This design comes from an exercise in tuning for small area on the open sky130 flow, not from production work. At most, simulation tests tie the RTL to the original design; equivalence was not proved. The series may have gaps, and a smaller design here may also do less where the tests do not look. The RTL of runs 2 to 5 was laid out without a check of its function. The flow treats the clock pin as an ideal source, which a real chip does not have.

## flow/run.sh

```bash
#!/bin/bash
# synth_recipe.tcl (not shown) runs the flow's synth.tcl, then flattens the netlist and writes it again
# the make line also repeats each setting of config.mk as NAME=value (left out here)
make -C /OpenROAD-flow-scripts/flow DESIGN_CONFIG=/design/flow/config.mk WORK_HOME=/design/flow/orfs CLKGATE_MAP_FILE= SYNTH_SCRIPT=/design/flow/synth_recipe.tcl finish
```

## flow/config.mk

```make
export PLATFORM = sky130hd
export DESIGN_NAME = ReactionGame
export DESIGN_NICKNAME = ReactionGame
export VERILOG_FILES = /design/flow/design.v
export SDC_FILE = /design/flow/constraint.sdc
export NUM_CORES = 4
export LEC_CHECK = 0
export CAP_MARGIN = 20
export CORE_MARGIN = 2
export CORE_UTILIZATION = 40
export SLEW_MARGIN = 20
```

## flow/constraint.sdc

```tcl
create_clock -name core_clock -period 25.0 [get_ports {CLOCK_50}]
set_input_delay 5.0000 -clock core_clock [delete_from_list [all_inputs] [get_ports {CLOCK_50}]]
set_output_delay 5.0000 -clock core_clock [all_outputs]
set_load 0.01 [all_outputs]
```

## flow/design.v

```verilog
module RandomGen (
    input        clk,
    input        reset_n,    
    output reg [31:0] rnd_out
);
    reg [31:0] lfsr;
    always @(posedge clk) begin
        if (!reset_n) begin
            lfsr <= 32'hA5A5_A5A5;  
            rnd_out <= 32'hA5A5_A5A5;
        end else begin
            lfsr <= { lfsr[30:0], lfsr[31] ^ lfsr[21] ^ lfsr[1] ^ lfsr[0] };
            rnd_out <= lfsr;
        end
    end
endmodule
module GameController(
    input clk,
    input run_enable,
    input [31:0] rnd,
    input [1:0] key_edge,
    input [1:0] key_state,
    output reg [7:0] score,
    output reg [1:0] led_out,
    output reg [1:0] led_flashing_out
);
    localparam S_IDLE    = 3'd0;
    localparam S_PREPARE = 3'd1;
    localparam S_ACTIVE  = 3'd2;
    localparam S_RESULT  = 3'd3;
    reg [2:0] state;
    reg [31:0] main_counter;
    reg [31:0] active_target;
    reg [31:0] off_target;
    reg [31:0] idle_target;
    reg [22:0] flash_ctr;
    reg flash_state;
    reg [1:0] chosen_led;
	 reg [1:0] idle_off_select;
    wire any_key_edge = |key_edge;
	 localparam MIN_ACTIVE = 32'd300;    
	 localparam MAX_ACTIVE = 32'd1500;   
	 localparam OFF_0 = 32'd250;      
  	 localparam OFF_1 = 32'd500;      
	 localparam OFF_2 = 32'd1000;     
	 localparam OFF_3 = 32'd1500;     
    always @(*) begin
        active_target = (score >= 33) ? MIN_ACTIVE : MIN_ACTIVE + ((MAX_ACTIVE - MIN_ACTIVE) * (99 - score) / 99);
		  case (rnd[1:0])
			  2'b00: off_target = OFF_0;
			  2'b01: off_target = OFF_1;
			  2'b10: off_target = OFF_2;
			  2'b11: off_target = OFF_3;
		 endcase
    end
    always @(posedge clk) begin
        if (!run_enable) begin
            state <= S_IDLE;
            score <= 8'd0;
            led_out <= 2'b00;
            led_flashing_out <= 2'b00;
            main_counter <= 32'd0;
            flash_ctr <= 23'd0;
            flash_state <= 1'b0;
            chosen_led <= 2'b00;
        end 
		  else begin
            case(state)
						S_IDLE: begin
							 led_out <= 2'b00;
							 led_flashing_out <= 2'b00;
							 main_counter <= main_counter + 1;
							 if (main_counter == 0) begin
								  idle_off_select <= rnd[1:0];
							 end
							 case (idle_off_select)
								  2'b00: idle_target = OFF_0;
								  2'b01: idle_target = OFF_1;
								  2'b10: idle_target = OFF_2;
								  2'b11: idle_target = OFF_3;
							 endcase
							 if (main_counter >= idle_target) begin
								  chosen_led <= rnd[0] ? 2'b10 : 2'b01;
								  main_counter <= active_target;
								  state <= S_ACTIVE;
							 end
						end
                S_ACTIVE: begin
                    led_out <= chosen_led;
                    led_flashing_out <= chosen_led;
                    if ((chosen_led==2'b01 && key_edge[0]) || (chosen_led==2'b10 && key_edge[1])) begin
                        if (score < 99) score <= score + 1;
                        main_counter <= 0;
                        state <= S_RESULT;
                    end
                    else if (any_key_edge) begin
                        if (score > 0) score <= score - 1;
                        main_counter <= 0;
                        state <= S_RESULT;
                    end
                    else if (main_counter == 0) begin
                        if (score > 0) score <= score - 1;
                        state <= S_RESULT;
                    end else begin
                        main_counter <= main_counter - 1;
                    end
                end
                S_RESULT: begin
                    led_out <= 2'b00;
                    led_flashing_out <= 2'b00;
                    main_counter <= 0;
                    state <= S_IDLE;
                end
                default: state <= S_IDLE;
            endcase
        end
    end
endmodule
module bin2bcd(
    input  [7:0] bin,
    output reg [3:0] tens,
    output reg [3:0] ones
);
    integer i;
    reg [19:0] shift;
    always @(*) begin
        shift = 20'd0;
        shift[7:0] = bin;
        for (i=0; i<8; i=i+1) begin
            if (shift[11:8] >= 5)
                shift[11:8] = shift[11:8] + 3;
            if (shift[15:12] >= 5)
                shift[15:12] = shift[15:12] + 3;
            shift = shift << 1;
        end
        tens = shift[15:12];
        ones = shift[11:8];
    end
endmodule
module lab2 (
input wire [3:0] x,
output wire [6:0] seg
);
	wire x3 = x[3];
	wire x2 = x[2];
	wire x1 = x[1];
	wire x0 = x[0];
	wire a_on = (x1 & x2) | (x1 & ~x3) | (x3 & ~x0) | (~x0 & ~x2) | (x0 & x2 & ~x3) | (x3 & ~x1 & ~x2);
	wire b_on = (~x0 & ~x2) | (~x2 & ~x3) | (x0 & x1 & ~x3) | (x0 & x3 & ~x1) | (~x0 & ~x1 & ~x3);
	wire c_on = (x0 & ~x1) | (x0 & ~x3) | (x2 & ~x3) | (x3 & ~x2) | (~x1 & ~x3);
	wire d_on = (x3 & ~x1) | (x0 & x1 & ~x2) | (x0 & x2 & ~x1) | (x1 & x2 & ~x0) | (~x0 & ~x2 & ~x3);
	wire e_on = (x3 & (x1 | x2)) | (~x0 & (x1 | ~x2));
	wire f_on = (x1 & x3) | (x2 & ~x0) | (x3 & ~x2) | (~x0 & ~x1) | (x2 & ~x1 & ~x3);
	wire g_on = (x0 & x3) | (x1 & ~x0) | (x1 & ~x2) | (x3 & ~x2) | (x2 & ~x1 & ~x3);
	assign seg[6] = ~g_on;
	assign seg[5] = ~f_on;
	assign seg[4] = ~e_on;
	assign seg[3] = ~d_on;
	assign seg[2] = ~c_on;
	assign seg[1] = ~b_on;
	assign seg[0] = ~a_on;
endmodule
module ReactionGame(
    input        CLOCK_50,    
    input        reset,       
    input  [1:0] KEY,         
    output [9:0] LEDR,        
    output [6:0] HEX0,        
    output [6:0] HEX1         
);
    wire run_enable = ~reset;
    reg [1:0] key_s1, key_s2, key_prev;
    always @(posedge CLOCK_50) begin
        if (!run_enable) begin
            key_s1   <= 2'b00;
            key_s2   <= 2'b00;
            key_prev <= 2'b00;
        end else begin
            key_s1   <= ~KEY;       
            key_s2   <= key_s1;
            key_prev <= key_s2;
        end
    end
    wire [1:0] key_edge = key_s2 & ~key_prev;  
    wire any_key_edge = |key_edge;
    wire [1:0] key_state = key_s2;  
    wire [31:0] rnd;
    RandomGen rng (
        .clk(CLOCK_50),
        .reset_n(run_enable),  
        .rnd_out(rnd)
    );
    wire [7:0] score;
    wire [1:0] led_out;           
    wire [1:0] led_flashing_out;  
	 assign LEDR[9:2] = 8'b0;              
    GameController ctrl (
        .clk(CLOCK_50),
        .run_enable(run_enable),
        .rnd(rnd),
        .key_edge(key_edge),
        .key_state(key_state),
        .score(score),
        .led_out(led_out),
        .led_flashing_out(led_flashing_out)
    );
    assign LEDR[1:0] = run_enable ? led_flashing_out : 2'b00;
    wire [3:0] tens, ones;
    bin2bcd b2b(.bin(score), .tens(tens), .ones(ones));
    lab2 seg0(.x(ones), .seg(HEX0));
    lab2 seg1(.x(tens), .seg(HEX1));
endmodule
```

run_1/floorplan.png
Drawn at 2 px/um. Pins as bars on the die edge.
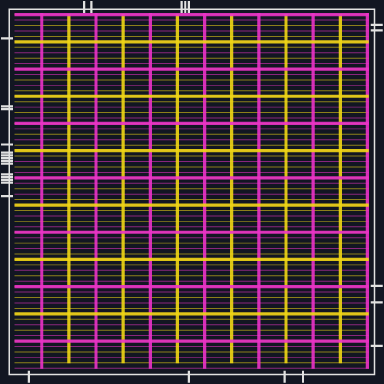
legend:
  VDD:
    color: yellow
  VSS:
    color: magenta
rows: 65
met4 straps: 13
met1 rails: 66

run_1/class_map.png
Drawn at 3 px/um.
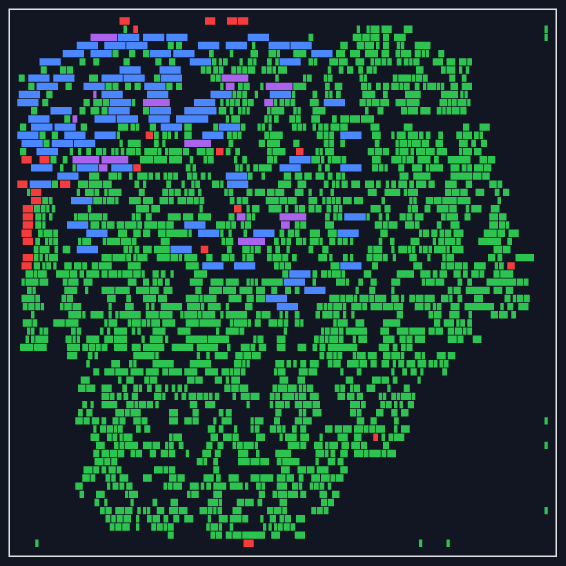
legend:
  clock drivers and dummy loads:
    color: purple
    cells: 16
  remaining logic cells:
    color: green
    cells: 1550
  remaining buffers and delay cells:
    color: red
    cells: 27
  registers:
    color: blue
    cells: 88

run_1/clock_wires.png
Drawn at 2 px/um.
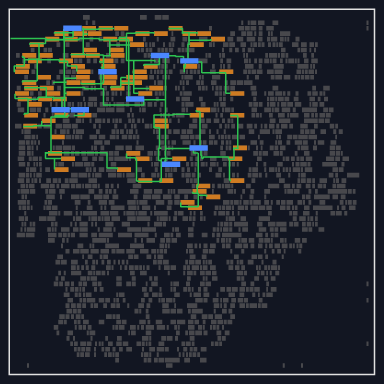
legend:
  flip-flops:
    color: orange
    count: 88
  clock wires:
    color: green
    length: 1180 um
  clock-net drivers:
    color: blue
    count: 9
routed clock nets: 10

==> results.toml, run 1 <==
[status]
status = "complete, no violations"

[cells_and_area]
fillers = 3209
final_common_cell = "sky130_fd_sc_hd__nor2_1"
num-nets-final = 1777
fin_cells = 2083
area_taken_by_multi_input_logic_gates_um2 = 10200

[yosys]
postSynthAreaPerCell_um2 = 7.39
ys_dominant_reg_cell = "sky130_fd_sc_hd__dfxtp_1"

[drt]
vias_per_cell = 6.01
drtAntennaViolNets = 0

[grt]
use_met1_pct = 28.0
global_route_wire_length_before_repair_um = 56500
globalRoute.busiestLayer = "met2"

[sta]
worst_slew_margin_rel_pct = 27.6
setup_viol_count_final = 0
timing.final.crit_share_pct = 85.7

[clocking]
post-cts-setup-buffer-count = 0
tritoncts_num_sinks = 88

[worst_setup_path]
timing.reg2reg.setup_slack_ps = 3580
crit_family = "compound AO/OA/AOI/OAI gates"
worst_setup_path_end_kind = "flop"
setup.worst_path.class = "reg -> reg"

[placement]
hpwlAfterDp_um = 25900

[floorplanning]
top_level_ports = 28
==> run 1: cell type report <==
type                       instances  share of cell area, %
inverter                          79                   2.23
tap                              402                   3.78
clock buffer                      10                   1.72
multi-input combinational       1471                   76.7
clock inverter                     6                  0.367
sequential                        88                   13.4
timing repair buffer              27                   1.82
==> run 1: metrics by stage <==
step | utilization (%) | hold WS [ps]
CTS | 42.4 | 412
finish | 42.5 | 409
floorplan | - | 386
detailed placement | 41.6 | 395
global route | 42.5 | 423
global placement | 41.6 | 393
==> run 1: cell families after synthesis <==
logic type | count (synthesis) | share of synthesized area (%)
buf+inv | 161 | 5.62
simple gates | 635 | 25.2
other cells | 1 | 0.0296
xor+xnor | 107 | 7.67
mux | 50 | 4.26
compound gates | 572 | 32.5
fa+ha+maj | 99 | 10.6
flops | 88 | 14.1
==> run 1: registers in the layout (all words and copies together), names as in the netlist <==
signal                 cells
ctrl.main_counter         32
ctrl.chosen_led            2
ctrl.score                 8
ctrl.led_flashing_out      2
ctrl.idle_off_select       2
rng.lfsr                  32
rng.rnd_out                2
key_prev                   2
ctrl.state                 2
key_s1                     2
key_s2                     2
==> run 1: layer usage <==
| layer | routed length (um) | part of all wire (%) | vias up |
|---|---|---|---|
| met5 | 0 | 0 | - |
| met4 | 454 | 1.3 | 0 |
| met3 | 1180 | 3.5 | 33 |
| met2 | 15700 | 46 | 298 |
| met1 | 16700 | 49 | 5884 |
| li1 | - | - | 6300 |
==> run 1: Yosys cell counts, types with 6 or more instances <==
cell | count | area (um2)
sky130_fd_sc_hd__mux2i_1 | 33 | 330
sky130_fd_sc_hd__clkbuf_1 | 38 | 143
sky130_fd_sc_hd__nand3_1 | 51 | 255
sky130_fd_sc_hd__and2_1 | 27 | 169
sky130_fd_sc_hd__o21ai_0 | 85 | 425
sky130_fd_sc_hd__or2_2 | 25 | 156
sky130_fd_sc_hd__xnor2_1 | 82 | 718
sky130_fd_sc_hd__nor4_1 | 18 | 113
sky130_fd_sc_hd__o211ai_1 | 19 | 143
sky130_fd_sc_hd__a22oi_1 | 14 | 105
sky130_fd_sc_hd__dfxtp_1 | 86 | 1720
sky130_fd_sc_hd__buf_2 | 18 | 90.1
sky130_fd_sc_hd__a21oi_1 | 115 | 576
sky130_fd_sc_hd__inv_1 | 76 | 285
sky130_fd_sc_hd__a31oi_1 | 32 | 200
sky130_fd_sc_hd__a211o_1 | 10 | 87.6
sky130_fd_sc_hd__mux2_2 | 12 | 135
sky130_fd_sc_hd__o31a_1 | 7 | 61.3
sky130_fd_sc_hd__fa_1 | 14 | 280
sky130_fd_sc_hd__o22ai_1 | 18 | 113
sky130_fd_sc_hd__a21oi_2 | 6 | 52.6
sky130_fd_sc_hd__a211oi_1 | 21 | 158
sky130_fd_sc_hd__a32oi_1 | 6 | 52.6
sky130_fd_sc_hd__a21boi_0 | 8 | 60.1
sky130_fd_sc_hd__o211a_1 | 6 | 60.1
sky130_fd_sc_hd__nor3_1 | 62 | 310
sky130_fd_sc_hd__nand2b_1 | 20 | 125
sky130_fd_sc_hd__nand4_1 | 21 | 131
sky130_fd_sc_hd__o31ai_1 | 19 | 143
sky130_fd_sc_hd__a21o_1 | 38 | 285
sky130_fd_sc_hd__nand2_1 | 121 | 454
sky130_fd_sc_hd__nor2_1 | 173 | 649
sky130_fd_sc_hd__ha_1 | 83 | 1040
sky130_fd_sc_hd__o21ai_1 | 18 | 90.1
sky130_fd_sc_hd__o21bai_1 | 7 | 52.6
sky130_fd_sc_hd__or3_1 | 21 | 131
sky130_fd_sc_hd__and3_1 | 21 | 131
sky130_fd_sc_hd__nor2b_1 | 32 | 200
sky130_fd_sc_hd__buf_4 | 22 | 165
sky130_fd_sc_hd__o21a_1 | 16 | 120
sky130_fd_sc_hd__xor2_1 | 22 | 193
sky130_fd_sc_hd__a221oi_1 | 10 | 87.6
sky130_fd_sc_hd__nor3b_1 | 9 | 67.6
run_1/layers.png
Drawn at 3 px/um. Only two layers are drawn.
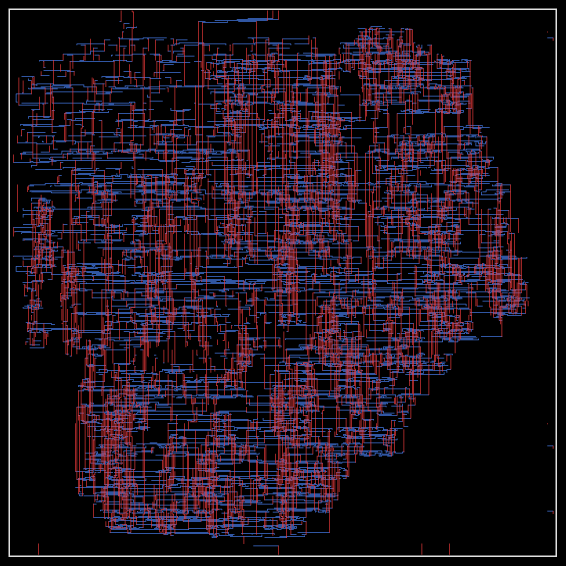

## Run 2: files that changed since run 1, shown whole
removed: flow/run.sh
==> flow/design.v <==
module lab2 (
input wire [3:0] x,
output wire [6:0] seg
);
	wire x3 = x[3];
	wire x2 = x[2];
	wire x1 = x[1];
	wire x0 = x[0];
	wire a_on = (x1 & x2) | (x1 & ~x3) | (x3 & ~x0) | (~x0 & ~x2) | (x0 & x2 & ~x3) | (x3 & ~x1 & ~x2);
	wire b_on = (~x0 & ~x2) | (~x2 & ~x3) | (x0 & x1 & ~x3) | (x0 & x3 & ~x1) | (~x0 & ~x1 & ~x3);
	wire c_on = (x0 & ~x1) | (x0 & ~x3) | (x2 & ~x3) | (x3 & ~x2) | (~x1 & ~x3);
	wire d_on = (x3 & ~x1) | (x0 & x1 & ~x2) | (x0 & x2 & ~x1) | (x1 & x2 & ~x0) | (~x0 & ~x2 & ~x3);
	wire e_on = (x3 & (x1 | x2)) | (~x0 & (x1 | ~x2));
	wire f_on = (x1 & x3) | (x2 & ~x0) | (x3 & ~x2) | (~x0 & ~x1) | (x2 & ~x1 & ~x3);
	wire g_on = (x0 & x3) | (x1 & ~x0) | (x1 & ~x2) | (x3 & ~x2) | (x2 & ~x1 & ~x3);
	assign seg[6] = ~g_on;
	assign seg[5] = ~f_on;
	assign seg[4] = ~e_on;
	assign seg[3] = ~d_on;
	assign seg[2] = ~c_on;
	assign seg[1] = ~b_on;
	assign seg[0] = ~a_on;
endmodule
module ReactionGame(
    input        CLOCK_50,
    input        reset,
    input  [1:0] KEY,
    output [9:0] LEDR,
    output [6:0] HEX0,
    output [6:0] HEX1
);
    reg [1:0] key_s1, key_s2, key_prev;
    always @(posedge CLOCK_50) begin
        key_s1   <= ~KEY;
        key_s2   <= key_s1;
        key_prev <= key_s2;
    end
    wire [1:0] key_edge = key_s2 & ~key_prev;
    localparam [31:0] SEED = 32'hA5A5_A5A5;
    reg  [31:0] lfsr_q;
    wire [31:0] lfsr = lfsr_q ^ SEED;
    wire        fb = lfsr[31] ^ lfsr[21] ^ lfsr[1] ^ lfsr[0];
    always @(posedge CLOCK_50) begin
        if (reset) lfsr_q <= 32'd0;
        else       lfsr_q <= {lfsr[30:0], fb} ^ SEED;
    end
    localparam S_IDLE = 2'd0, S_AF = 2'd1, S_A = 2'd3, S_R = 2'd2;
    reg [1:0] state;
    reg       chosen;         
    reg [3:0] tens, ones;     
    reg [3:0] hi_t, hi_o, lo;
    wire lo_z = (lo == 4'd0);
    wire zero = lo_z && hi_t == 4'd12 && hi_o == 4'd4;
    wire correct  = chosen ? key_edge[1] : key_edge[0];
    wire any_edge = |key_edge;
    wire s99  = (tens == 4'd9) && (ones == 4'd9);
    wire s0   = (tens == 4'd0) && (ones == 4'd0);
    wire ge33 = (tens > 4'd3) || (tens == 4'd3 && ones >= 4'd3);
    wire [3:0] inc_t = (ones == 4'd9) ? tens + 4'd1 : tens;
    wire [3:0] inc_o = (ones == 4'd9) ? 4'd0 : ones + 4'd1;
    wire [3:0] dec_t = (ones == 4'd0) ? tens - 4'd1 : tens;
    wire [3:0] dec_o = (ones == 4'd0) ? 4'd9 : ones - 4'd1;
    reg [3:0] win_lo;
    always @(*) begin
        if (tens == 4'd0 && ones == 4'd0)                    win_lo = 4'd12;
        else if (tens == 4'd0 && ones <= 4'd8)               win_lo = 4'd11;
        else if (tens == 4'd0 || (tens == 4'd1 && ones <= 4'd6)) win_lo = 4'd10;
        else if (tens == 4'd1 || (tens == 4'd2 && ones <= 4'd4)) win_lo = 4'd9;
        else                                                 win_lo = 4'd8;
    end
    reg [11:0] idle_v;
    always @(*) begin
        case (reset ? 2'b01 : lfsr[1:0])
            2'b00:   idle_v = {4'd10, 4'd4, 4'd10};    
            2'b01:   idle_v = {4'd8,  4'd3, 4'd8};     
            2'b10:   idle_v = {4'd4,  4'd1, 4'd4};     
            default: idle_v = {4'd0,  4'd0, 4'd12};    
        endcase
    end
    always @(posedge CLOCK_50) begin
        if (reset || state == S_R) begin
            hi_t <= idle_v[11:8];
            hi_o <= idle_v[7:4];
            lo   <= idle_v[3:0];
        end else if (state == S_IDLE && zero) begin
            if (ge33) begin
                hi_t <= 4'd9; hi_o <= 4'd9; lo <= 4'd0;
            end else begin
                hi_t <= tens; hi_o <= ones; lo <= win_lo;
            end
        end else if (lo_z) begin
            lo <= 4'd11;
            if (hi_o == 4'd9) begin hi_o <= 4'd0; hi_t <= hi_t + 4'd1; end
            else hi_o <= hi_o + 4'd1;
        end else begin
            lo <= lo - 4'd1;
        end
        if (state == S_IDLE && zero)
            chosen <= lfsr[1];
        if (reset) begin
            state <= S_IDLE;
            tens <= 4'd0;
            ones <= 4'd0;
        end else begin
            case (state)
                S_IDLE: if (zero) state <= S_AF;
                S_R:    state <= S_IDLE;
                default: begin
                    if (correct) begin
                        if (!s99) begin tens <= inc_t; ones <= inc_o; end
                    end else if (any_edge || zero) begin
                        if (!s0) begin tens <= dec_t; ones <= dec_o; end
                    end
                    state <= (correct || any_edge || zero) ? S_R : S_A;
                end
            endcase
        end
    end
    wire lit = ~reset & state[1];    
    assign LEDR[9:2] = 8'b0;
    assign LEDR[1] = lit & chosen;
    assign LEDR[0] = lit & ~chosen;
    lab2 seg0(.x(ones), .seg(HEX0));
    lab2 seg1(.x(tens), .seg(HEX1));
endmodule
==> flow/flow/run.sh <==
#!/bin/bash
# Own layout flow: the standard synthesis, an area re-mapping of its
# combinational logic (flip-flops untouched), then the standard layout.
set -euo pipefail
W=$(pwd)
F=$W/flow
R=$W/orfs/results/$FLOW_PLATFORM/ReactionGame/base
LIB=$FLOW_HOME/platforms/$FLOW_PLATFORM/lib/sky130_fd_sc_hd__tt_025C_1v80.lib
DONTUSE=$(cat "$F/dontuse.txt")

bash standard.sh synth > "$W/log_synth.txt" 2>&1
cp "$R/1_2_yosys.v" "$W/std.v"

subst() { sed -e "s|@LIB@|$LIB|g" -e "s|@TOP@|$FLOW_TOP|g" -e "s|@ABC@|$F/abc.script|g" -e "s|@DONTUSE@|$DONTUSE|g" "$1"; }
subst "$F/reopt.ys" > "$W/reopt.ys"
subst "$F/equiv.ys" > "$W/equiv.ys"
if yosys -s "$W/reopt.ys" > "$W/log_reopt.txt" 2>&1 &&
   yosys -s "$W/equiv.ys" > "$W/log_equiv.txt" 2>&1; then
  cp "$W/out.v" "$R/1_2_yosys.v"
else
  echo "re-mapping not proven; keeping the standard netlist" >> "$W/log_equiv.txt"
fi
rm -f "$R/1_synth.odb" "$R/1_synth.sdc"
bash standard.sh BUFFER_PORTS_ARGS="-buffer_cell sky130_fd_sc_hd__buf_1" finish > "$W/log_finish.txt" 2>&1
==> flow/flow/abc.script <==
strash
&get -n
&deepsyn -T 60
&put
dch
amap
topo
==> flow/flow/dontuse.txt <==
-dont_use sky130_fd_sc_hd__lpflow_bleeder_1 -dont_use sky130_fd_sc_hd__lpflow_clkbufkapwr_1 -dont_use sky130_fd_sc_hd__lpflow_clkbufkapwr_16 -dont_use sky130_fd_sc_hd__lpflow_clkbufkapwr_2 -dont_use sky130_fd_sc_hd__lpflow_clkbufkapwr_4 -dont_use sky130_fd_sc_hd__lpflow_clkbufkapwr_8 -dont_use sky130_fd_sc_hd__lpflow_clkinvkapwr_1 -dont_use sky130_fd_sc_hd__lpflow_clkinvkapwr_16 -dont_use sky130_fd_sc_hd__lpflow_clkinvkapwr_2 -dont_use sky130_fd_sc_hd__lpflow_clkinvkapwr_4 -dont_use sky130_fd_sc_hd__lpflow_clkinvkapwr_8 -dont_use sky130_fd_sc_hd__lpflow_decapkapwr_12 -dont_use sky130_fd_sc_hd__lpflow_decapkapwr_3 -dont_use sky130_fd_sc_hd__lpflow_decapkapwr_4 -dont_use sky130_fd_sc_hd__lpflow_decapkapwr_6 -dont_use sky130_fd_sc_hd__lpflow_decapkapwr_8 -dont_use sky130_fd_sc_hd__lpflow_inputiso0n_1 -dont_use sky130_fd_sc_hd__lpflow_inputiso0p_1 -dont_use sky130_fd_sc_hd__lpflow_inputiso1n_1 -dont_use sky130_fd_sc_hd__lpflow_inputiso1p_1 -dont_use sky130_fd_sc_hd__lpflow_inputisolatch_1 -dont_use sky130_fd_sc_hd__lpflow_isobufsrc_1 -dont_use sky130_fd_sc_hd__lpflow_isobufsrc_16 -dont_use sky130_fd_sc_hd__lpflow_isobufsrc_2 -dont_use sky130_fd_sc_hd__lpflow_isobufsrc_4 -dont_use sky130_fd_sc_hd__lpflow_isobufsrc_8 -dont_use sky130_fd_sc_hd__lpflow_isobufsrckapwr_16 -dont_use sky130_fd_sc_hd__lpflow_lsbuf_lh_hl_isowell_tap_1 -dont_use sky130_fd_sc_hd__lpflow_lsbuf_lh_hl_isowell_tap_2 -dont_use sky130_fd_sc_hd__lpflow_lsbuf_lh_hl_isowell_tap_4 -dont_use sky130_fd_sc_hd__lpflow_lsbuf_lh_isowell_4 -dont_use sky130_fd_sc_hd__lpflow_lsbuf_lh_isowell_tap_1 -dont_use sky130_fd_sc_hd__lpflow_lsbuf_lh_isowell_tap_2 -dont_use sky130_fd_sc_hd__lpflow_lsbuf_lh_isowell_tap_4 -dont_use sky130_fd_sc_hd__probe_p_8 -dont_use sky130_fd_sc_hd__probec_p_8 
==> flow/flow/equiv.ys <==
# Check that out.v computes what std.v computes, with the flip-flops paired
# by instance name (a combinational proof between the registers).
read_liberty -ignore_miss_func @LIB@
read_verilog std.v
rename @TOP@ gold
read_verilog out.v
rename @TOP@ gate
hierarchy -check
flatten gold gate
delete t:$scopeinfo
rename -hide gold/w:_* gate/w:_*
opt_clean
equiv_make gold gate eq
hierarchy -top eq
equiv_simple
equiv_status -assert
==> flow/flow/reopt.ys <==
# Re-map the combinational logic of the standard synthesis for area. The
# flip-flop instances (names and cell types) are kept as they are.
read_liberty -ignore_miss_func @LIB@
read_verilog std.v
hierarchy -top @TOP@
setattr -mod -set keep_hierarchy 1 sky130_fd_sc_hd__*df* sky130_fd_sc_hd__*dl*
flatten
delete t:$scopeinfo
opt_clean -purge
select @TOP@
opt -full
abc -liberty @LIB@ @DONTUSE@ -script @ABC@
opt_clean -purge
hilomap -singleton -hicell sky130_fd_sc_hd__conb_1 HI -locell sky130_fd_sc_hd__conb_1 LO
splitnets
opt_clean -purge
write_verilog -noattr -nohex -nodec -selected out.v
==> flow/standard.sh <==
#!/bin/bash
# synth_recipe.tcl (not shown) runs the flow's synth.tcl, then flattens the netlist and writes it again
# the make line also repeats each setting of config.mk as NAME=value (left out here)
make -C /OpenROAD-flow-scripts/flow DESIGN_CONFIG=/design/flow/config.mk WORK_HOME=/design/flow/orfs CLKGATE_MAP_FILE= SYNTH_SCRIPT=/design/flow/synth_recipe.tcl "${@:-finish}"
run_2/layers.png
Drawn at 8 px/um. Only two layers are drawn.
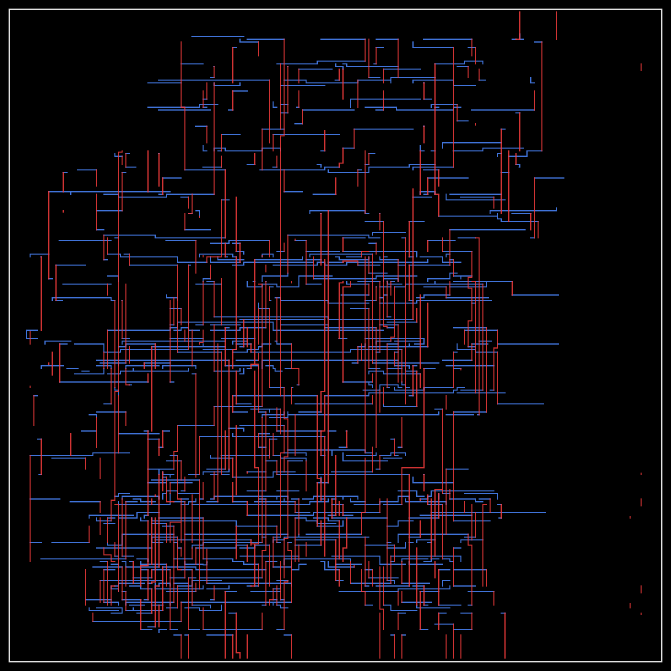
legend:
  M2:
    color: red
    wire_length: 2090 um
  M1:
    color: blue
    wire_length: 2310 um

run_2/floorplan.png
Drawn at 6 px/um. Pins as bars on the die edge.
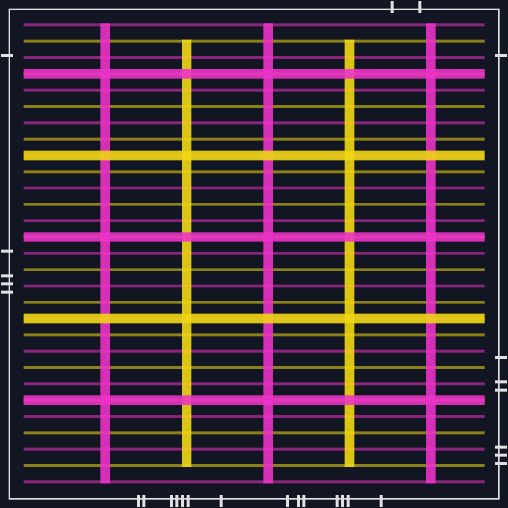
legend:
  VSS:
    color: magenta
  VDD:
    color: yellow
rows: 28
met1 rails: 29
signal pins: 28
met5 straps: 5
met4 straps: 5

run_2/congestion_map.png
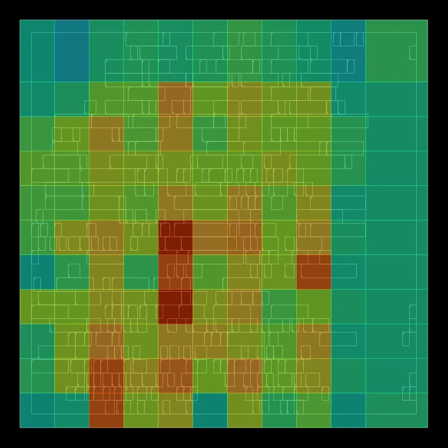
total global routing track utilization: 16.0%
GR Util met3: 6.67%
utilization of the core after routing: 47.9%
GR peak layer: met2
GRT met2 Usage: 23.4%

==> run 2 against run 1 <==
Utilization up 5.4 points. Hold slack worse by 79 ps. Critical path depth fell by 59. Register-to-register slack improved by 18000 ps. Maximum frequency is 92% higher. Cell count decreased by 81%. Setup slack improved by 10000 ps. First-iteration DRC count fell by 86%. Final area fell by 79%. Clock-buffer cell count grew 2.
==> results.toml, run 2 <==
[yosys]
netlist_instances = 284
netlist_area_um2 = 2390
postSynthAreaPerCell_um2 = 8.43

[cells_and_area]
finish.instance_area_um2 = 2800
num-nets-final = 326
largest_register = "lfsr_q"
max_ffs_per_register = 32
post_route_cells_drive_above_1_share_pct = 4.60
final_common_cell = "sky130_fd_sc_hd__nor2_1"

[sta]
fin_worst_hold_slack_ps = 330
setup_viol_count_final = 0
rsz0062_at_grt = "false"
timing.final.crit_share_pct = 44.5
tightestPinTransition_ps = 563
worst_slew_margin_rel_pct = 62.1

[floorplanning]
initial_core_util_pct = 40.9
die_width_um = 81.4
floorplan.core_area_um2 = 5850
top_level_ports = 28

[clocking]
postCtsResizedCells = 0
post-cts-setup-buffer-count = 0
path_clk_slew_ps = 60
clockRootBuffer = "sky130_fd_sc_hd__clkbuf_8"
tritoncts_num_sinks = 61
cts_hold_buffers = 0

[grt]
gr-total-overflow = 0
grt_antenna_before_repair = 0
global_route_wire_length_before_repair_um = 7910

[hold_path]
worst_min_delay_path_category = "reg -> reg"

[drt]
firstDrtPassIters = 4
vias = 2009
detail_route.wl_per_cell_um = 11.9
vias_per_cell = 5.01
drt_drc_violations_left = 0
drtAntennaViolNets = 0

[worst_setup_path]
worst_setup_path_end_kind = "primary output"
setup.worst_path.class = "in -> out"

[status]
status = "complete, no violations"

[placement]
hpwlAfterDp_um = 3430
run 2: cell types whose count changed in the layout (fill, tap and decap cells not counted), moves of 36 or more:
| cell | previous run | this run |
|---|---|---|
| sky130_fd_sc_hd__nand2_1 | 121 | 17 |
| sky130_fd_sc_hd__o21ai_0 | 85 | 18 |
| sky130_fd_sc_hd__clkinv_1 | 1 | 38 |
| sky130_fd_sc_hd__ha_1 | 83 | 0 |
| sky130_fd_sc_hd__nor3_1 | 62 | 9 |
| sky130_fd_sc_hd__a21oi_1 | 114 | 11 |
| sky130_fd_sc_hd__nand3_1 | 51 | 5 |
| sky130_fd_sc_hd__xnor2_1 | 82 | 0 |
| sky130_fd_sc_hd__inv_1 | 76 | 0 |
| sky130_fd_sc_hd__nor2_1 | 173 | 70 |
| sky130_fd_sc_hd__a21o_1 | 38 | 2 |
run 2: stage by stage:
step / util, % / cells / worst slack (ps)
floorplan: - / 291 / 14650
global placement: 44.3 / 386 / 13900
detailed placement: 44.3 / 386 / 13850
CTS: 47.9 / 401 / 13850
global route: 47.9 / 401 / 13720
finish: 47.9 / 401 / 13870
run 2: layout make-up:
type                    count  area [um2]
clock buffers              12         166
clock inverters             3        41.3
fillers                   558        3050
inverters                  38         143
multi-input cells         192         966
flip-flops and latches     61        1310
well taps                  75        93.8
repair buffers             20        78.8
run 2: worst max-delay path, stage by stage:
cell and delay, ps:
sky130_fd_sc_hd__buf_1 60, sky130_fd_sc_hd__buf_4 360, sky130_fd_sc_hd__clkinv_1 340, sky130_fd_sc_hd__nand2_1 180, sky130_fd_sc_hd__nor2_1 50, sky130_fd_sc_hd__buf_1 120
run 2: worst paths after layout:
path,from,end,slack (ps),cells after the start
setup / recovery,reset,LEDR[0],13870,6
hold / removal,key_s1[0],key_s2[0],330,0
setup reg to reg,lo[0],tens[3],21730,15
hold reg to reg,key_s1[0],key_s2[0],330,0
run 2: per-layer routing:
| layer | wire [um] | vias up | track usage (%) | share of wire (%) |
|---|---|---|---|---|
| met1 | 2310 | 920 | 21.2 | 48 |
| li1 | - | 1040 | - | - |
| met3 | 267 | 10 | 6.67 | 5.6 |
| met4 | 89 | 0 | 5.76 | 1.9 |
| met2 | 2090 | 39 | 23.4 | 44 |
| met5 | 0 | - | 0 | 0 |
run_2/clock_wires.png
Drawn at 6 px/um.
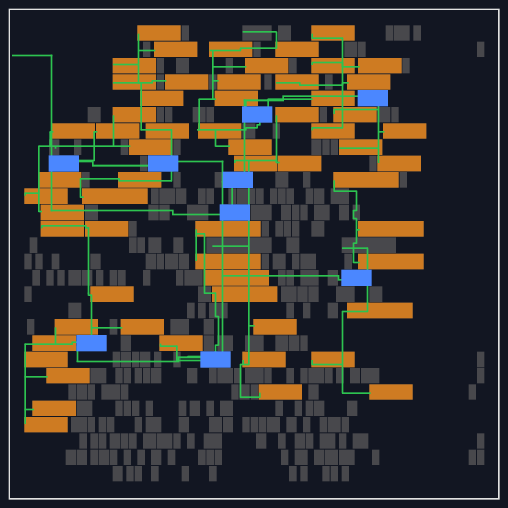

==> run 3, diff against run 2 <==
==> flow/design.v (replaced) <==
module lab2 (
    input  wire [3:0] x,
    output wire [6:0] seg
);
    wire x3 = x[3];
    wire x2 = x[2];
    wire x1 = x[1];
    wire x0 = x[0];
    assign seg[0] = (~x3 & ~x2 & ~x1 & x0) | (x2 & ~x1 & ~x0);                  
    assign seg[1] = x2 & (x1 ^ x0);                                             
    assign seg[2] = ~x2 & x1 & ~x0;                                             
    assign seg[3] = (~x3 & ~x2 & ~x1 & x0) | (x2 & ~x1 & ~x0) | (x2 & x1 & x0);  
    assign seg[4] = x0 | (x2 & ~x1);                                            
    assign seg[5] = (~x2 & x1) | (~x3 & ~x2 & x0) | (x2 & x1 & x0);              
    assign seg[6] = (~x3 & ~x2 & ~x1) | (x2 & x1 & x0);                          
endmodule
module ReactionGame(
    input        CLOCK_50,
    input        reset,
    input  [1:0] KEY,
    output [9:0] LEDR,
    output [6:0] HEX0,
    output [6:0] HEX1
);
    reg [1:0] key_s1, key_s2, key_prev;
    always @(posedge CLOCK_50) begin
        key_s1   <= ~KEY;
        key_s2   <= key_s1;
        key_prev <= key_s2;
    end
    wire [1:0] key_edge = key_s2 & ~key_prev;
    localparam [31:0] SEED = 32'hA5A5_A5A5;
    reg  [31:0] lfsr_q;
    wire [31:0] lfsr = lfsr_q ^ SEED;
    wire        fb = lfsr[31] ^ lfsr[21] ^ lfsr[1] ^ lfsr[0];
    always @(posedge CLOCK_50) begin
        if (reset) lfsr_q <= 32'd0;
        else       lfsr_q <= {lfsr[30:0], fb} ^ SEED;
    end
    localparam S_IDLE = 2'd0, S_AF = 2'd1, S_A = 2'd3, S_R = 2'd2;
    reg [1:0] state;
    reg       chosen;         
    reg [3:0] tens, ones;     
    reg [3:0] hi_t, hi_o, lo;
    wire lo_wrap = (lo == 4'd11);
    wire zero = (lo == 4'd0) && hi_t == 4'd12 && hi_o == 4'd5;
    wire active   = state[0];
    wire idle     = (state == S_IDLE);
    wire correct  = chosen ? key_edge[1] : key_edge[0];
    wire any_edge = |key_edge;
    wire done     = any_edge || zero;
    wire s99  = (tens == 4'd9) && (ones == 4'd9);
    wire s0   = (tens == 4'd0) && (ones == 4'd0);
    wire ge33 = (tens > 4'd3) || (tens == 4'd3 && ones >= 4'd3);
    reg [3:0] win_lo;
    always @(*) begin
        if (tens == 4'd0 && ones == 4'd0)                        win_lo = 4'd0;
        else if (tens == 4'd0 && ones <= 4'd8)                   win_lo = 4'd1;
        else if (tens == 4'd0 || (tens == 4'd1 && ones <= 4'd6)) win_lo = 4'd2;
        else if (tens == 4'd1 || (tens == 4'd2 && ones <= 4'd4)) win_lo = 4'd3;
        else                                                     win_lo = 4'd4;
    end
    reg [11:0] idle_v;
    always @(*) begin
        case (reset ? 2'b01 : lfsr[1:0])
            2'b00:   idle_v = {4'd10, 4'd4, 4'd2};     
            2'b01:   idle_v = {4'd8,  4'd3, 4'd4};     
            2'b10:   idle_v = {4'd4,  4'd1, 4'd8};     
            default: idle_v = {4'd0,  4'd0, 4'd0};     
        endcase
    end
    always @(posedge CLOCK_50) begin
        if (reset || state == S_R) begin
            hi_t <= idle_v[11:8];
            hi_o <= idle_v[7:4];
            lo   <= idle_v[3:0];
        end else if (idle && zero) begin
            if (ge33) begin
                hi_t <= 4'd10; hi_o <= 4'd0; lo <= 4'd0;
            end else begin
                hi_t <= tens; hi_o <= ones; lo <= win_lo;
            end
        end else if (lo_wrap) begin
            lo <= 4'd0;
            if (hi_o == 4'd9) begin hi_o <= 4'd0; hi_t <= hi_t + 4'd1; end
            else hi_o <= hi_o + 4'd1;
        end else begin
            lo <= lo + 4'd1;
        end
        if (idle && zero)
            chosen <= lfsr[1];
        if (reset) begin
            state <= S_IDLE;
            tens <= 4'd0;
            ones <= 4'd0;
        end else begin
            if (active && correct) begin
                if (!s99) begin
                    if (ones == 4'd9) begin ones <= 4'd0; tens <= tens + 4'd1; end
                    else ones <= ones + 4'd1;
                end
            end else if (active && done) begin
                if (!s0) begin
                    if (ones == 4'd0) begin ones <= 4'd9; tens <= tens - 4'd1; end
                    else ones <= ones - 4'd1;
                end
            end
            state[1] <= active;
            state[0] <= active ? !done : (idle && zero);
        end
    end
    wire lit = ~reset & state[1];    
    assign LEDR[9:2] = 8'b0;
    assign LEDR[1] = lit & chosen;
    assign LEDR[0] = lit & ~chosen;
    lab2 seg0(.x(ones), .seg(HEX0));
    lab2 seg1(.x(tens), .seg(HEX1));
endmodule
--- a/flow/flow/run.sh
+++ b/flow/flow/run.sh
@@ -23,2 +23,2 @@
 rm -f "$R/1_synth.odb" "$R/1_synth.sdc"
-bash standard.sh BUFFER_PORTS_ARGS="-buffer_cell sky130_fd_sc_hd__buf_1" finish > "$W/log_finish.txt" 2>&1
+bash standard.sh BUFFER_PORTS_ARGS="-buffer_cell sky130_fd_sc_hd__buf_1" SKIP_REPAIR_TIE_FANOUT=1 CTS_ARGS="-sink_clustering_enable -repair_clock_nets -dont_use_dummy_load -buf_list sky130_fd_sc_hd__clkbuf_4 -sink_clustering_size 20 -sink_clustering_max_diameter 60" finish > "$W/log_finish.txt" 2>&1
run_3/clock_wires.png
Drawn at 6 px/um.
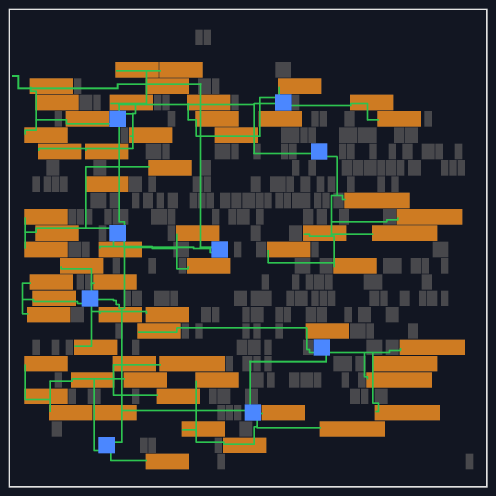
legend:
  clock-net drivers:
    color: blue
    count: 9
  clock wires:
    color: green
    length: 720 um
  flip-flops:
    color: orange
    count: 61
flops lie: spread over the die

run_3/floorplan.png
Drawn at 6 px/um. Pins as bars on the die edge.
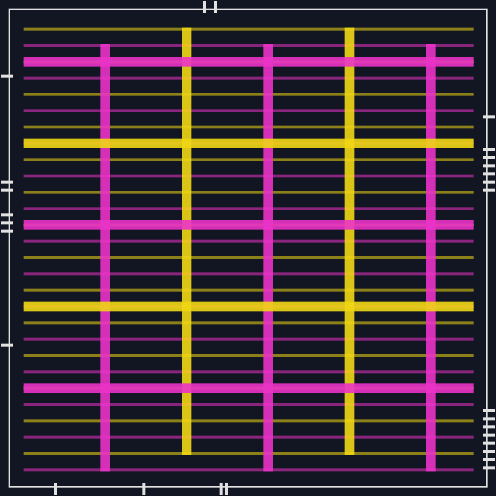
legend:
  VDD:
    color: yellow
  VSS:
    color: magenta
rows: 27
met4 straps: 5
met1 rails: 28

==> run 3 against run 2 <==
Routed wire length fell by 4.3%. Setup slack lost 140 ps. Utilization decreased by 2.4 points. Register-to-register slack better by 340 ps. Clock skew up 24 ps. Clock-buffer cell count fell by 3. Still clean on timing, DRC and antenna. First-iteration DRC count rose by 33%. Critical path depth fell by 1. Flip-flop and latch count is the same. Synthesized cell count is 8.5% lower.
==> results.toml, run 3 <==
[clocking]
post-cts-setup-buffer-count = 0
path_clk_slew_ps = 90
cts_hold_buffers = 0
clockRootBuffer = "sky130_fd_sc_hd__clkbuf_4"
tritoncts_num_sinks = 61
postCtsResizedCells = 0

[floorplanning]
floorplan.core_area_um2 = 5510
die_width_um = 79.3
initial_core_util_pct = 41.2
full_die_area_um2 = 6300
core.rowCount = 27
top_level_ports = 28

[drt]
met2RoutedLength_um = 1910
routed.top_layer = "met4"
vias = 1800
drt-total-wl_um = 4550
drtAntennaViolNets = 0
vias_per_cell = 5.00
met3RoutedLength_um = 309
detail_route.wl_per_cell_um = 12.6
firstDrtPassIters = 4

[sta]
setup_viol_count_final = 0
timing.final.crit_share_pct = 45.1
tightestPinTransition_ps = 778
worst_slew_margin_rel_pct = 48.1
rsz0062_at_grt = "false"

[hold_path]
worst_min_delay_path_category = "reg -> reg"

[cells_and_area]
num-nets-final = 294
post_route_cells_drive_above_1_share_pct = 3.47
area_taken_by_multi_input_logic_gates_um2 = 870
max_ffs_per_register = 32
final_common_cell = "sky130_fd_sc_hd__nor2_1"
fillers = 564
largest_register = "lfsr_q"

[yosys]
netlist_area_um2 = 2270
netlist_instances = 260
yosys_warnings = 1

[grt]
gr-total-overflow = 0
groute.usage.overall_pct = 15.9
grt_antenna_before_repair = 0

[status]
status = "complete, no violations"

[placement]
buffer_ports.inserted = 19
hpwlAfterDp_um = 3310

[worst_setup_path]
setup.worst_path.class = "in -> out"
timing.reg2reg.setup_slack_ps = 22070
run_3/congestion_map.png
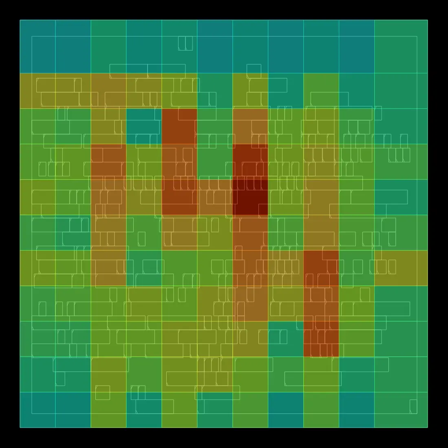
global-route met1 utilization: 22.4%
utilization of the core after routing: 45.4%
GRT met2 Usage: 21.3%

run 3: path summary, 6_finish.rpt:
path | startpoint | to | cells past startpoint
worst max-delay path | reset | LEDR[1] | 5
worst min-delay path | key_s1[0] | key_s2[0] | 0
worst max register to register | chosen | tens[3] | 16
worst min register to register | key_s1[0] | key_s2[0] | 0
run 3: worst max-delay path, cell delays in order:
cell                       delay (ps)
sky130_fd_sc_hd__clkbuf_2         590
sky130_fd_sc_hd__clkinv_1         310
sky130_fd_sc_hd__nand2_1          180
sky130_fd_sc_hd__nor2_1            60
sky130_fd_sc_hd__buf_1            120
run 3: metal layers:
layer,global-route usage [%],vias up
li1,-,943
met1,22.4,808
met2,21.3,45
met3,5.45,4
met4,8.45,0
met5,0,-
run 3: final cells by class:
cell class	instances	share of cell area, %
well taps	72	3.60
multi-input cells	175	34.8
clock buffers	9	2.70
repair buffers	19	2.90
flip-flops and latches	61	52.4
inverters	24	3.60
run 3: metrics by stage:
| stage | cell area (um2) | cells |
|---|---|---|
| floorplan | 2270 | 260 |
| global placement | 2430 | 351 |
| detailed placement | 2430 | 351 |
| CTS | 2500 | 360 |
| global route | 2500 | 360 |
| finish | 2500 | 360 |
==> run 4, diff against run 3 <==
--- a/flow/flow/run.sh
+++ b/flow/flow/run.sh
@@ -23,2 +23,2 @@
 rm -f "$R/1_synth.odb" "$R/1_synth.sdc"
-bash standard.sh BUFFER_PORTS_ARGS="-buffer_cell sky130_fd_sc_hd__buf_1" SKIP_REPAIR_TIE_FANOUT=1 CTS_ARGS="-sink_clustering_enable -repair_clock_nets -dont_use_dummy_load -buf_list sky130_fd_sc_hd__clkbuf_4 -sink_clustering_size 20 -sink_clustering_max_diameter 60" finish > "$W/log_finish.txt" 2>&1
+bash standard.sh BUFFER_PORTS_ARGS="-buffer_cell sky130_fd_sc_hd__buf_1" SKIP_REPAIR_TIE_FANOUT=1 CTS_ARGS="-sink_clustering_enable -repair_clock_nets -dont_use_dummy_load -buf_list sky130_fd_sc_hd__clkbuf_4 -sink_clustering_size 32 -sink_clustering_max_diameter 150" finish > "$W/log_finish.txt" 2>&1
run_4/layers.png
Drawn at 8 px/um. Only two layers are drawn.
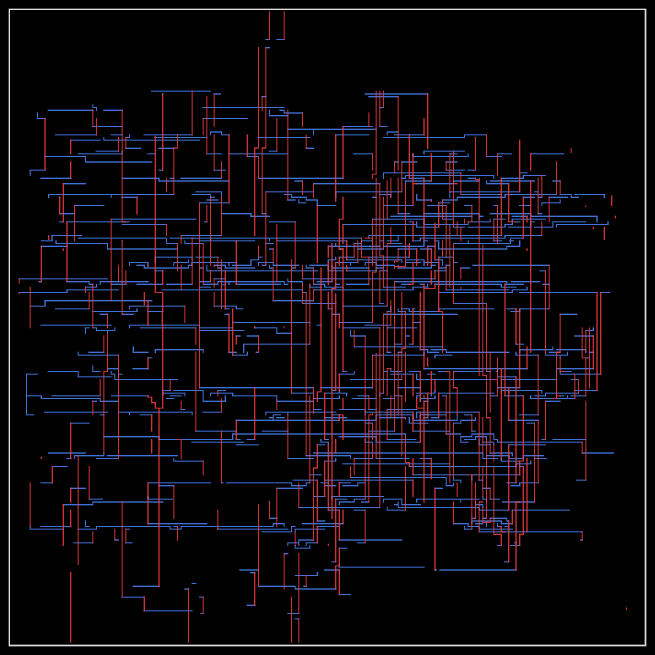
legend:
  M1:
    color: blue
    wire_length: 2290 um
  M2:
    color: red
    wire_length: 1910 um

run_4/class_map.png
Drawn at 8 px/um.
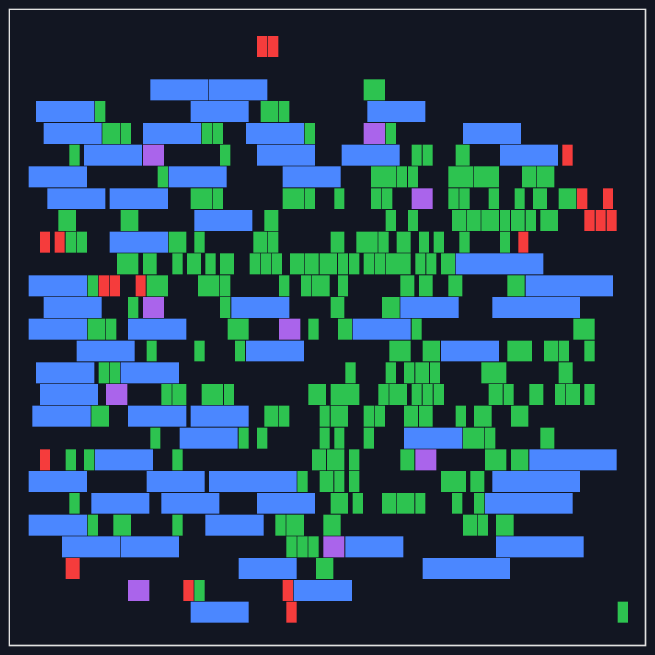
legend:
  clock-net drivers:
    color: purple
    cells: 9
  remaining logic cells:
    color: green
    cells: 199
  registers:
    color: blue
    cells: 61
  remaining buffers and delay cells:
    color: red
    cells: 19

==> run 4 against run 3 <==
Still clean. Via count unchanged. Die area unchanged. Clock skew unchanged. Utilization unchanged. Flip-flop and latch count unchanged. Cell count unchanged. Non-clock buffer count unchanged. Clock-buffer cell count unchanged. Critical path depth unchanged. Sequential share of layout area unchanged. Highest routed layer unchanged.
==> results.toml, run 4 <==
[placement]
buffer_ports.inserted = 19
place.detailed.instances = 351
detailed_place.area_um2 = 2430

[clocking]
tritoncts_num_sinks = 61
path_clk_slew_ps = 90
postCtsResizedCells = 0
clockRootBuffer = "sky130_fd_sc_hd__clkbuf_4"
cts_hold_buffers = 0

[sta]
timing.final.crit_share_pct = 45.1
setup_viol_count_final = 0
rsz0062_at_grt = "false"
worst_slew_margin_rel_pct = 48.1
tightestPinTransition_ps = 778

[floorplanning]
die_width_um = 79.3
core.rowCount = 27
top_level_ports = 28
initial_core_util_pct = 41.2

[cells_and_area]
finish.instance_area_um2 = 2500
num-nets-final = 294
largest_register = "lfsr_q"
area_taken_by_multi_input_logic_gates_um2 = 870
max_ffs_per_register = 32
fillers = 564
fin_cells = 360

[worst_setup_path]
crit_chain = "clkbuf_2 > clkinv_1 > nand2_1 > nor2_1 > buf_1"
critPathSlowestCell = "sky130_fd_sc_hd__clkbuf_2"
crit_buf_inv = 3
timing.reg2reg.setup_slack_ps = 22070
crit_family = "buffers and inverters"
critical-path-max-stage-delay_ps = 590
setup.worst_path.class = "in -> out"

[drt]
detail_route.wl_per_cell_um = 12.6

[yosys]
yosys_warnings = 1

[status]
status = "complete, no violations"
[run 4: cell counts in the layout (fill, tap and decap cells not counted)]
No cell type changed its count.
[run 4: worst paths after layout]
check             startpoint  cells past startpoint   endpoint
setup / recovery       reset                      5    LEDR[1]
hold / removal     key_s1[0]                      0  key_s2[0]
setup reg to reg      chosen                     16    tens[3]
hold reg to reg    key_s1[0]                      0  key_s2[0]
[run 4: routing by layer]
layer / wire (um) / global-route usage (%) / vias to the layer above
met5: 0 / 0 / -
met4: 35 / 8.45 / 0
met3: 309 / 5.45 / 4
met2: 1910 / 21.3 / 45
met1: 2290 / 22.4 / 808
li1: - / - / 943
[run 4: final cells by class]
cell class	instances	area share, %
sequential	61	52.4
multi-input combinational	175	34.8
inverter	24	3.60
tap	72	3.60
timing repair buffer	19	2.90
clock buffer	9	2.70
[run 4: stage by stage]
step           util (%)
6_report           45.4
5_1_grt            45.4
4_1_cts            45.4
3_5_place_dp       44.2
3_3_place_gp       44.2
2_1_floorplan         -
==> run 5, diff against run 4 <==
--- a/flow/flow/run.sh
+++ b/flow/flow/run.sh
@@ -23,2 +23,2 @@
 rm -f "$R/1_synth.odb" "$R/1_synth.sdc"
-bash standard.sh BUFFER_PORTS_ARGS="-buffer_cell sky130_fd_sc_hd__buf_1" SKIP_REPAIR_TIE_FANOUT=1 CTS_ARGS="-sink_clustering_enable -repair_clock_nets -dont_use_dummy_load -buf_list sky130_fd_sc_hd__clkbuf_4 -sink_clustering_size 32 -sink_clustering_max_diameter 150" finish > "$W/log_finish.txt" 2>&1
+bash standard.sh BUFFER_PORTS_ARGS="-buffer_cell sky130_fd_sc_hd__buf_1" SKIP_REPAIR_TIE_FANOUT=1 CTS_ARGS="-sink_clustering_enable -repair_clock_nets -dont_use_dummy_load -buf_list {sky130_fd_sc_hd__clkbuf_4 sky130_fd_sc_hd__clkbuf_8} -sink_clustering_size 64 -sink_clustering_max_diameter 300" finish > "$W/log_finish.txt" 2>&1
run_5/congestion_map.png
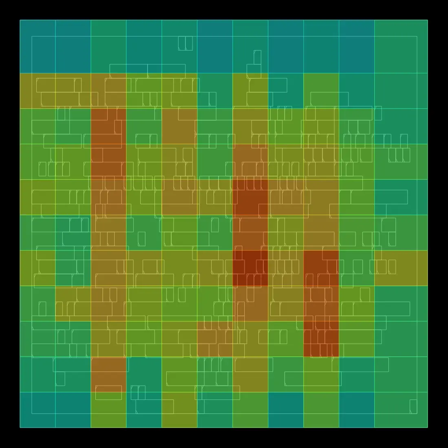
GR Util met3: 4.77%
total global routing track utilization: 16.3%
global-route met1 utilization: 22.7%

run_5/class_map.png
Drawn at 8 px/um.
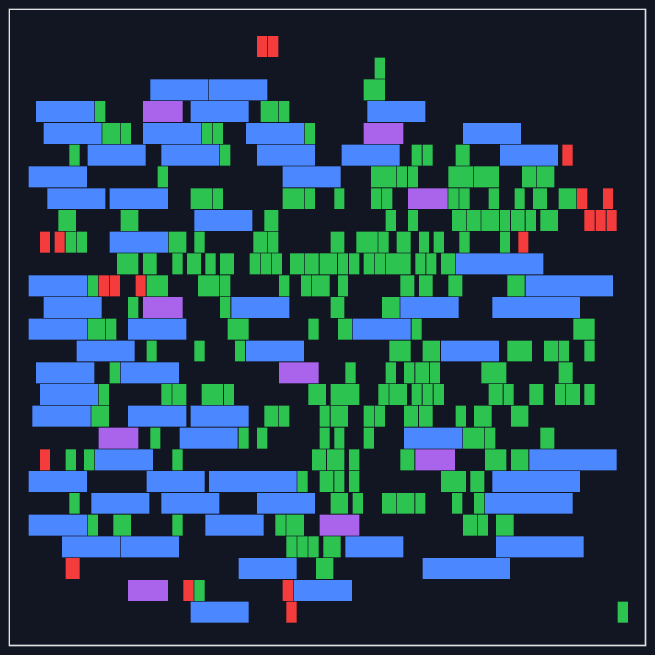
legend:
  clock-net drivers:
    color: purple
    cells: 9
  remaining buffers and delay cells:
    color: red
    cells: 19
  registers:
    color: blue
    cells: 61
  remaining logic cells:
    color: green
    cells: 199

==> run 5 against run 4 <==
Still clean. Maximum frequency barely moved. Sequential share of layout area fell by 1.2 points. Utilization rose by 1.0 points. Hold slack got worse by 7.1 ps. Critical path depth did not move. Synthesized cell count did not move. Register-to-register slack got worse by 20 ps. Routed wire length rose by 1.0%. Critical path type unchanged.
==> results.toml, run 5 <==
[cells_and_area]
num-nets-final = 294
final_common_cell = "sky130_fd_sc_hd__nor2_1"
area_growth_syn_to_layout_pct = 12.6
max_ffs_per_register = 32
fillers = 552
largest_register = "lfsr_q"
finish.instance_area_um2 = 2560

[status]
status = "complete, no violations"

[worst_setup_path]
timing.reg2reg.setup_slack_ps = 22050
r2r-start = "key_s2[0]"
r2r-end = "tens[3]"
start_kind = "primary input"
r2r.worst_path.cells = 16
setup.worst_path.class = "in -> out"

[yosys]
yosys_warnings = 1
postSynthAreaPerCell_um2 = 8.73
netlist_instances = 260

[sta]
tightestPinTransition_ps = 797
worst_slew_margin_rel_pct = 46.9
rsz0062_at_grt = "false"
min_period_ps = 11280
setup_viol_count_final = 0
max_clock_freq_mhz = 88.7
timing.final.crit_share_pct = 45.1
report.final.slew_viol_count = 0

[placement]
buffer_ports.inserted = 19
routabilityCongestion = 0.803
detailed_place.area_um2 = 2430

[clocking]
clock_insertion_delay_worst_skew_ps = 330
tritoncts_num_sinks = 61
cts_tree = "done"
clockRootBuffer = "sky130_fd_sc_hd__clkbuf_8"
path_clk_slew_ps = 60
postCtsResizedCells = 0
cts_hold_buffers = 0
ctsLongestPathBuffers = 2

[hold_path]
hold-path-cell-count = 0
worst_min_delay_path_category = "reg -> reg"
min_from = "key_s1[0]"
whs_endpoint = "key_s2[0]"

[grt]
gr-total-overflow = 0
grt_start_max_net_pins = 43

[drt]
detail_route.wl_per_cell_um = 12.8
firstDrtPassIters = 4

[floorplanning]
core.rowCount = 27
initial_core_util_pct = 41.2
die_width_um = 79.3
top_level_ports = 28
full_die_area_um2 = 6300

[flow_run]
drv.max_cap_violation_count = 0

[pwr]
run_5/clock_wires.png
Drawn at 6 px/um.
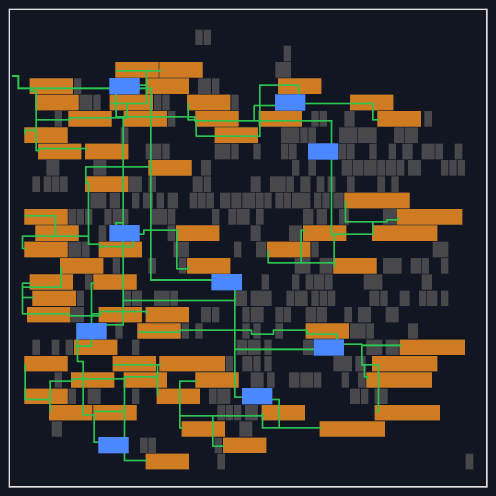
legend:
  flip-flops:
    color: orange
    count: 61
  clock-net drivers:
    color: blue
    count: 9
  clock wires:
    color: green
    length: 741 um
routed clock nets: 10

==> run 5: critical path: stages <==
cell	delay (ps)
sky130_fd_sc_hd__clkbuf_2	590
sky130_fd_sc_hd__clkinv_1	320
sky130_fd_sc_hd__nand2_1	180
sky130_fd_sc_hd__nor2_1	50
sky130_fd_sc_hd__buf_1	120
==> run 5: final cells by class <==
class                   instances  area [um2]  share of cell area, %
clock buffers                   9         124                   4.84
inverters                      24        90.1                   3.52
multi-input cells             175         870                   34.0
flip-flops and latches         61        1310                   51.3
well taps                      72        90.1                   3.52
repair buffers                 19        72.6                   2.84
==> run 5: worst max path at each step <==
stage | from | to | slack [ps] | cells after the start
after floorplan | reset | LEDR[0] | 14690 | 3
after global placement | reset | LEDR[0] | 13720 | 5
after detailed placement | reset | LEDR[1] | 13700 | 5
after CTS | reset | LEDR[1] | 13700 | 5
after global routing | reset | LEDR[0] | 13520 | 5
final | reset | LEDR[1] | 13730 | 5
==> run 5: metrics by stage <==
step	util (%)	setup WS, ps	std cells	hold WS, ps
detailed placement	44.2	13700	351	314
global route	46.4	13520	360	331
CTS	46.4	13700	360	330
floorplan	-	14690	260	310
finish	46.4	13730	360	330
global placement	44.2	13720	351	310
==> run 5: per-layer routing <==
layer,global-route usage (%),wire (um),vias to the layer above
li1,-,-,942
met3,4.77,297,6
met2,21.6,1930,40
met1,22.7,2310,812
met5,0,0,-
met4,10.5,66,0
run_5/layers.png
Drawn at 8 px/um. Only two layers are drawn.
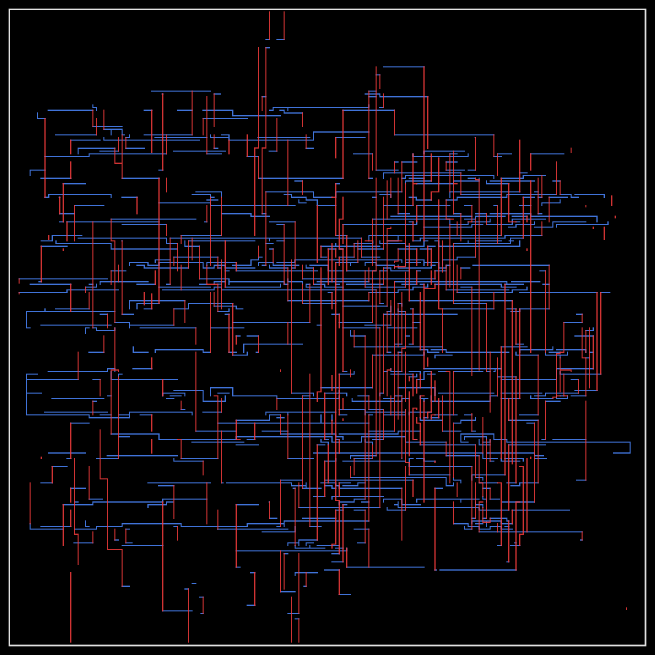

--- run 6 (changed files replaced; the others as in run 5) ---
removed: flow/flow/run.sh
removed: flow/flow/abc.script
removed: flow/flow/dontuse.txt
removed: flow/flow/equiv.ys
removed: flow/flow/reopt.ys
removed: flow/standard.sh
==> flow/design.v <==
module lab2 (
input wire [3:0] x,
output wire [6:0] seg
);
	wire x3 = x[3];
	wire x2 = x[2];
	wire x1 = x[1];
	wire x0 = x[0];
	wire a_on = (x1 & x2) | (x1 & ~x3) | (x3 & ~x0) | (~x0 & ~x2) | (x0 & x2 & ~x3) | (x3 & ~x1 & ~x2);
	wire b_on = (~x0 & ~x2) | (~x2 & ~x3) | (x0 & x1 & ~x3) | (x0 & x3 & ~x1) | (~x0 & ~x1 & ~x3);
	wire c_on = (x0 & ~x1) | (x0 & ~x3) | (x2 & ~x3) | (x3 & ~x2) | (~x1 & ~x3);
	wire d_on = (x3 & ~x1) | (x0 & x1 & ~x2) | (x0 & x2 & ~x1) | (x1 & x2 & ~x0) | (~x0 & ~x2 & ~x3);
	wire e_on = (x3 & (x1 | x2)) | (~x0 & (x1 | ~x2));
	wire f_on = (x1 & x3) | (x2 & ~x0) | (x3 & ~x2) | (~x0 & ~x1) | (x2 & ~x1 & ~x3);
	wire g_on = (x0 & x3) | (x1 & ~x0) | (x1 & ~x2) | (x3 & ~x2) | (x2 & ~x1 & ~x3);
	assign seg[6] = ~g_on;
	assign seg[5] = ~f_on;
	assign seg[4] = ~e_on;
	assign seg[3] = ~d_on;
	assign seg[2] = ~c_on;
	assign seg[1] = ~b_on;
	assign seg[0] = ~a_on;
endmodule
module ReactionGame(
    input        CLOCK_50,
    input        reset,
    input  [1:0] KEY,
    output [9:0] LEDR,
    output [6:0] HEX0,
    output [6:0] HEX1
);
    reg [1:0] key_s1, key_s2, key_prev;
    always @(posedge CLOCK_50) begin
        key_s1   <= ~KEY;
        key_s2   <= key_s1;
        key_prev <= key_s2;
    end
    wire [1:0] key_edge = key_s2 & ~key_prev;
    reg [31:0] lfsr;
    always @(posedge CLOCK_50) begin
        if (reset) lfsr <= 32'hA5A5_A5A5;
        else       lfsr <= {lfsr[30:0], lfsr[31] ^ lfsr[21] ^ lfsr[1] ^ lfsr[0]};
    end
    localparam S_IDLE = 2'd0, S_AF = 2'd1, S_A = 2'd3, S_R = 2'd2;
    reg [1:0] state;
    reg       chosen;         
    reg [3:0] tens, ones;     
    reg [3:0] hi_t, hi_o, lo;
    wire lo_z = (lo == 4'd0);
    wire zero = lo_z && hi_t == 4'd12 && hi_o == 4'd5;
    wire correct  = chosen ? key_edge[1] : key_edge[0];
    wire any_edge = |key_edge;
    wire s99  = (tens == 4'd9) && (ones == 4'd9);
    wire s0   = (tens == 4'd0) && (ones == 4'd0);
    wire ge33 = (tens > 4'd3) || (tens == 4'd3 && ones >= 4'd3);
    wire [3:0] inc_t = (ones == 4'd9) ? tens + 4'd1 : tens;
    wire [3:0] inc_o = (ones == 4'd9) ? 4'd0 : ones + 4'd1;
    wire [3:0] dec_t = (ones == 4'd0) ? tens - 4'd1 : tens;
    wire [3:0] dec_o = (ones == 4'd0) ? 4'd9 : ones - 4'd1;
    reg [3:0] win_lo;
    always @(*) begin
        if (tens == 4'd0 && ones == 4'd0)                    win_lo = 4'd12;
        else if (tens == 4'd0 && ones <= 4'd8)               win_lo = 4'd11;
        else if (tens == 4'd0 || (tens == 4'd1 && ones <= 4'd6)) win_lo = 4'd10;
        else if (tens == 4'd1 || (tens == 4'd2 && ones <= 4'd4)) win_lo = 4'd9;
        else                                                 win_lo = 4'd8;
    end
    reg [11:0] idle_v;
    always @(*) begin
        case (reset ? 2'b01 : lfsr[1:0])
            2'b00:   idle_v = {4'd10, 4'd5, 4'd10};    
            2'b01:   idle_v = {4'd8,  4'd4, 4'd8};     
            2'b10:   idle_v = {4'd4,  4'd2, 4'd4};     
            default: idle_v = {4'd0,  4'd0, 4'd0};     
        endcase
    end
    always @(posedge CLOCK_50) begin
        if (reset || state == S_R) begin
            hi_t <= idle_v[11:8];
            hi_o <= idle_v[7:4];
            lo   <= idle_v[3:0];
        end else if (state == S_IDLE && zero) begin
            if (ge33) begin
                hi_t <= 4'd10; hi_o <= 4'd0; lo <= 4'd0;
            end else begin
                hi_t <= inc_t; hi_o <= inc_o; lo <= win_lo;
            end
        end else if (lo_z) begin
            lo <= 4'd11;
            if (hi_o == 4'd9) begin hi_o <= 4'd0; hi_t <= hi_t + 4'd1; end
            else hi_o <= hi_o + 4'd1;
        end else begin
            lo <= lo - 4'd1;
        end
        if (state == S_IDLE && zero)
            chosen <= lfsr[1];
        if (reset) begin
            state <= S_IDLE;
            tens <= 4'd0;
            ones <= 4'd0;
        end else begin
            case (state)
                S_IDLE: if (zero) state <= S_AF;
                S_R:    state <= S_IDLE;
                default: begin
                    if (correct) begin
                        if (!s99) begin tens <= inc_t; ones <= inc_o; end
                    end else if (any_edge || zero) begin
                        if (!s0) begin tens <= dec_t; ones <= dec_o; end
                    end
                    state <= (correct || any_edge || zero) ? S_R : S_A;
                end
            endcase
        end
    end
    wire lit = ~reset & state[1];    
    assign LEDR[9:2] = 8'b0;
    assign LEDR[1] = lit & chosen;
    assign LEDR[0] = lit & ~chosen;
    lab2 seg0(.x(ones), .seg(HEX0));
    lab2 seg1(.x(tens), .seg(HEX1));
endmodule
==> flow/run.sh <==
#!/bin/bash
# synth_recipe.tcl (not shown) runs the flow's synth.tcl, then flattens the netlist and writes it again
# the make line also repeats each setting of config.mk as NAME=value (left out here)
make -C /OpenROAD-flow-scripts/flow DESIGN_CONFIG=/design/flow/config.mk WORK_HOME=/design/flow/orfs CLKGATE_MAP_FILE= SYNTH_SCRIPT=/design/flow/synth_recipe.tcl finish
run_6/layers.png
Drawn at 6 px/um. Only two layers are drawn.
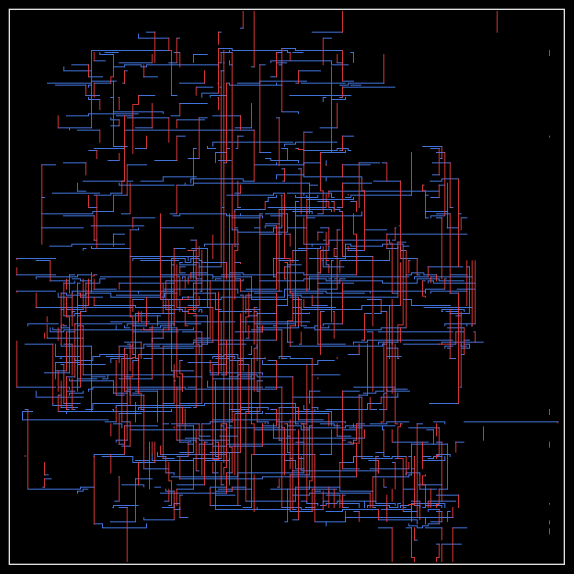
legend:
  M1:
    color: blue
    wire_length: 3160 um
  M2:
    color: red
    wire_length: 2770 um

run_6/congestion_map.png
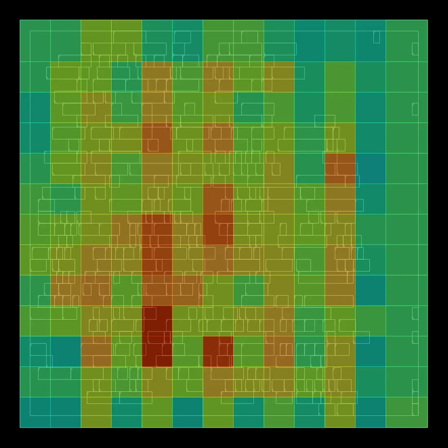
utilization of the core after routing: 46.2%
routed length per placed instance: 13.5 um

==> run 6 against run 5 <==
Utilization fell by 0.27 points. Clock-buffer cell count did not move. Flip-flop and latch count did not move. Die area rose by 35%. Register-to-register slack improved by 300 ps. First-iteration DRC count fell by 40%. Sequential share of layout area fell by 14 points. Hold slack got worse by 0.54 ps. Maximum frequency fell by 3.4%. Routed wire length rose by 37%. Synthesized area rose by 37%. Clock skew fell by 6.4 ps.
==> results.toml, run 6 <==
[clocking]
clock_insertion_delay_worst_skew_ps = 340
path_clk_slew_ps = 70
postCtsResizedCells = 0
ctsLongestPathBuffers = 2
tritoncts_num_sinks = 61

[flow_run]
drv.max_cap_violation_count = 0

[sta]
report.final.slew_viol_count = 0
min_period_ps = 11670
timing.final.crit_share_pct = 46.7
setup_viol_count_final = 0

[cells_and_area]
fin_cells = 464
fillers = 746
max_ffs_per_register = 32
largest_register = "lfsr"
area_growth_syn_to_layout_pct = 13.3
num-nets-final = 371

[grt]
gr-total-overflow = 0

[worst_setup_path]
crit_buf_inv = 4
critPathSlowestCell = "sky130_fd_sc_hd__clkdlybuf4s50_1"
crit_chain = "clkdlybuf4s50_1 > buf_4 > inv_1 > and3_1 > clkdlybuf4s50_1"
path_depth = 5

[status]
status = "complete, no violations"

[floorplanning]
top_level_ports = 28
full_die_area_um2 = 8510

[hold_path]
hold-path-cell-count = 0

[yosys]
netlist_instances = 346

[drt]
firstDrtPassIters = 5

[pwr]
run_6/class_map.png
Drawn at 6 px/um.
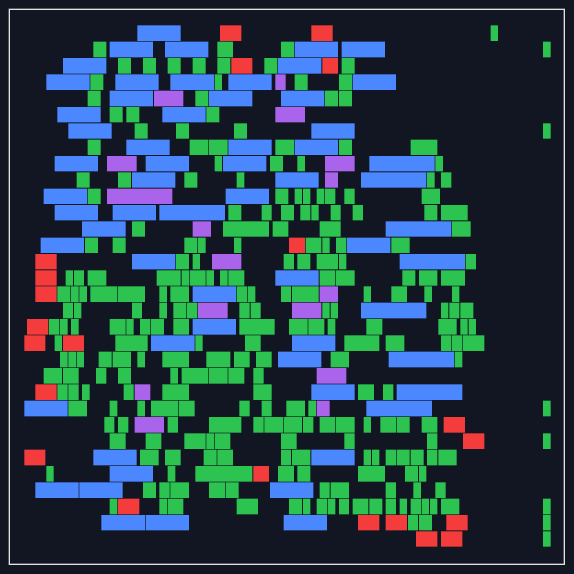
legend:
  remaining buffers and delay cells:
    color: red
    cells: 22
  clock drivers and dummy loads:
    color: purple
    cells: 16
  remaining logic cells:
    color: green
    cells: 263
  registers:
    color: blue
    cells: 61

run 6: cell types whose count changed in the layout (fill, tap and decap cells not counted), moves of 11 or more:
cell,before,now
sky130_fd_sc_hd__buf_1,18,0
sky130_fd_sc_hd__or2_2,0,15
sky130_fd_sc_hd__nor2_1,68,26
sky130_fd_sc_hd__a21oi_1,6,17
sky130_fd_sc_hd__clkinv_1,24,1
sky130_fd_sc_hd__clkdlybuf4s50_1,0,19
sky130_fd_sc_hd__nor2b_1,10,22
sky130_fd_sc_hd__inv_1,0,19
run 6: layout make-up:
| type | count | area [um2] | share of cell area (%) |
|---|---|---|---|
| well taps | 102 | 128 | 3.61 |
| clock buffers | 9 | 124 | 3.51 |
| inverters | 20 | 75.1 | 2.13 |
| clock inverters | 7 | 72.6 | 2.06 |
| flip-flops and latches | 61 | 1310 | 37.1 |
| multi-input cells | 243 | 1610 | 45.5 |
| repair buffers | 22 | 213 | 6.02 |
run 6: cell families (layout without fill, tap and decap cells):
group,count (synthesis),in the layout,share of synthesized area (%)
adders and majority gates,10,10,4.02
DFF,61,61,42.1
buffers and inverters,49,58,7.15
other,1,8,0.120
AOI/OAI and AO/OA,91,91,20.7
muxes,4,4,1.49
xor gates and xnor gates,10,10,2.81
and+or+nand+nor,120,120,21.6
run 6: per-stage QoR:
stage	cell area [um2]
after floorplan	3140
after global placement	3330
after detailed placement	3330
after CTS	3530
after global routing	3530
final	3530
run 6: how the worst max path moves through the flow:
stage	start	to	slack (ps)
2_1_floorplan	reset	LEDR[0]	14270
3_3_place_gp	reset	LEDR[1]	13310
3_5_place_dp	reset	LEDR[1]	13310
4_1_cts	reset	LEDR[1]	13310
5_1_grt	reset	LEDR[1]	13200
6_report	reset	LEDR[1]	13330
run 6: metal layers:
metal | wire length [um] | up-vias | part of all wire, % | track usage [%]
li1 | - | 1225 | - | -
met1 | 3160 | 1090 | 50 | 22.2
met2 | 2770 | 49 | 44 | 23.5
met3 | 228 | 13 | 3.6 | 3.37
met4 | 132 | 0 | 2.1 | 7.09
met5 | 0 | - | 0 | 0
run_6/floorplan.png
Drawn at 4 px/um. Pins as bars on the die edge.
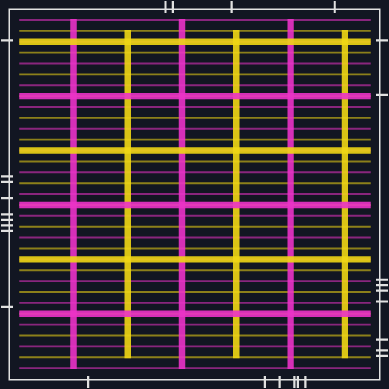

## Run 7: files that changed since run 6, shown whole
removed: flow/run.sh
==> flow/design.v <==
module ReactionGame(
    input        CLOCK_50,
    input        reset,
    input  [1:0] KEY,
    output [9:0] LEDR,
    output [6:0] HEX0,
    output [6:0] HEX1
);
    reg [1:0] key_s1, key_s2, key_prev;
    always @(posedge CLOCK_50) begin
        key_s1   <= ~KEY;
        key_s2   <= key_s1;
        key_prev <= key_s2;
    end
    wire [1:0] key_edge = key_s2 & ~key_prev;
    localparam [31:0] SEED = 32'hA5A5_A5A5;
    reg  [31:0] lfsr_q;
    wire [31:0] lfsr = lfsr_q ^ SEED;
    wire        fb = lfsr[31] ^ lfsr[21] ^ lfsr[1] ^ lfsr[0];
    always @(posedge CLOCK_50) begin
        if (reset) lfsr_q <= 32'd0;
        else       lfsr_q <= {lfsr[30:0], fb} ^ SEED;
    end
    localparam S_IDLE = 2'd0, S_AF = 2'd1, S_A = 2'd3, S_R = 2'd2;
    reg [1:0] state;
    reg       chosen;         
    reg [3:0] tens, ones;     
    reg [3:0] hi_t, hi_o, lo;
    wire [3:0] o_inc, o_dec, t_inc, t_dec, ho_inc, ht_inc, lo_inc, lo_w;
    wire [6:0] seg_o, seg_t;
    wire ge33;
    assign o_inc[0] = (~ones[0]);
    assign o_inc[1] = (ones[1] & ~ones[0]) | (~ones[3] & ~ones[1] & ones[0]);
    assign o_inc[2] = (ones[2] & ~ones[0]) | (ones[2] & ~ones[1]) | (~ones[2] & ones[1] & ones[0]);
    assign o_inc[3] = (ones[3] & ~ones[0]) | (ones[2] & ones[1] & ones[0]);
    assign o_dec[0] = (~ones[0]);
    assign o_dec[1] = (ones[1] & ones[0]) | (ones[3] & ~ones[0]) | (ones[2] & ~ones[1] & ~ones[0]);
    assign o_dec[2] = (ones[2] & ones[0]) | (ones[3] & ~ones[0]) | (ones[2] & ones[1]);
    assign o_dec[3] = (ones[3] & ones[0]) | (~ones[3] & ~ones[2] & ~ones[1] & ~ones[0]);
    assign t_inc[0] = (~tens[0]);
    assign t_inc[1] = (~tens[1] & tens[0]) | (tens[1] & ~tens[0]);
    assign t_inc[2] = (tens[2] & ~tens[0]) | (tens[2] & ~tens[1]) | (~tens[2] & tens[1] & tens[0]);
    assign t_inc[3] = (tens[3]) | (tens[2] & tens[1] & tens[0]);
    assign t_dec[0] = (~tens[0]);
    assign t_dec[1] = (~tens[1] & ~tens[0]) | (tens[1] & tens[0]);
    assign t_dec[2] = (tens[2] & tens[0]) | (tens[3] & ~tens[0]) | (tens[2] & tens[1]);
    assign t_dec[3] = (tens[3] & tens[0]);
    assign ho_inc[0] = (~hi_o[0]);
    assign ho_inc[1] = (hi_o[1] & ~hi_o[0]) | (~hi_o[3] & ~hi_o[1] & hi_o[0]);
    assign ho_inc[2] = (hi_o[2] & ~hi_o[0]) | (hi_o[2] & ~hi_o[1]) | (~hi_o[2] & hi_o[1] & hi_o[0]);
    assign ho_inc[3] = (hi_o[3] & ~hi_o[0]) | (hi_o[2] & hi_o[1] & hi_o[0]);
    assign ht_inc[0] = (~hi_t[0]);
    assign ht_inc[1] = (~hi_t[1] & hi_t[0]) | (hi_t[1] & ~hi_t[0]);
    assign ht_inc[2] = (hi_t[2] & ~hi_t[0]) | (~hi_t[2] & hi_t[1] & hi_t[0]) | (hi_t[2] & ~hi_t[1]);
    assign ht_inc[3] = (hi_t[3]) | (hi_t[2] & hi_t[1] & hi_t[0]);
    assign lo_inc[0] = (~lo[0]);
    assign lo_inc[1] = (~lo[1] & lo[0]) | (lo[1] & ~lo[0]);
    assign lo_inc[2] = (lo[2] & ~lo[1]) | (lo[2] & ~lo[0]) | (~lo[3] & ~lo[2] & lo[1] & lo[0]);
    assign lo_inc[3] = (lo[3] & ~lo[1]) | (lo[3] & ~lo[0]) | (lo[2] & lo[1] & lo[0]);
    assign seg_o[0] = (ones[2] & ~ones[1] & ~ones[0]) | (~ones[3] & ~ones[2] & ~ones[1] & ones[0]);
    assign seg_o[1] = (ones[2] & ones[1] & ~ones[0]) | (ones[2] & ~ones[1] & ones[0]);
    assign seg_o[2] = (~ones[2] & ones[1] & ~ones[0]);
    assign seg_o[3] = (ones[2] & ~ones[1] & ~ones[0]) | (ones[2] & ones[1] & ones[0]) | (~ones[3] & ~ones[2] & ~ones[1] & ones[0]);
    assign seg_o[4] = (ones[0]) | (ones[2] & ~ones[1]);
    assign seg_o[5] = (~ones[2] & ones[1]) | (ones[1] & ones[0]) | (~ones[3] & ~ones[2] & ones[0]);
    assign seg_o[6] = (~ones[3] & ~ones[2] & ~ones[1]) | (ones[2] & ones[1] & ones[0]);
    assign seg_t[0] = (tens[2] & ~tens[1] & ~tens[0]) | (~tens[3] & ~tens[2] & ~tens[1] & tens[0]);
    assign seg_t[1] = (tens[2] & tens[1] & ~tens[0]) | (tens[2] & ~tens[1] & tens[0]);
    assign seg_t[2] = (~tens[2] & tens[1] & ~tens[0]);
    assign seg_t[3] = (tens[2] & ~tens[1] & ~tens[0]) | (tens[2] & tens[1] & tens[0]) | (~tens[3] & ~tens[2] & ~tens[1] & tens[0]);
    assign seg_t[4] = (tens[0]) | (tens[2] & ~tens[1]);
    assign seg_t[5] = (~tens[2] & tens[1]) | (tens[1] & tens[0]) | (~tens[3] & ~tens[2] & tens[0]);
    assign seg_t[6] = (~tens[3] & ~tens[2] & ~tens[1]) | (tens[2] & tens[1] & tens[0]);
    assign ge33 = (tens[2]) | (tens[3]) | (tens[1] & tens[0] & ones[2]) | (tens[1] & tens[0] & ones[3]) | (tens[1] & tens[0] & ones[1] & ones[0]);
    assign lo_w[0] = ~((tens[2]) | (tens[3]) | (tens[1] & tens[0]) | (tens[0] & ~ones[3] & ~ones[2]) | (tens[1] & ones[3]) | (tens[0] & ones[2] & ~ones[1]) | (tens[1] & ones[2] & ones[0]) | (~tens[0] & ones[3] & ones[0]) | (tens[1] & ones[2] & ones[1]) | (tens[0] & ~ones[3] & ~ones[0]) | (~tens[1] & ~ones[3] & ~ones[2] & ~ones[1] & ~ones[0]));
    assign lo_w[1] = (~tens[3] & ~tens[2] & ~tens[1] & tens[0]) | (~tens[2] & tens[1] & ~tens[0] & ~ones[3] & ~ones[2]) | (~tens[3] & ~tens[2] & ~tens[1] & ones[3] & ones[0]) | (~tens[2] & tens[1] & ~tens[0] & ones[2] & ~ones[1] & ~ones[0]);
    assign lo_w[2] = ~((~tens[1]) | (tens[2]) | (tens[0] & ones[2]) | (~tens[0] & ~ones[3] & ~ones[2]) | (tens[0] & ones[3]) | (ones[2] & ~ones[1] & ~ones[0]) | (~ones[2] & ones[1] & ones[0]));
    assign lo_w[3] = 1'b0;
    wire o9 = (ones[3] & ones[0]);
    wire o0 = (~ones[3] & ~ones[2] & ~ones[1] & ~ones[0]);
    wire t9 = (tens[3] & tens[0]);
    wire t0 = (~tens[3] & ~tens[2] & ~tens[1] & ~tens[0]);
    wire ho9 = (hi_o[3] & hi_o[0]);
    wire ho5 = (hi_o[2] & ~hi_o[1] & hi_o[0]);
    wire ht12 = (hi_t[3] & hi_t[2]);
    wire lo11 = (lo[3] & lo[1] & lo[0]);
    wire lo0 = (~lo[3] & ~lo[2] & ~lo[1] & ~lo[0]);
    wire zero     = lo0 & ht12 & ho5;
    wire active   = state[0];
    wire idle     = (state == S_IDLE);
    wire correct  = chosen ? key_edge[1] : key_edge[0];
    wire any_edge = |key_edge;
    wire done     = any_edge || zero;
    wire s99      = t9 & o9;
    wire s0       = t0 & o0;
    reg [11:0] idle_v;
    always @(*) begin
        case (reset ? 2'b01 : lfsr[1:0])
            2'b00:   idle_v = {4'd10, 4'd4, 4'd2};
            2'b01:   idle_v = {4'd8, 4'd3, 4'd4};
            2'b10:   idle_v = {4'd4, 4'd1, 4'd8};
            default: idle_v = {4'd0, 4'd0, 4'd0};
        endcase
    end
    always @(posedge CLOCK_50) begin
        if (reset || state == S_R) begin
            hi_t <= idle_v[11:8];
            hi_o <= idle_v[7:4];
            lo   <= idle_v[3:0];
        end else if (idle && zero) begin
            hi_t <= ge33 ? 4'd10 : tens;
            hi_o <= ge33 ? 4'd0 : ones;
            lo   <= lo_w;
        end else if (lo11) begin
            lo <= 4'd0;
            hi_o <= ho_inc;
            if (ho9) hi_t <= ht_inc;
        end else begin
            lo <= lo_inc;
        end
        if (idle && zero)
            chosen <= lfsr[1];
        if (reset) begin
            state <= S_IDLE;
            tens <= 4'd0;
            ones <= 4'd0;
        end else begin
            if (active && correct) begin
                if (!s99) begin
                    ones <= o_inc;
                    if (o9) tens <= t_inc;
                end
            end else if (active && done) begin
                if (!s0) begin
                    ones <= o_dec;
                    if (o0) tens <= t_dec;
                end
            end
            state[1] <= active;
            state[0] <= active ? !done : (idle && zero);
        end
    end
    wire lit = ~reset & state[1];    
    assign LEDR[9:2] = 8'b0;
    assign LEDR[1] = lit & chosen;
    assign LEDR[0] = lit & ~chosen;
    assign HEX0 = seg_o;
    assign HEX1 = seg_t;
endmodule
==> flow/flow/run.sh <==
#!/bin/bash
# Own layout flow: the standard synthesis, an area re-mapping of its
# combinational logic (flip-flops untouched, proven equivalent), then the
# standard layout steps.
set -euo pipefail
W=$(pwd)
F=$W/flow
R=$W/orfs/results/$FLOW_PLATFORM/ReactionGame/base
LIB=$FLOW_HOME/platforms/$FLOW_PLATFORM/lib/sky130_fd_sc_hd__tt_025C_1v80.lib
DONTUSE=$(cat "$F/dontuse.txt")

bash standard.sh synth > "$W/log_synth.txt" 2>&1
cp "$R/1_2_yosys.v" "$W/std.v"
python3 "$F/cutff.py" "$W/std.v" "$W/std_cut.v" > "$W/log_cut.txt" 2>&1

# Several seeds of ABC's deep synthesis in parallel; keep the smallest
# re-mapping that is proven equivalent to the standard netlist.
subst() { sed -e "s|@LIB@|$LIB|g" -e "s|@TOP@|$FLOW_TOP|g" -e "s|@ABC@|$2/abc.script|g" -e "s|@SEED@|$3|g" -e "s|@DONTUSE@|$DONTUSE|g" "$1"; }
for s in 1 2 3 4; do
  D=$W/reopt_$s
  mkdir -p "$D"
  subst "$F/abc.script" "$D" $s > "$D/abc.script"
  subst "$F/reopt.ys" "$D" $s > "$D/reopt.ys"
  subst "$F/equiv.ys" "$D" $s > "$D/equiv.ys"
  ( cd "$D" && yosys -s reopt.ys > log_reopt.txt 2>&1 &&
    python3 "$F/cutff.py" out.v out_cut.v > log_cut.txt 2>&1 &&
    cp "$W/std_cut.v" std_cut.v &&
    yosys -s equiv.ys > log_equiv.txt 2>&1 &&
    python3 "$F/area.py" out.v "$LIB" | tail -1 | awk '{print $2}' > area.txt ) &
done
wait
best=""; besta=""
for s in 1 2 3 4; do
  a=$(cat "$W/reopt_$s/area.txt" 2>/dev/null || true)
  [[ -n "$a" ]] || continue
  if [[ -z "$besta" ]] || awk "BEGIN{exit !($a < $besta)}"; then best=$s; besta=$a; fi
done
echo "best seed: ${best:-none} area ${besta:-none}" > "$W/log_pick.txt"
if [[ -n "$best" ]]; then
  cp "$W/reopt_$best/out.v" "$W/out.v"
  cp "$W/out.v" "$R/1_2_yosys.v"
  rm -f "$R/1_synth.odb" "$R/1_synth.sdc"
fi
bash standard.sh BUFFER_PORTS_ARGS="-buffer_cell sky130_fd_sc_hd__buf_1" SKIP_REPAIR_TIE_FANOUT=1 CTS_ARGS="-sink_clustering_enable -repair_clock_nets -dont_use_dummy_load -buf_list sky130_fd_sc_hd__clkbuf_4 -sink_clustering_size 20 -sink_clustering_max_diameter 60" finish > "$W/log_finish.txt" 2>&1
==> flow/flow/abc.script <==
strash
&get -n
&deepsyn -T 60 -S @SEED@
&put
dch
amap
topo
==> flow/flow/area.py <==
import re,sys,collections
lib=sys.argv[2]
A={}
cur=None
for line in open(lib):
    m=re.match(r'\s*cell\s*\(\s*"?(\w+)"?\s*\)',line)
    if m: cur=m.group(1); continue
    m=re.match(r'\s*area\s*:\s*([\d.]+)',line)
    if m and cur: A[cur]=float(m.group(1)); cur=None
c=collections.Counter(re.findall(r'^\s*(sky130_fd_sc_hd__\w+)\s',open(sys.argv[1]).read(),re.M))
tot=0
rows=[]
for k,n in c.items():
    if any(x in k for x in ['fill','tap','decap']): continue
    rows.append((A[k]*n,k,n)); tot+=A[k]*n
for a,k,n in sorted(rows,reverse=True): print(f"{k[16:]:16s} {n:4d} {a:8.1f}")
print("total",tot)
==> flow/flow/cutff.py <==
#!/usr/bin/env python3
"""Cut the flip-flops of a Yosys-written gate netlist: each flip-flop
instance becomes an input (its current state, named after the instance)
and an output (its next state), so that two netlists with the same
flip-flop instances can be compared combinationally.
usage: cutff.py IN.v OUT.v"""
import re, sys
src = open(sys.argv[1]).read()
inst_re = re.compile(r'^\s*(sky130_fd_sc_hd__(e?dfxtp)_\d+)\s+(\S+)\s*\((.*?)\);\s*$', re.M | re.S)
pin_re = re.compile(r'\.(\w+)\(([^()]*)\)')
ins, outs, assigns = [], [], []
def canon(name):
    return "ff_" + re.sub(r'[^A-Za-z0-9_]', '_', name)
seen = set()
def repl(m):
    kind, name, body = m.group(2), m.group(3), m.group(4)
    pins = {p: n.strip() + " " for p, n in pin_re.findall(body)}
    c = canon(name)
    assert c not in seen, c
    seen.add(c)
    ins.append(c + "_q"); outs.append(c + "_n")
    assigns.append(f"  assign {pins['Q']} = {c}_q;")
    if kind == "edfxtp":
        assigns.append(f"  assign {c}_n = {pins['DE']} ? {pins['D']} : {c}_q;")
    else:
        assigns.append(f"  assign {c}_n = {pins['D']};")
    return ""
body = inst_re.sub(repl, src)
m = re.search(r'module\s+(\w+)\s*\(([^)]*)\);', body)
ports = m.group(2).strip()
newports = ", ".join([ports] + ins + outs)
decl = "\n".join([f"  input {x};" for x in ins] + [f"  output {x};" for x in outs])
body = body[:m.start()] + f"module {m.group(1)}({newports});\n{decl}\n" + body[m.end():]
body = body.replace("endmodule", "\n".join(assigns) + "\nendmodule", 1)
open(sys.argv[2], "w").write(body)
print(len(ins), "flip-flops cut", file=sys.stderr)
==> flow/flow/dontuse.txt <==
-dont_use sky130_fd_sc_hd__lpflow_bleeder_1 -dont_use sky130_fd_sc_hd__lpflow_clkbufkapwr_1 -dont_use sky130_fd_sc_hd__lpflow_clkbufkapwr_16 -dont_use sky130_fd_sc_hd__lpflow_clkbufkapwr_2 -dont_use sky130_fd_sc_hd__lpflow_clkbufkapwr_4 -dont_use sky130_fd_sc_hd__lpflow_clkbufkapwr_8 -dont_use sky130_fd_sc_hd__lpflow_clkinvkapwr_1 -dont_use sky130_fd_sc_hd__lpflow_clkinvkapwr_16 -dont_use sky130_fd_sc_hd__lpflow_clkinvkapwr_2 -dont_use sky130_fd_sc_hd__lpflow_clkinvkapwr_4 -dont_use sky130_fd_sc_hd__lpflow_clkinvkapwr_8 -dont_use sky130_fd_sc_hd__lpflow_decapkapwr_12 -dont_use sky130_fd_sc_hd__lpflow_decapkapwr_3 -dont_use sky130_fd_sc_hd__lpflow_decapkapwr_4 -dont_use sky130_fd_sc_hd__lpflow_decapkapwr_6 -dont_use sky130_fd_sc_hd__lpflow_decapkapwr_8 -dont_use sky130_fd_sc_hd__lpflow_inputiso0n_1 -dont_use sky130_fd_sc_hd__lpflow_inputiso0p_1 -dont_use sky130_fd_sc_hd__lpflow_inputiso1n_1 -dont_use sky130_fd_sc_hd__lpflow_inputiso1p_1 -dont_use sky130_fd_sc_hd__lpflow_inputisolatch_1 -dont_use sky130_fd_sc_hd__lpflow_isobufsrc_1 -dont_use sky130_fd_sc_hd__lpflow_isobufsrc_16 -dont_use sky130_fd_sc_hd__lpflow_isobufsrc_2 -dont_use sky130_fd_sc_hd__lpflow_isobufsrc_4 -dont_use sky130_fd_sc_hd__lpflow_isobufsrc_8 -dont_use sky130_fd_sc_hd__lpflow_isobufsrckapwr_16 -dont_use sky130_fd_sc_hd__lpflow_lsbuf_lh_hl_isowell_tap_1 -dont_use sky130_fd_sc_hd__lpflow_lsbuf_lh_hl_isowell_tap_2 -dont_use sky130_fd_sc_hd__lpflow_lsbuf_lh_hl_isowell_tap_4 -dont_use sky130_fd_sc_hd__lpflow_lsbuf_lh_isowell_4 -dont_use sky130_fd_sc_hd__lpflow_lsbuf_lh_isowell_tap_1 -dont_use sky130_fd_sc_hd__lpflow_lsbuf_lh_isowell_tap_2 -dont_use sky130_fd_sc_hd__lpflow_lsbuf_lh_isowell_tap_4 -dont_use sky130_fd_sc_hd__probe_p_8 -dont_use sky130_fd_sc_hd__probec_p_8 
==> flow/flow/equiv.ys <==
# Check that out.v computes what std.v computes: both with their flip-flops
# cut (cutff.py) and paired by instance name, compared by SAT.
read_liberty -ignore_miss_func @LIB@
read_verilog std_cut.v
rename @TOP@ gold
read_verilog out_cut.v
rename @TOP@ gate
hierarchy -check
flatten gold gate
delete t:$scopeinfo
opt_clean
miter -equiv -flatten -make_assert gold gate miter
hierarchy -top miter
sat -verify -prove-asserts
==> flow/flow/reopt.ys <==
# Re-map the combinational logic of the standard synthesis for area. The
# flip-flop instances (names and cell types) are kept as they are.
read_liberty -ignore_miss_func @LIB@
read_verilog ../std.v
hierarchy -top @TOP@
setattr -mod -set keep_hierarchy 1 sky130_fd_sc_hd__*df* sky130_fd_sc_hd__*dl*
flatten
delete t:$scopeinfo
opt_clean -purge
select @TOP@
opt -full
abc -liberty @LIB@ @DONTUSE@ -script @ABC@
opt_clean -purge
hilomap -singleton -hicell sky130_fd_sc_hd__conb_1 HI -locell sky130_fd_sc_hd__conb_1 LO
splitnets
opt_clean -purge
write_verilog -noattr -nohex -nodec -selected out.v
==> flow/standard.sh <==
#!/bin/bash
# synth_recipe.tcl (not shown) runs the flow's synth.tcl, then flattens the netlist and writes it again
# the make line also repeats each setting of config.mk as NAME=value (left out here)
make -C /OpenROAD-flow-scripts/flow DESIGN_CONFIG=/design/flow/config.mk WORK_HOME=/design/flow/orfs CLKGATE_MAP_FILE= SYNTH_SCRIPT=/design/flow/synth_recipe.tcl "${@:-finish}"
run_7/floorplan.png
Drawn at 6 px/um. Pins as bars on the die edge.
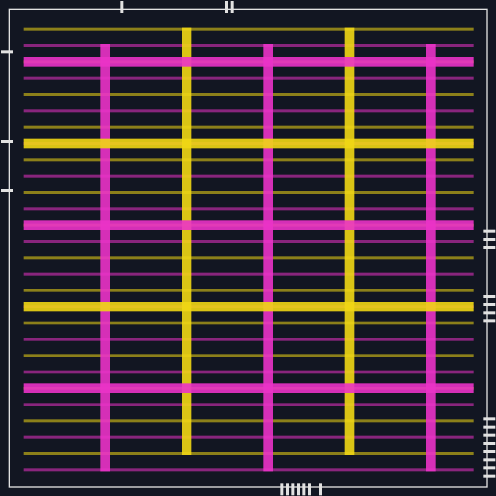
legend:
  VSS:
    color: magenta
  VDD:
    color: yellow
met1 rails: 28
rows: 27
met5 straps: 5
signal pins: 28

run_7/congestion_map.png
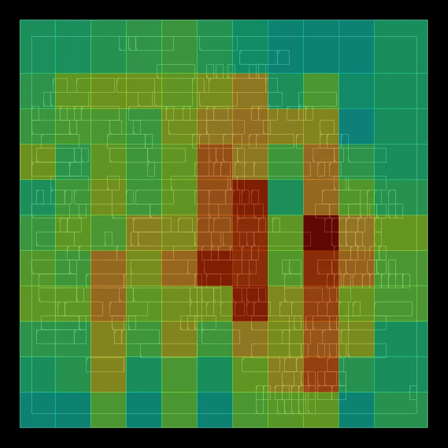
utilization of the core after routing: 45.6%
GR Util met3: 6.56%
routed length per placed instance: 12.6 um

run_7/clock_wires.png
Drawn at 6 px/um.
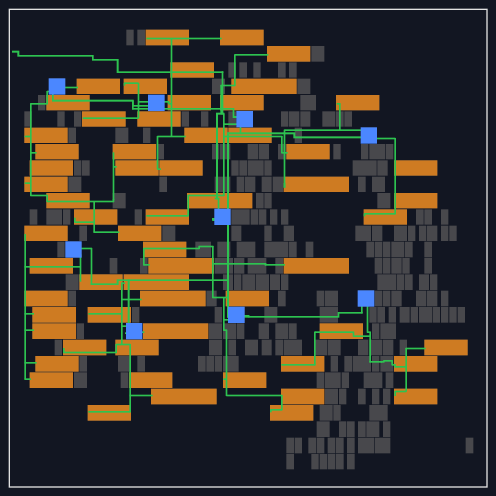
legend:
  flip-flops:
    color: orange
    count: 61
  clock wires:
    color: green
    length: 701 um
  clock-net drivers:
    color: blue
    count: 9
routed clock nets: 10

==> run 7 against run 6 <==
Non-clock buffer count is 2 lower. Maximum frequency is 6.4% higher. Setup slack better by 700 ps.
==> results.toml, run 7 <==
[status]
status = "complete, no violations"

[drt]
firstDrtPassIters = 4
drtAntennaViolNets = 0
drt-total-wl_um = 4500
vias = 1826

[worst_setup_path]
crit_start = "reset"
r2r-start = "lo[0]"
worst_setup_path_end_kind = "primary output"
r2r.worst_path.cells = 12
r2r-end = "tens[3]"
timing.reg2reg.setup_slack_ps = 21870
data_required_time_of_the_critical_path_ps = 20000
critical_path_peak_fanout = 39

[grt]
gr-total-overflow = 0
first_global_vias = 1745

[floorplanning]
floorplan.die.height_um = 79.4
top_level_ports = 28
full_die_area_um2 = 6300

[sta]
timing.final.crit_share_pct = 43.9
worst_slew_margin_rel_pct = 50.7
min_period_ps = 10970
report.final.slew_viol_count = 0
worst_slack_ps = 14030
max_clock_freq_mhz = 91.1
setup_viol_count_final = 0

[yosys]
postSynthAreaPerCell_um2 = 8.84
netlist_instances = 257
netlist_area_um2 = 2270

[clocking]
clock_insertion_delay_worst_skew_ps = 400
postCtsResizedCells = 0
htreeDepth = 3
tritoncts_num_sinks = 61
path_clk_slew_ps = 90
clockRootBuffer = "sky130_fd_sc_hd__clkbuf_4"
ctsLongestPathBuffers = 2
post-cts-setup-buffer-count = 0

[placement]
routabilityCongestion = 0.881

[cells_and_area]
area_growth_syn_to_layout_pct = 10.4
max_ffs_per_register = 32
largest_register = "lfsr_q"
num-nets-final = 292
antenna_diode_count = 0

[hold_path]
hold-path-cell-count = 0
whs_endpoint = "key_s2[0]"

[flow_run]
drv.max_cap_violation_count = 0
==> run 7: through the flow <==
stage / hold WS, ps / instance area [um2] / cells / util [%]
after floorplan: 310 / 2270 / 257 / -
after global placement: 313 / 2440 / 349 / 44.3
after detailed placement: 313 / 2440 / 349 / 44.3
after CTS: 343 / 2510 / 358 / 45.6
after global routing: 352 / 2510 / 358 / 45.6
final: 341 / 2510 / 358 / 45.6
==> run 7: worst max path at each step <==
stage	endpoint	slack [ps]	cells after the start
floorplan	LEDR[0]	14700	3
global placement	LEDR[0]	14040	6
detailed placement	LEDR[0]	14010	6
CTS	LEDR[0]	14000	6
global route	LEDR[0]	13880	6
finish	LEDR[0]	14030	6
==> run 7: critical path, cell delays in order <==
cell                       delay (ps)
sky130_fd_sc_hd__buf_1             70
sky130_fd_sc_hd__buf_4            330
sky130_fd_sc_hd__clkinv_1         230
sky130_fd_sc_hd__nand2_1          160
sky130_fd_sc_hd__nor2_1            50
sky130_fd_sc_hd__buf_1            120
==> run 7: cell type report <==
| class | instances | area, um2 |
|---|---|---|
| timing repair buffer | 20 | 78.8 |
| sequential | 61 | 1310 |
| multi-input combinational | 166 | 848 |
| inverter | 30 | 113 |
| clock buffer | 9 | 67.6 |
| tap | 72 | 90.1 |
| fill | 548 | 3000 |
==> run 7: per-layer routing <==
metal / track usage (%) / part of all wire [%]
met5: 0 / 0
met4: 9.66 / 4.0
met3: 6.56 / 7.4
met2: 24.2 / 42
met1: 20.6 / 46
run_7/class_map.png
Drawn at 8 px/um.
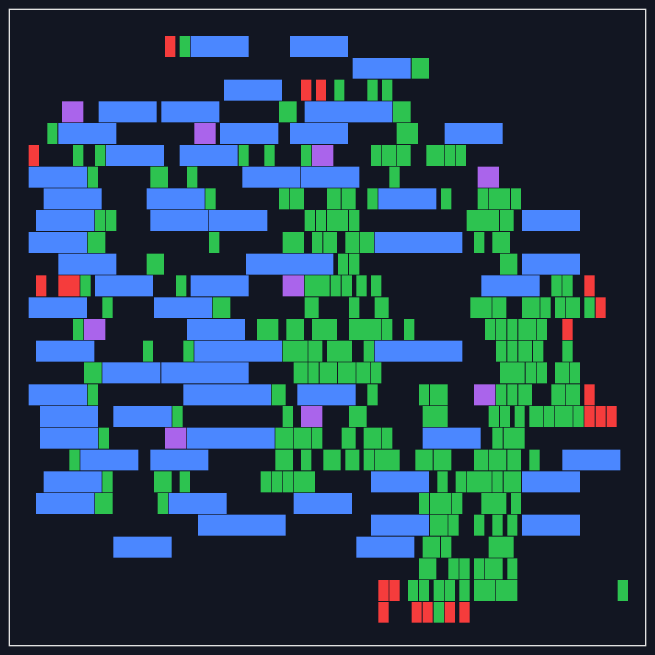

==> run 8, diff against run 7 <==
==> flow/flow/run.sh (replaced) <==
#!/bin/bash
# Own layout flow: the standard synthesis, an area re-mapping of its
# combinational logic (flip-flops untouched), then the standard layout.
set -euo pipefail
W=$(pwd)
F=$W/flow
R=$W/orfs/results/$FLOW_PLATFORM/ReactionGame/base
LIB=$FLOW_HOME/platforms/$FLOW_PLATFORM/lib/sky130_fd_sc_hd__tt_025C_1v80.lib
DONTUSE=$(cat "$F/dontuse.txt")

bash standard.sh synth > "$W/log_synth.txt" 2>&1
cp "$R/1_2_yosys.v" "$W/std.v"

subst() { sed -e "s|@LIB@|$LIB|g" -e "s|@TOP@|$FLOW_TOP|g" -e "s|@ABC@|$F/abc.script|g" -e "s|@DONTUSE@|$DONTUSE|g" "$1"; }
subst "$F/reopt.ys" > "$W/reopt.ys"
subst "$F/equiv.ys" > "$W/equiv.ys"
if yosys -s "$W/reopt.ys" > "$W/log_reopt.txt" 2>&1 &&
   python3 "$F/cutff.py" "$W/std.v" "$W/std_cut.v" > "$W/log_cut.txt" 2>&1 &&
   python3 "$F/cutff.py" "$W/out.v" "$W/out_cut.v" >> "$W/log_cut.txt" 2>&1 &&
   yosys -s "$W/equiv.ys" > "$W/log_equiv.txt" 2>&1; then
  cp "$W/out.v" "$R/1_2_yosys.v"
else
  echo "re-mapping not proven; keeping the standard netlist" >> "$W/log_equiv.txt"
fi
rm -f "$R/1_synth.odb" "$R/1_synth.sdc"
bash standard.sh BUFFER_PORTS_ARGS="-buffer_cell sky130_fd_sc_hd__buf_1" SKIP_REPAIR_TIE_FANOUT=1 CTS_ARGS="-sink_clustering_enable -repair_clock_nets -dont_use_dummy_load -buf_list sky130_fd_sc_hd__clkbuf_4 -sink_clustering_size 20 -sink_clustering_max_diameter 60" finish > "$W/log_finish.txt" 2>&1
==> flow/flow/abc.script (replaced) <==
strash
&get -n
&deepsyn -T 60
&put
dch
amap
topo
--- a/flow/flow/reopt.ys
+++ b/flow/flow/reopt.ys
@@ -3,3 +3,3 @@
 read_liberty -ignore_miss_func @LIB@
-read_verilog ../std.v
+read_verilog std.v
 hierarchy -top @TOP@
removed: flow/flow/area.py
run_8/class_map.png
Drawn at 8 px/um.
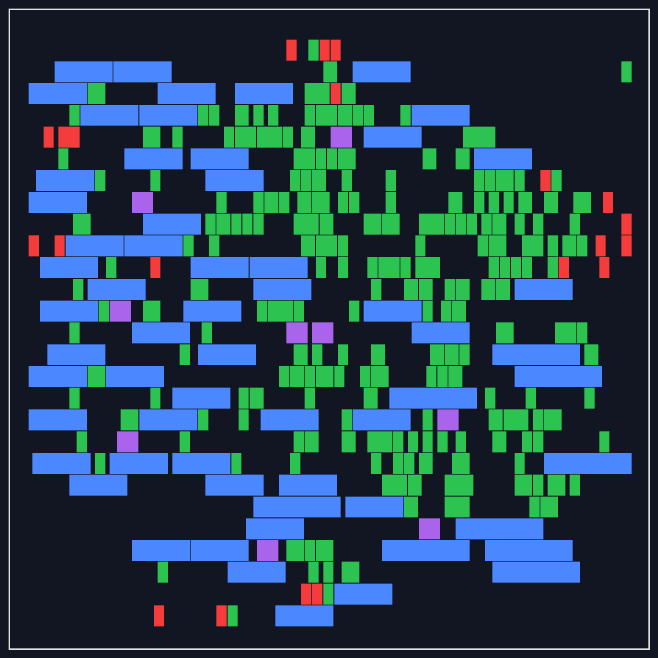
legend:
  remaining logic cells:
    color: green
    cells: 209
  remaining buffers and delay cells:
    color: red
    cells: 20
  registers:
    color: blue
    cells: 61
  clock-net drivers:
    color: purple
    cells: 9

run_8/layers.png
Drawn at 8 px/um. Only two layers are drawn.
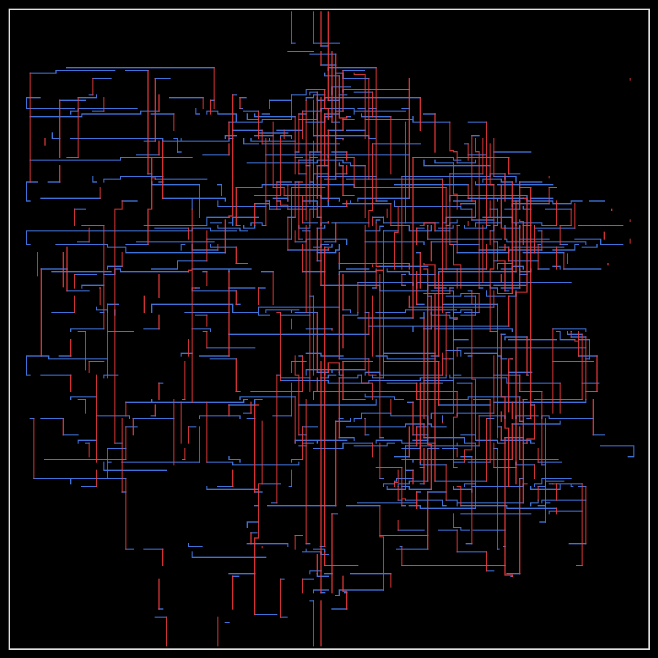
legend:
  M2:
    color: red
    wire_length: 2100 um
  M1:
    color: blue
    wire_length: 2280 um

run_8/floorplan.png
Drawn at 6 px/um. Pins as bars on the die edge.
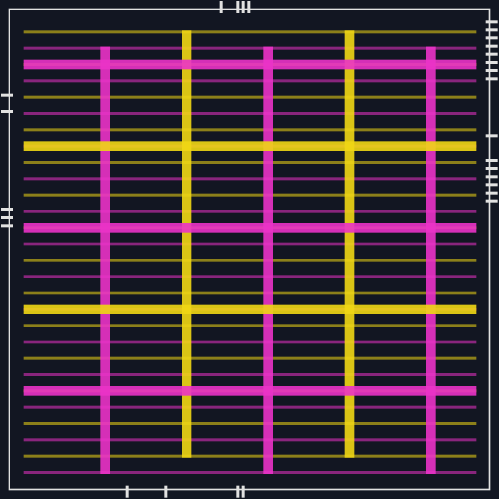
legend:
  VSS:
    color: magenta
  VDD:
    color: yellow
met4 straps: 5
met1 rails: 28
rows: 27
signal pins: 28
met5 straps: 5

==> run 8 against run 7 <==
Still clean. Final area rose by 1.0%. Setup slack worse by 3.5 ps. Utilization up 0.20 points. Synthesized area increased by 1.2%. Maximum frequency barely moved. Routed wire length up 5.1%. Critical path type unchanged. Critical endpoint is now LEDR[1].
==> results.toml, run 8 <==
[status]
status = "complete, no violations"

[hold_path]
whs_endpoint = "key_s2[0]"
hold-path-cell-count = 0
min_from = "key_s1[0]"

[worst_setup_path]
critPathSlowestCell = "sky130_fd_sc_hd__buf_4"
critical-path-max-stage-delay_ps = 350
timing.reg2reg.setup_slack_ps = 22180
r2r-end = "tens[1]"
timing.critical_path.mode_cell = "sky130_fd_sc_hd__buf_1"
r2r.worst_path.cells = 11
critical_path_peak_fanout = 43
data_required_time_of_the_critical_path_ps = 20000
worst_setup_path_end_kind = "primary output"
setup.worst_path.class = "in -> out"
r2r-start = "ones[0]"
crit_chain = "buf_1 > buf_4 > clkinv_1 > nand2_1 > nor2_1 > buf_1"

[floorplanning]
full_die_area_um2 = 6370
floorplan.die.height_um = 79.8
top_level_ports = 28

[sta]
min_period_ps = 10980
setup_viol_count_final = 0
worst_slack_ps = 14020
max_clock_freq_mhz = 91.1
timing.final.crit_share_pct = 43.9
report.final.slew_viol_count = 0
fin_worst_hold_slack_ps = 330

[clocking]
ctsLongestPathBuffers = 2
clockRootBuffer = "sky130_fd_sc_hd__clkbuf_4"
postCtsResizedCells = 0
tritoncts.num_buffers = 9
path_clk_slew_ps = 80
clock_insertion_delay_worst_skew_ps = 400
tritoncts_num_sinks = 61
htreeDepth = 3
post-cts-setup-buffer-count = 0

[yosys]
netlist_instances = 270
netlist_area_um2 = 2300
postSynthAreaPerCell_um2 = 8.51

[grt]
gr-total-overflow = 0
first_global_vias = 1792

[cells_and_area]
max_ffs_per_register = 32
post_route_cells_drive_above_1_share_pct = 3.34
num-nets-final = 305
area_growth_syn_to_layout_pct = 10.3
antenna_diode_count = 0

[flow_run]
drv.max_cap_violation_count = 0

[drt]
drtAntennaViolNets = 0
firstDrtPassIters = 4
vias = 1869
drt-total-wl_um = 4730
detail_route.wl_per_cell_um = 12.8

[placement]
routabilityCongestion = 0.923
[run 8: stage by stage]
stage | cells | cell area (um2) | util, %
2_1_floorplan | 270 | 2300 | -
3_3_place_gp | 362 | 2470 | 44.5
3_5_place_dp | 362 | 2470 | 44.5
4_1_cts | 371 | 2530 | 45.8
5_1_grt | 371 | 2530 | 45.8
6_report | 371 | 2530 | 45.8
[run 8: critical path: cells and delay by family]
| family | cells | cell delay [ps] |
|---|---|---|
| buf+inv | 4 | 740 |
| simple gates | 2 | 210 |
[run 8: how the worst max path moves through the flow]
stage	startpoint	endpoint	slack [ps]
floorplan	reset	LEDR[0]	14710
global placement	reset	LEDR[0]	14030
detailed placement	reset	LEDR[1]	13990
CTS	reset	LEDR[1]	13990
global route	reset	LEDR[0]	13900
finish	reset	LEDR[1]	14020
[run 8: layout make-up]
cell class	count	area [um2]
Timing Repair Buffer	20	78.8
Sequential cell	61	1310
Inverter	33	124
Multi-Input combinational cell	176	863
Tap cell	72	90.1
Fill cell	571	3010
Clock buffer	9	67.6
[run 8: per-layer routing]
layer	part of all wire (%)	GRT usage (%)	wire length, um	vias up
met1	48	21.0	2280	858
li1	-	-	-	970
met2	44	26.3	2100	31
met4	1.7	7.63	80	0
met5	0	0	0	-
met3	5.8	6.45	273	10
run_8/congestion_map.png
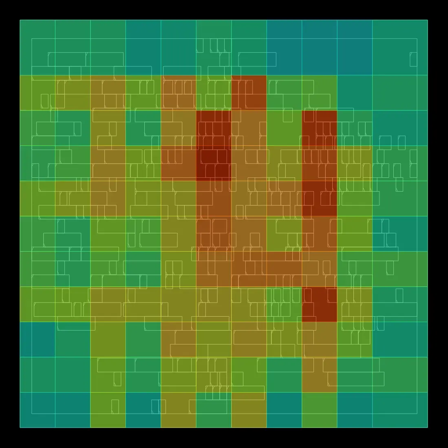

==> run 9, diff against run 8 <==
==> flow/flow/run.sh (replaced) <==
#!/bin/bash
# Own layout flow: the standard synthesis, an area re-mapping of its
# combinational logic (flip-flops untouched, proven equivalent), then the
# standard layout steps.
set -euo pipefail
W=$(pwd)
F=$W/flow
R=$W/orfs/results/$FLOW_PLATFORM/ReactionGame/base
LIB=$FLOW_HOME/platforms/$FLOW_PLATFORM/lib/sky130_fd_sc_hd__tt_025C_1v80.lib
DONTUSE=$(cat "$F/dontuse.txt")

bash standard.sh synth > "$W/log_synth.txt" 2>&1
cp "$R/1_2_yosys.v" "$W/std.v"
python3 "$F/cutff.py" "$W/std.v" "$W/std_cut.v" > "$W/log_cut.txt" 2>&1

# Several seeds of ABC's deep synthesis in parallel; keep the smallest
# re-mapping that is proven equivalent to the standard netlist.
subst() { sed -e "s|@LIB@|$LIB|g" -e "s|@TOP@|$FLOW_TOP|g" -e "s|@ABC@|$2/abc.script|g" -e "s|@SEED@|$3|g" -e "s|@DONTUSE@|$DONTUSE|g" "$1"; }
for s in 1 2 3 4; do
  D=$W/reopt_$s
  mkdir -p "$D"
  subst "$F/abc.script" "$D" $s > "$D/abc.script"
  subst "$F/reopt.ys" "$D" $s > "$D/reopt.ys"
  subst "$F/equiv.ys" "$D" $s > "$D/equiv.ys"
  ( cd "$D" && yosys -s reopt.ys > log_reopt.txt 2>&1 &&
    python3 "$F/cutff.py" out.v out_cut.v > log_cut.txt 2>&1 &&
    cp "$W/std_cut.v" std_cut.v &&
    yosys -s equiv.ys > log_equiv.txt 2>&1 &&
    python3 "$F/area.py" out.v "$LIB" | tail -1 | awk '{print $2}' > area.txt ) &
done
wait
best=""; besta=""
for s in 1 2 3 4; do
  a=$(cat "$W/reopt_$s/area.txt" 2>/dev/null || true)
  [[ -n "$a" ]] || continue
  if [[ -z "$besta" ]] || awk "BEGIN{exit !($a < $besta)}"; then best=$s; besta=$a; fi
done
echo "best seed: ${best:-none} area ${besta:-none}" > "$W/log_pick.txt"
if [[ -n "$best" ]]; then
  cp "$W/reopt_$best/out.v" "$W/out.v"
  cp "$W/out.v" "$R/1_2_yosys.v"
  rm -f "$R/1_synth.odb" "$R/1_synth.sdc"
fi
bash standard.sh BUFFER_PORTS_ARGS="-buffer_cell sky130_fd_sc_hd__buf_1" SKIP_REPAIR_TIE_FANOUT=1 PRE_CTS_TCL="$F/cts_pre.tcl" CTS_ARGS="-sink_clustering_enable -repair_clock_nets -dont_use_dummy_load -buf_list sky130_fd_sc_hd__clkbuf_4 -sink_clustering_size 20 -sink_clustering_max_diameter 60" finish > "$W/log_finish.txt" 2>&1
==> flow/flow/abc.script (replaced) <==
strash
&get -n
&deepsyn -T 60 -S @SEED@
&put
dch
amap
topo
==> flow/flow/area.py (new file) <==
import re,sys,collections
lib=sys.argv[2]
A={}
cur=None
for line in open(lib):
    m=re.match(r'\s*cell\s*\(\s*"?(\w+)"?\s*\)',line)
    if m: cur=m.group(1); continue
    m=re.match(r'\s*area\s*:\s*([\d.]+)',line)
    if m and cur: A[cur]=float(m.group(1)); cur=None
c=collections.Counter(re.findall(r'^\s*(sky130_fd_sc_hd__\w+)\s',open(sys.argv[1]).read(),re.M))
tot=0
rows=[]
for k,n in c.items():
    if any(x in k for x in ['fill','tap','decap']): continue
    rows.append((A[k]*n,k,n)); tot+=A[k]*n
for a,k,n in sorted(rows,reverse=True): print(f"{k[16:]:16s} {n:4d} {a:8.1f}")
print("total",tot)
==> flow/flow/cts_pre.tcl (new file) <==
# Manual clock tree: the flip-flops are split into K clusters by position
# (k-means); each cluster gets a clkbuf_4 at its centre, all fed by one
# root buffer next to the clock port.
proc my_cts { K leafcell rootcell } {
  set block [ord::get_db_block]
  set pts {}
  foreach it [[$block findNet CLOCK_50] getITerms] {
    set inst [$it getInst]
    set bb [$inst getBBox]
    lappend pts [list [$inst getName]/[[$it getMTerm] getName] [expr {([$bb xMin]+[$bb xMax])/2.0}] [expr {([$bb yMin]+[$bb yMax])/2.0}]]
  }
  set n [llength $pts]
  # k-means, initial centres from the sorted x order
  set sorted [lsort -real -index 1 $pts]
  set cs {}
  for {set k 0} {$k < $K} {incr k} {
    set p [lindex $sorted [expr {int(($k + 0.5) * $n / $K)}]]
    lappend cs [list [lindex $p 1] [lindex $p 2]]
  }
  for {set iter 0} {$iter < 50} {incr iter} {
    set asg {}
    foreach p $pts {
      set best 0; set bd 1e30
      for {set k 0} {$k < $K} {incr k} {
        set c [lindex $cs $k]
        set d [expr {abs([lindex $p 1]-[lindex $c 0]) + abs([lindex $p 2]-[lindex $c 1])}]
        if {$d < $bd} { set bd $d; set best $k }
      }
      lappend asg $best
    }
    set ncs {}
    for {set k 0} {$k < $K} {incr k} {
      set sx 0; set sy 0; set m 0
      foreach p $pts a $asg { if {$a == $k} { set sx [expr {$sx+[lindex $p 1]}]; set sy [expr {$sy+[lindex $p 2]}]; incr m } }
      if {$m > 0} { lappend ncs [list [expr {$sx/$m}] [expr {$sy/$m}]] } else { lappend ncs [lindex $cs $k] }
    }
    set cs $ncs
  }
  set dbu [$block getDbUnitsPerMicron]
  set leafins {}
  for {set k 0} {$k < $K} {incr k} {
    set pins {}
    foreach p $pts a $asg { if {$a == $k} { lappend pins [get_pins [lindex $p 0]] } }
    if {[llength $pins] == 0} continue
    set c [lindex $cs $k]
    insert_buffer -buffer_cell $leafcell -net CLOCK_50 -load_pins $pins \
      -location [list [expr {[lindex $c 0]/$dbu}] [expr {[lindex $c 1]/$dbu}]] \
      -buffer_name clkleaf_$k -net_name clknet_leaf_$k
    lappend leafins [get_pins clkleaf_$k/A]
    puts "my_cts: cluster $k [llength $pins] sinks"
  }
  if {$rootcell ne ""} {
    set sx 0; set sy 0
    foreach c $cs { set sx [expr {$sx+[lindex $c 0]}]; set sy [expr {$sy+[lindex $c 1]}] }
    insert_buffer -buffer_cell $rootcell -net CLOCK_50 -load_pins $leafins \
      -location [list [expr {$sx/$K/$dbu}] [expr {$sy/$K/$dbu}]] \
      -buffer_name clkroot -net_name clknet_root
  }
}

my_cts 4 sky130_fd_sc_hd__clkbuf_8 {}
--- a/flow/flow/reopt.ys
+++ b/flow/flow/reopt.ys
@@ -3,3 +3,3 @@
 read_liberty -ignore_miss_func @LIB@
-read_verilog std.v
+read_verilog ../std.v
 hierarchy -top @TOP@
run_9/congestion_map.png
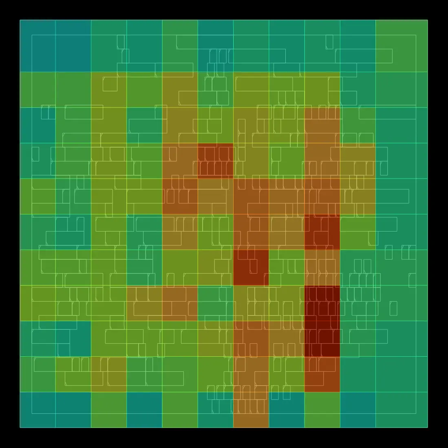
total global routing track utilization: 16.4%
routed length per placed instance: 12.6 um
global-route met1 utilization: 19.3%
GRT met2 Usage: 24.2%

run_9/class_map.png
Drawn at 8 px/um.
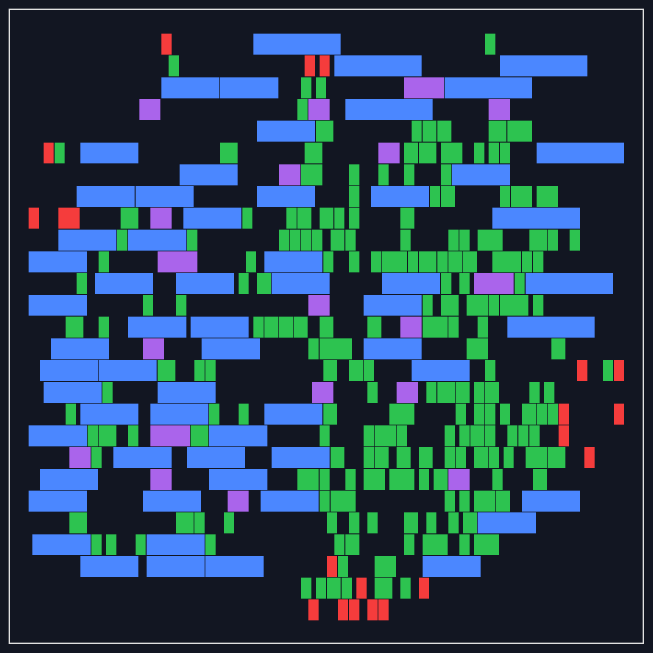
legend:
  remaining logic cells:
    color: green
    cells: 198
  registers:
    color: blue
    cells: 61
  remaining buffers and delay cells:
    color: red
    cells: 20
  clock-net drivers:
    color: purple
    cells: 19

run_9/layers.png
Drawn at 8 px/um. Only two layers are drawn.
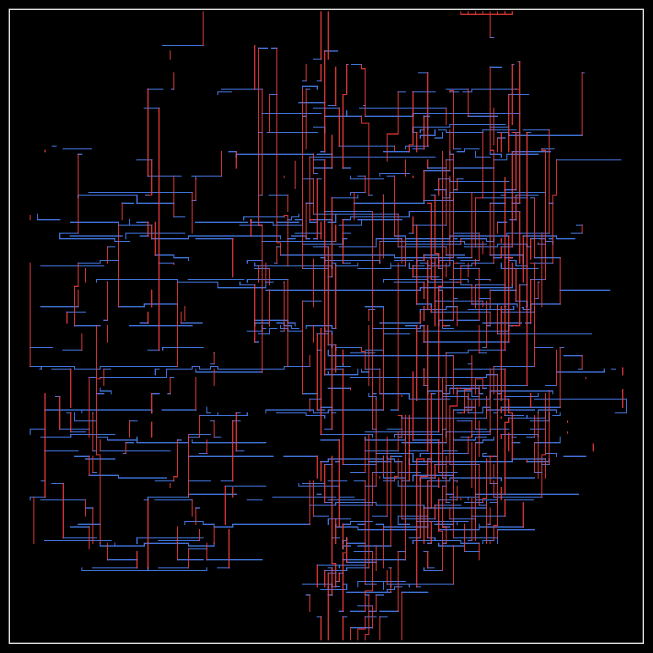
legend:
  M2:
    color: red
    wire_length: 2110 um
  M1:
    color: blue
    wire_length: 2160 um

==> run 9 against run 8 <==
Flip-flop and latch count unchanged. Maximum frequency up 0.12%. Via count fell by 1.7%. Hold slack about the same. Routed wire length is 1.7% lower. Critical endpoint is now LEDR[0]. Highest routed layer unchanged.
==> results.toml, run 9 <==
[sta]
fin_worst_skew_ps = 21.8
max_clock_freq_mhz = 91.2
worst_slew_margin_rel_pct = 54.1
totalNegativeSetupSlack_ps = 0
worst_slack_ps = 14040
min_period_ps = 10960
timing.final.crit_share_pct = 43.8
report.final.slew_viol_count = 0
fin_worst_hold_slack_ps = 331
setup_viol_count_final = 0

[clocking]
path_clk_slew_ps = 80
post-cts-setup-buffer-count = 0
postCtsResizedCells = 0
clock_insertion_delay_worst_skew_ps = 680

[placement]
pre_cts_ws_ps = 14000
buffer_ports.inserted = 19
routabilityCongestion = 0.831

[worst_setup_path]
critical_path_peak_fanout = 40
setup.worst_path.class = "in -> out"
data_required_time_of_the_critical_path_ps = 20000
worst_setup_path_end_kind = "primary output"

[floorplanning]
top_level_ports = 28
floorplan.die.height_um = 79.1
full_die_area_um2 = 6250

[drt]
met2RoutedLength_um = 2110
routed.top_layer = "met4"
met3RoutedLength_um = 255
met1_wirelength_um = 2160
vias = 1838
firstDrtPassIters = 4
drt-total-wl_um = 4650
drtAntennaViolNets = 0

[yosys]
netlist_instances = 259
postSynthAreaPerCell_um2 = 8.71
netlist_area_um2 = 2250

[cells_and_area]
post_route_cells_drive_above_1_share_pct = 6.71
num-nets-final = 304
max_ffs_per_register = 32
final_common_cell = "sky130_fd_sc_hd__nor2_1"
area_growth_syn_to_layout_pct = 14.9
fin_util_pct = 47.3
antenna_diode_count = 0
fillers = 581

[status]
status = "complete, no violations"

[grt]
grt_antenna_before_repair = 0
gr-total-overflow = 0
first_global_vias = 1787
grt_start_max_net_pins = 41

[hold_path]
worst_min_delay_path_category = "reg -> reg"

[flow_run]
drv.max_cap_violation_count = 0
[run 9: worst paths after layout]
kind                                start        end  slack (ps)  cells after the start
worst max-delay path                reset    LEDR[0]       14040                      6
worst min-delay path            key_s1[0]  key_s2[0]         330                      0
worst max register to register      lo[0]    tens[2]       22190                     10
worst min register to register  key_s1[0]  key_s2[0]         330                      0
[run 9: metal layers]
metal / vias up / GRT usage, %
met5: - / 0
met4: 0 / 10.5
met3: 17 / 7.27
met2: 52 / 24.2
met1: 809 / 19.3
li1: 960 / -
[run 9: area by class of cell, clock buffers not listed]
class / count / area (um2) / share of cell area (%)
multi-input combinational: 168 / 831 / 32.1
inverter: 30 / 113 / 4.35
tap: 72 / 90.1 / 3.48
sequential: 61 / 1310 / 50.6
timing repair buffer: 20 / 78.8 / 3.04
[run 9: critical path, cell delays in order]
cell and delay, ps:
sky130_fd_sc_hd__buf_1 70, sky130_fd_sc_hd__buf_4 340, sky130_fd_sc_hd__clkinv_1 220, sky130_fd_sc_hd__nand2_1 160
sky130_fd_sc_hd__nor2_1 50, sky130_fd_sc_hd__buf_1 120
[run 9: per-stage QoR]
stage          std cells  area (um2)
6_report             370        2590
3_5_place_dp         351        2420
2_1_floorplan        259        2250
4_1_cts              370        2590
3_3_place_gp         351        2420
5_1_grt              370        2590

[port drivers added, routing unchanged]
The results above use ideal ports. As a check the final layouts listed here were re-extracted and re-timed, cells and wires unchanged. Step 1, drivers: a clkbuf_16 drives CLOCK_50 and a buf_2 each remaining input, both assumed. Step 2 adds t to the input delays and takes it off the output delays; t is the mean of the earliest and latest rising clock arrival at the registers after step 1. Input paths then give back, and output paths get back, about the clock's delay inside the block. Three values: ideal, step 1, step 2; two values: the first two.
run	t, ns	setup WS [ns]	latest minus earliest clock arrival (ns)
run 1	0.380	3.581 / 3.581 / 3.581	0.008 / 0.008
run 2	0.354	13.868 / 13.846 / 13.846	0.007 / 0.007
run 3	0.405	13.728 / 13.705 / 13.705	0.034 / 0.034
run 4	0.405	13.728 / 13.705 / 13.705	0.034 / 0.034
run 5	0.352	13.725 / 13.702 / 13.702	0.018 / 0.017
run 6	0.361	13.331 / 13.306 / 13.306	0.010 / 0.010
run 7	0.411	14.028 / 14.005 / 14.005	0.026 / 0.026
run 8	0.405	14.025 / 14.003 / 14.003	0.037 / 0.037
run 9	0.690	14.038 / 14.017 / 14.017	0.022 / 0.023
After both steps every run listed still meets setup and hold. For run 6, which loses most, drivers alone change the setup slack by -0.025 ns; drivers and shift together by -0.025 ns.
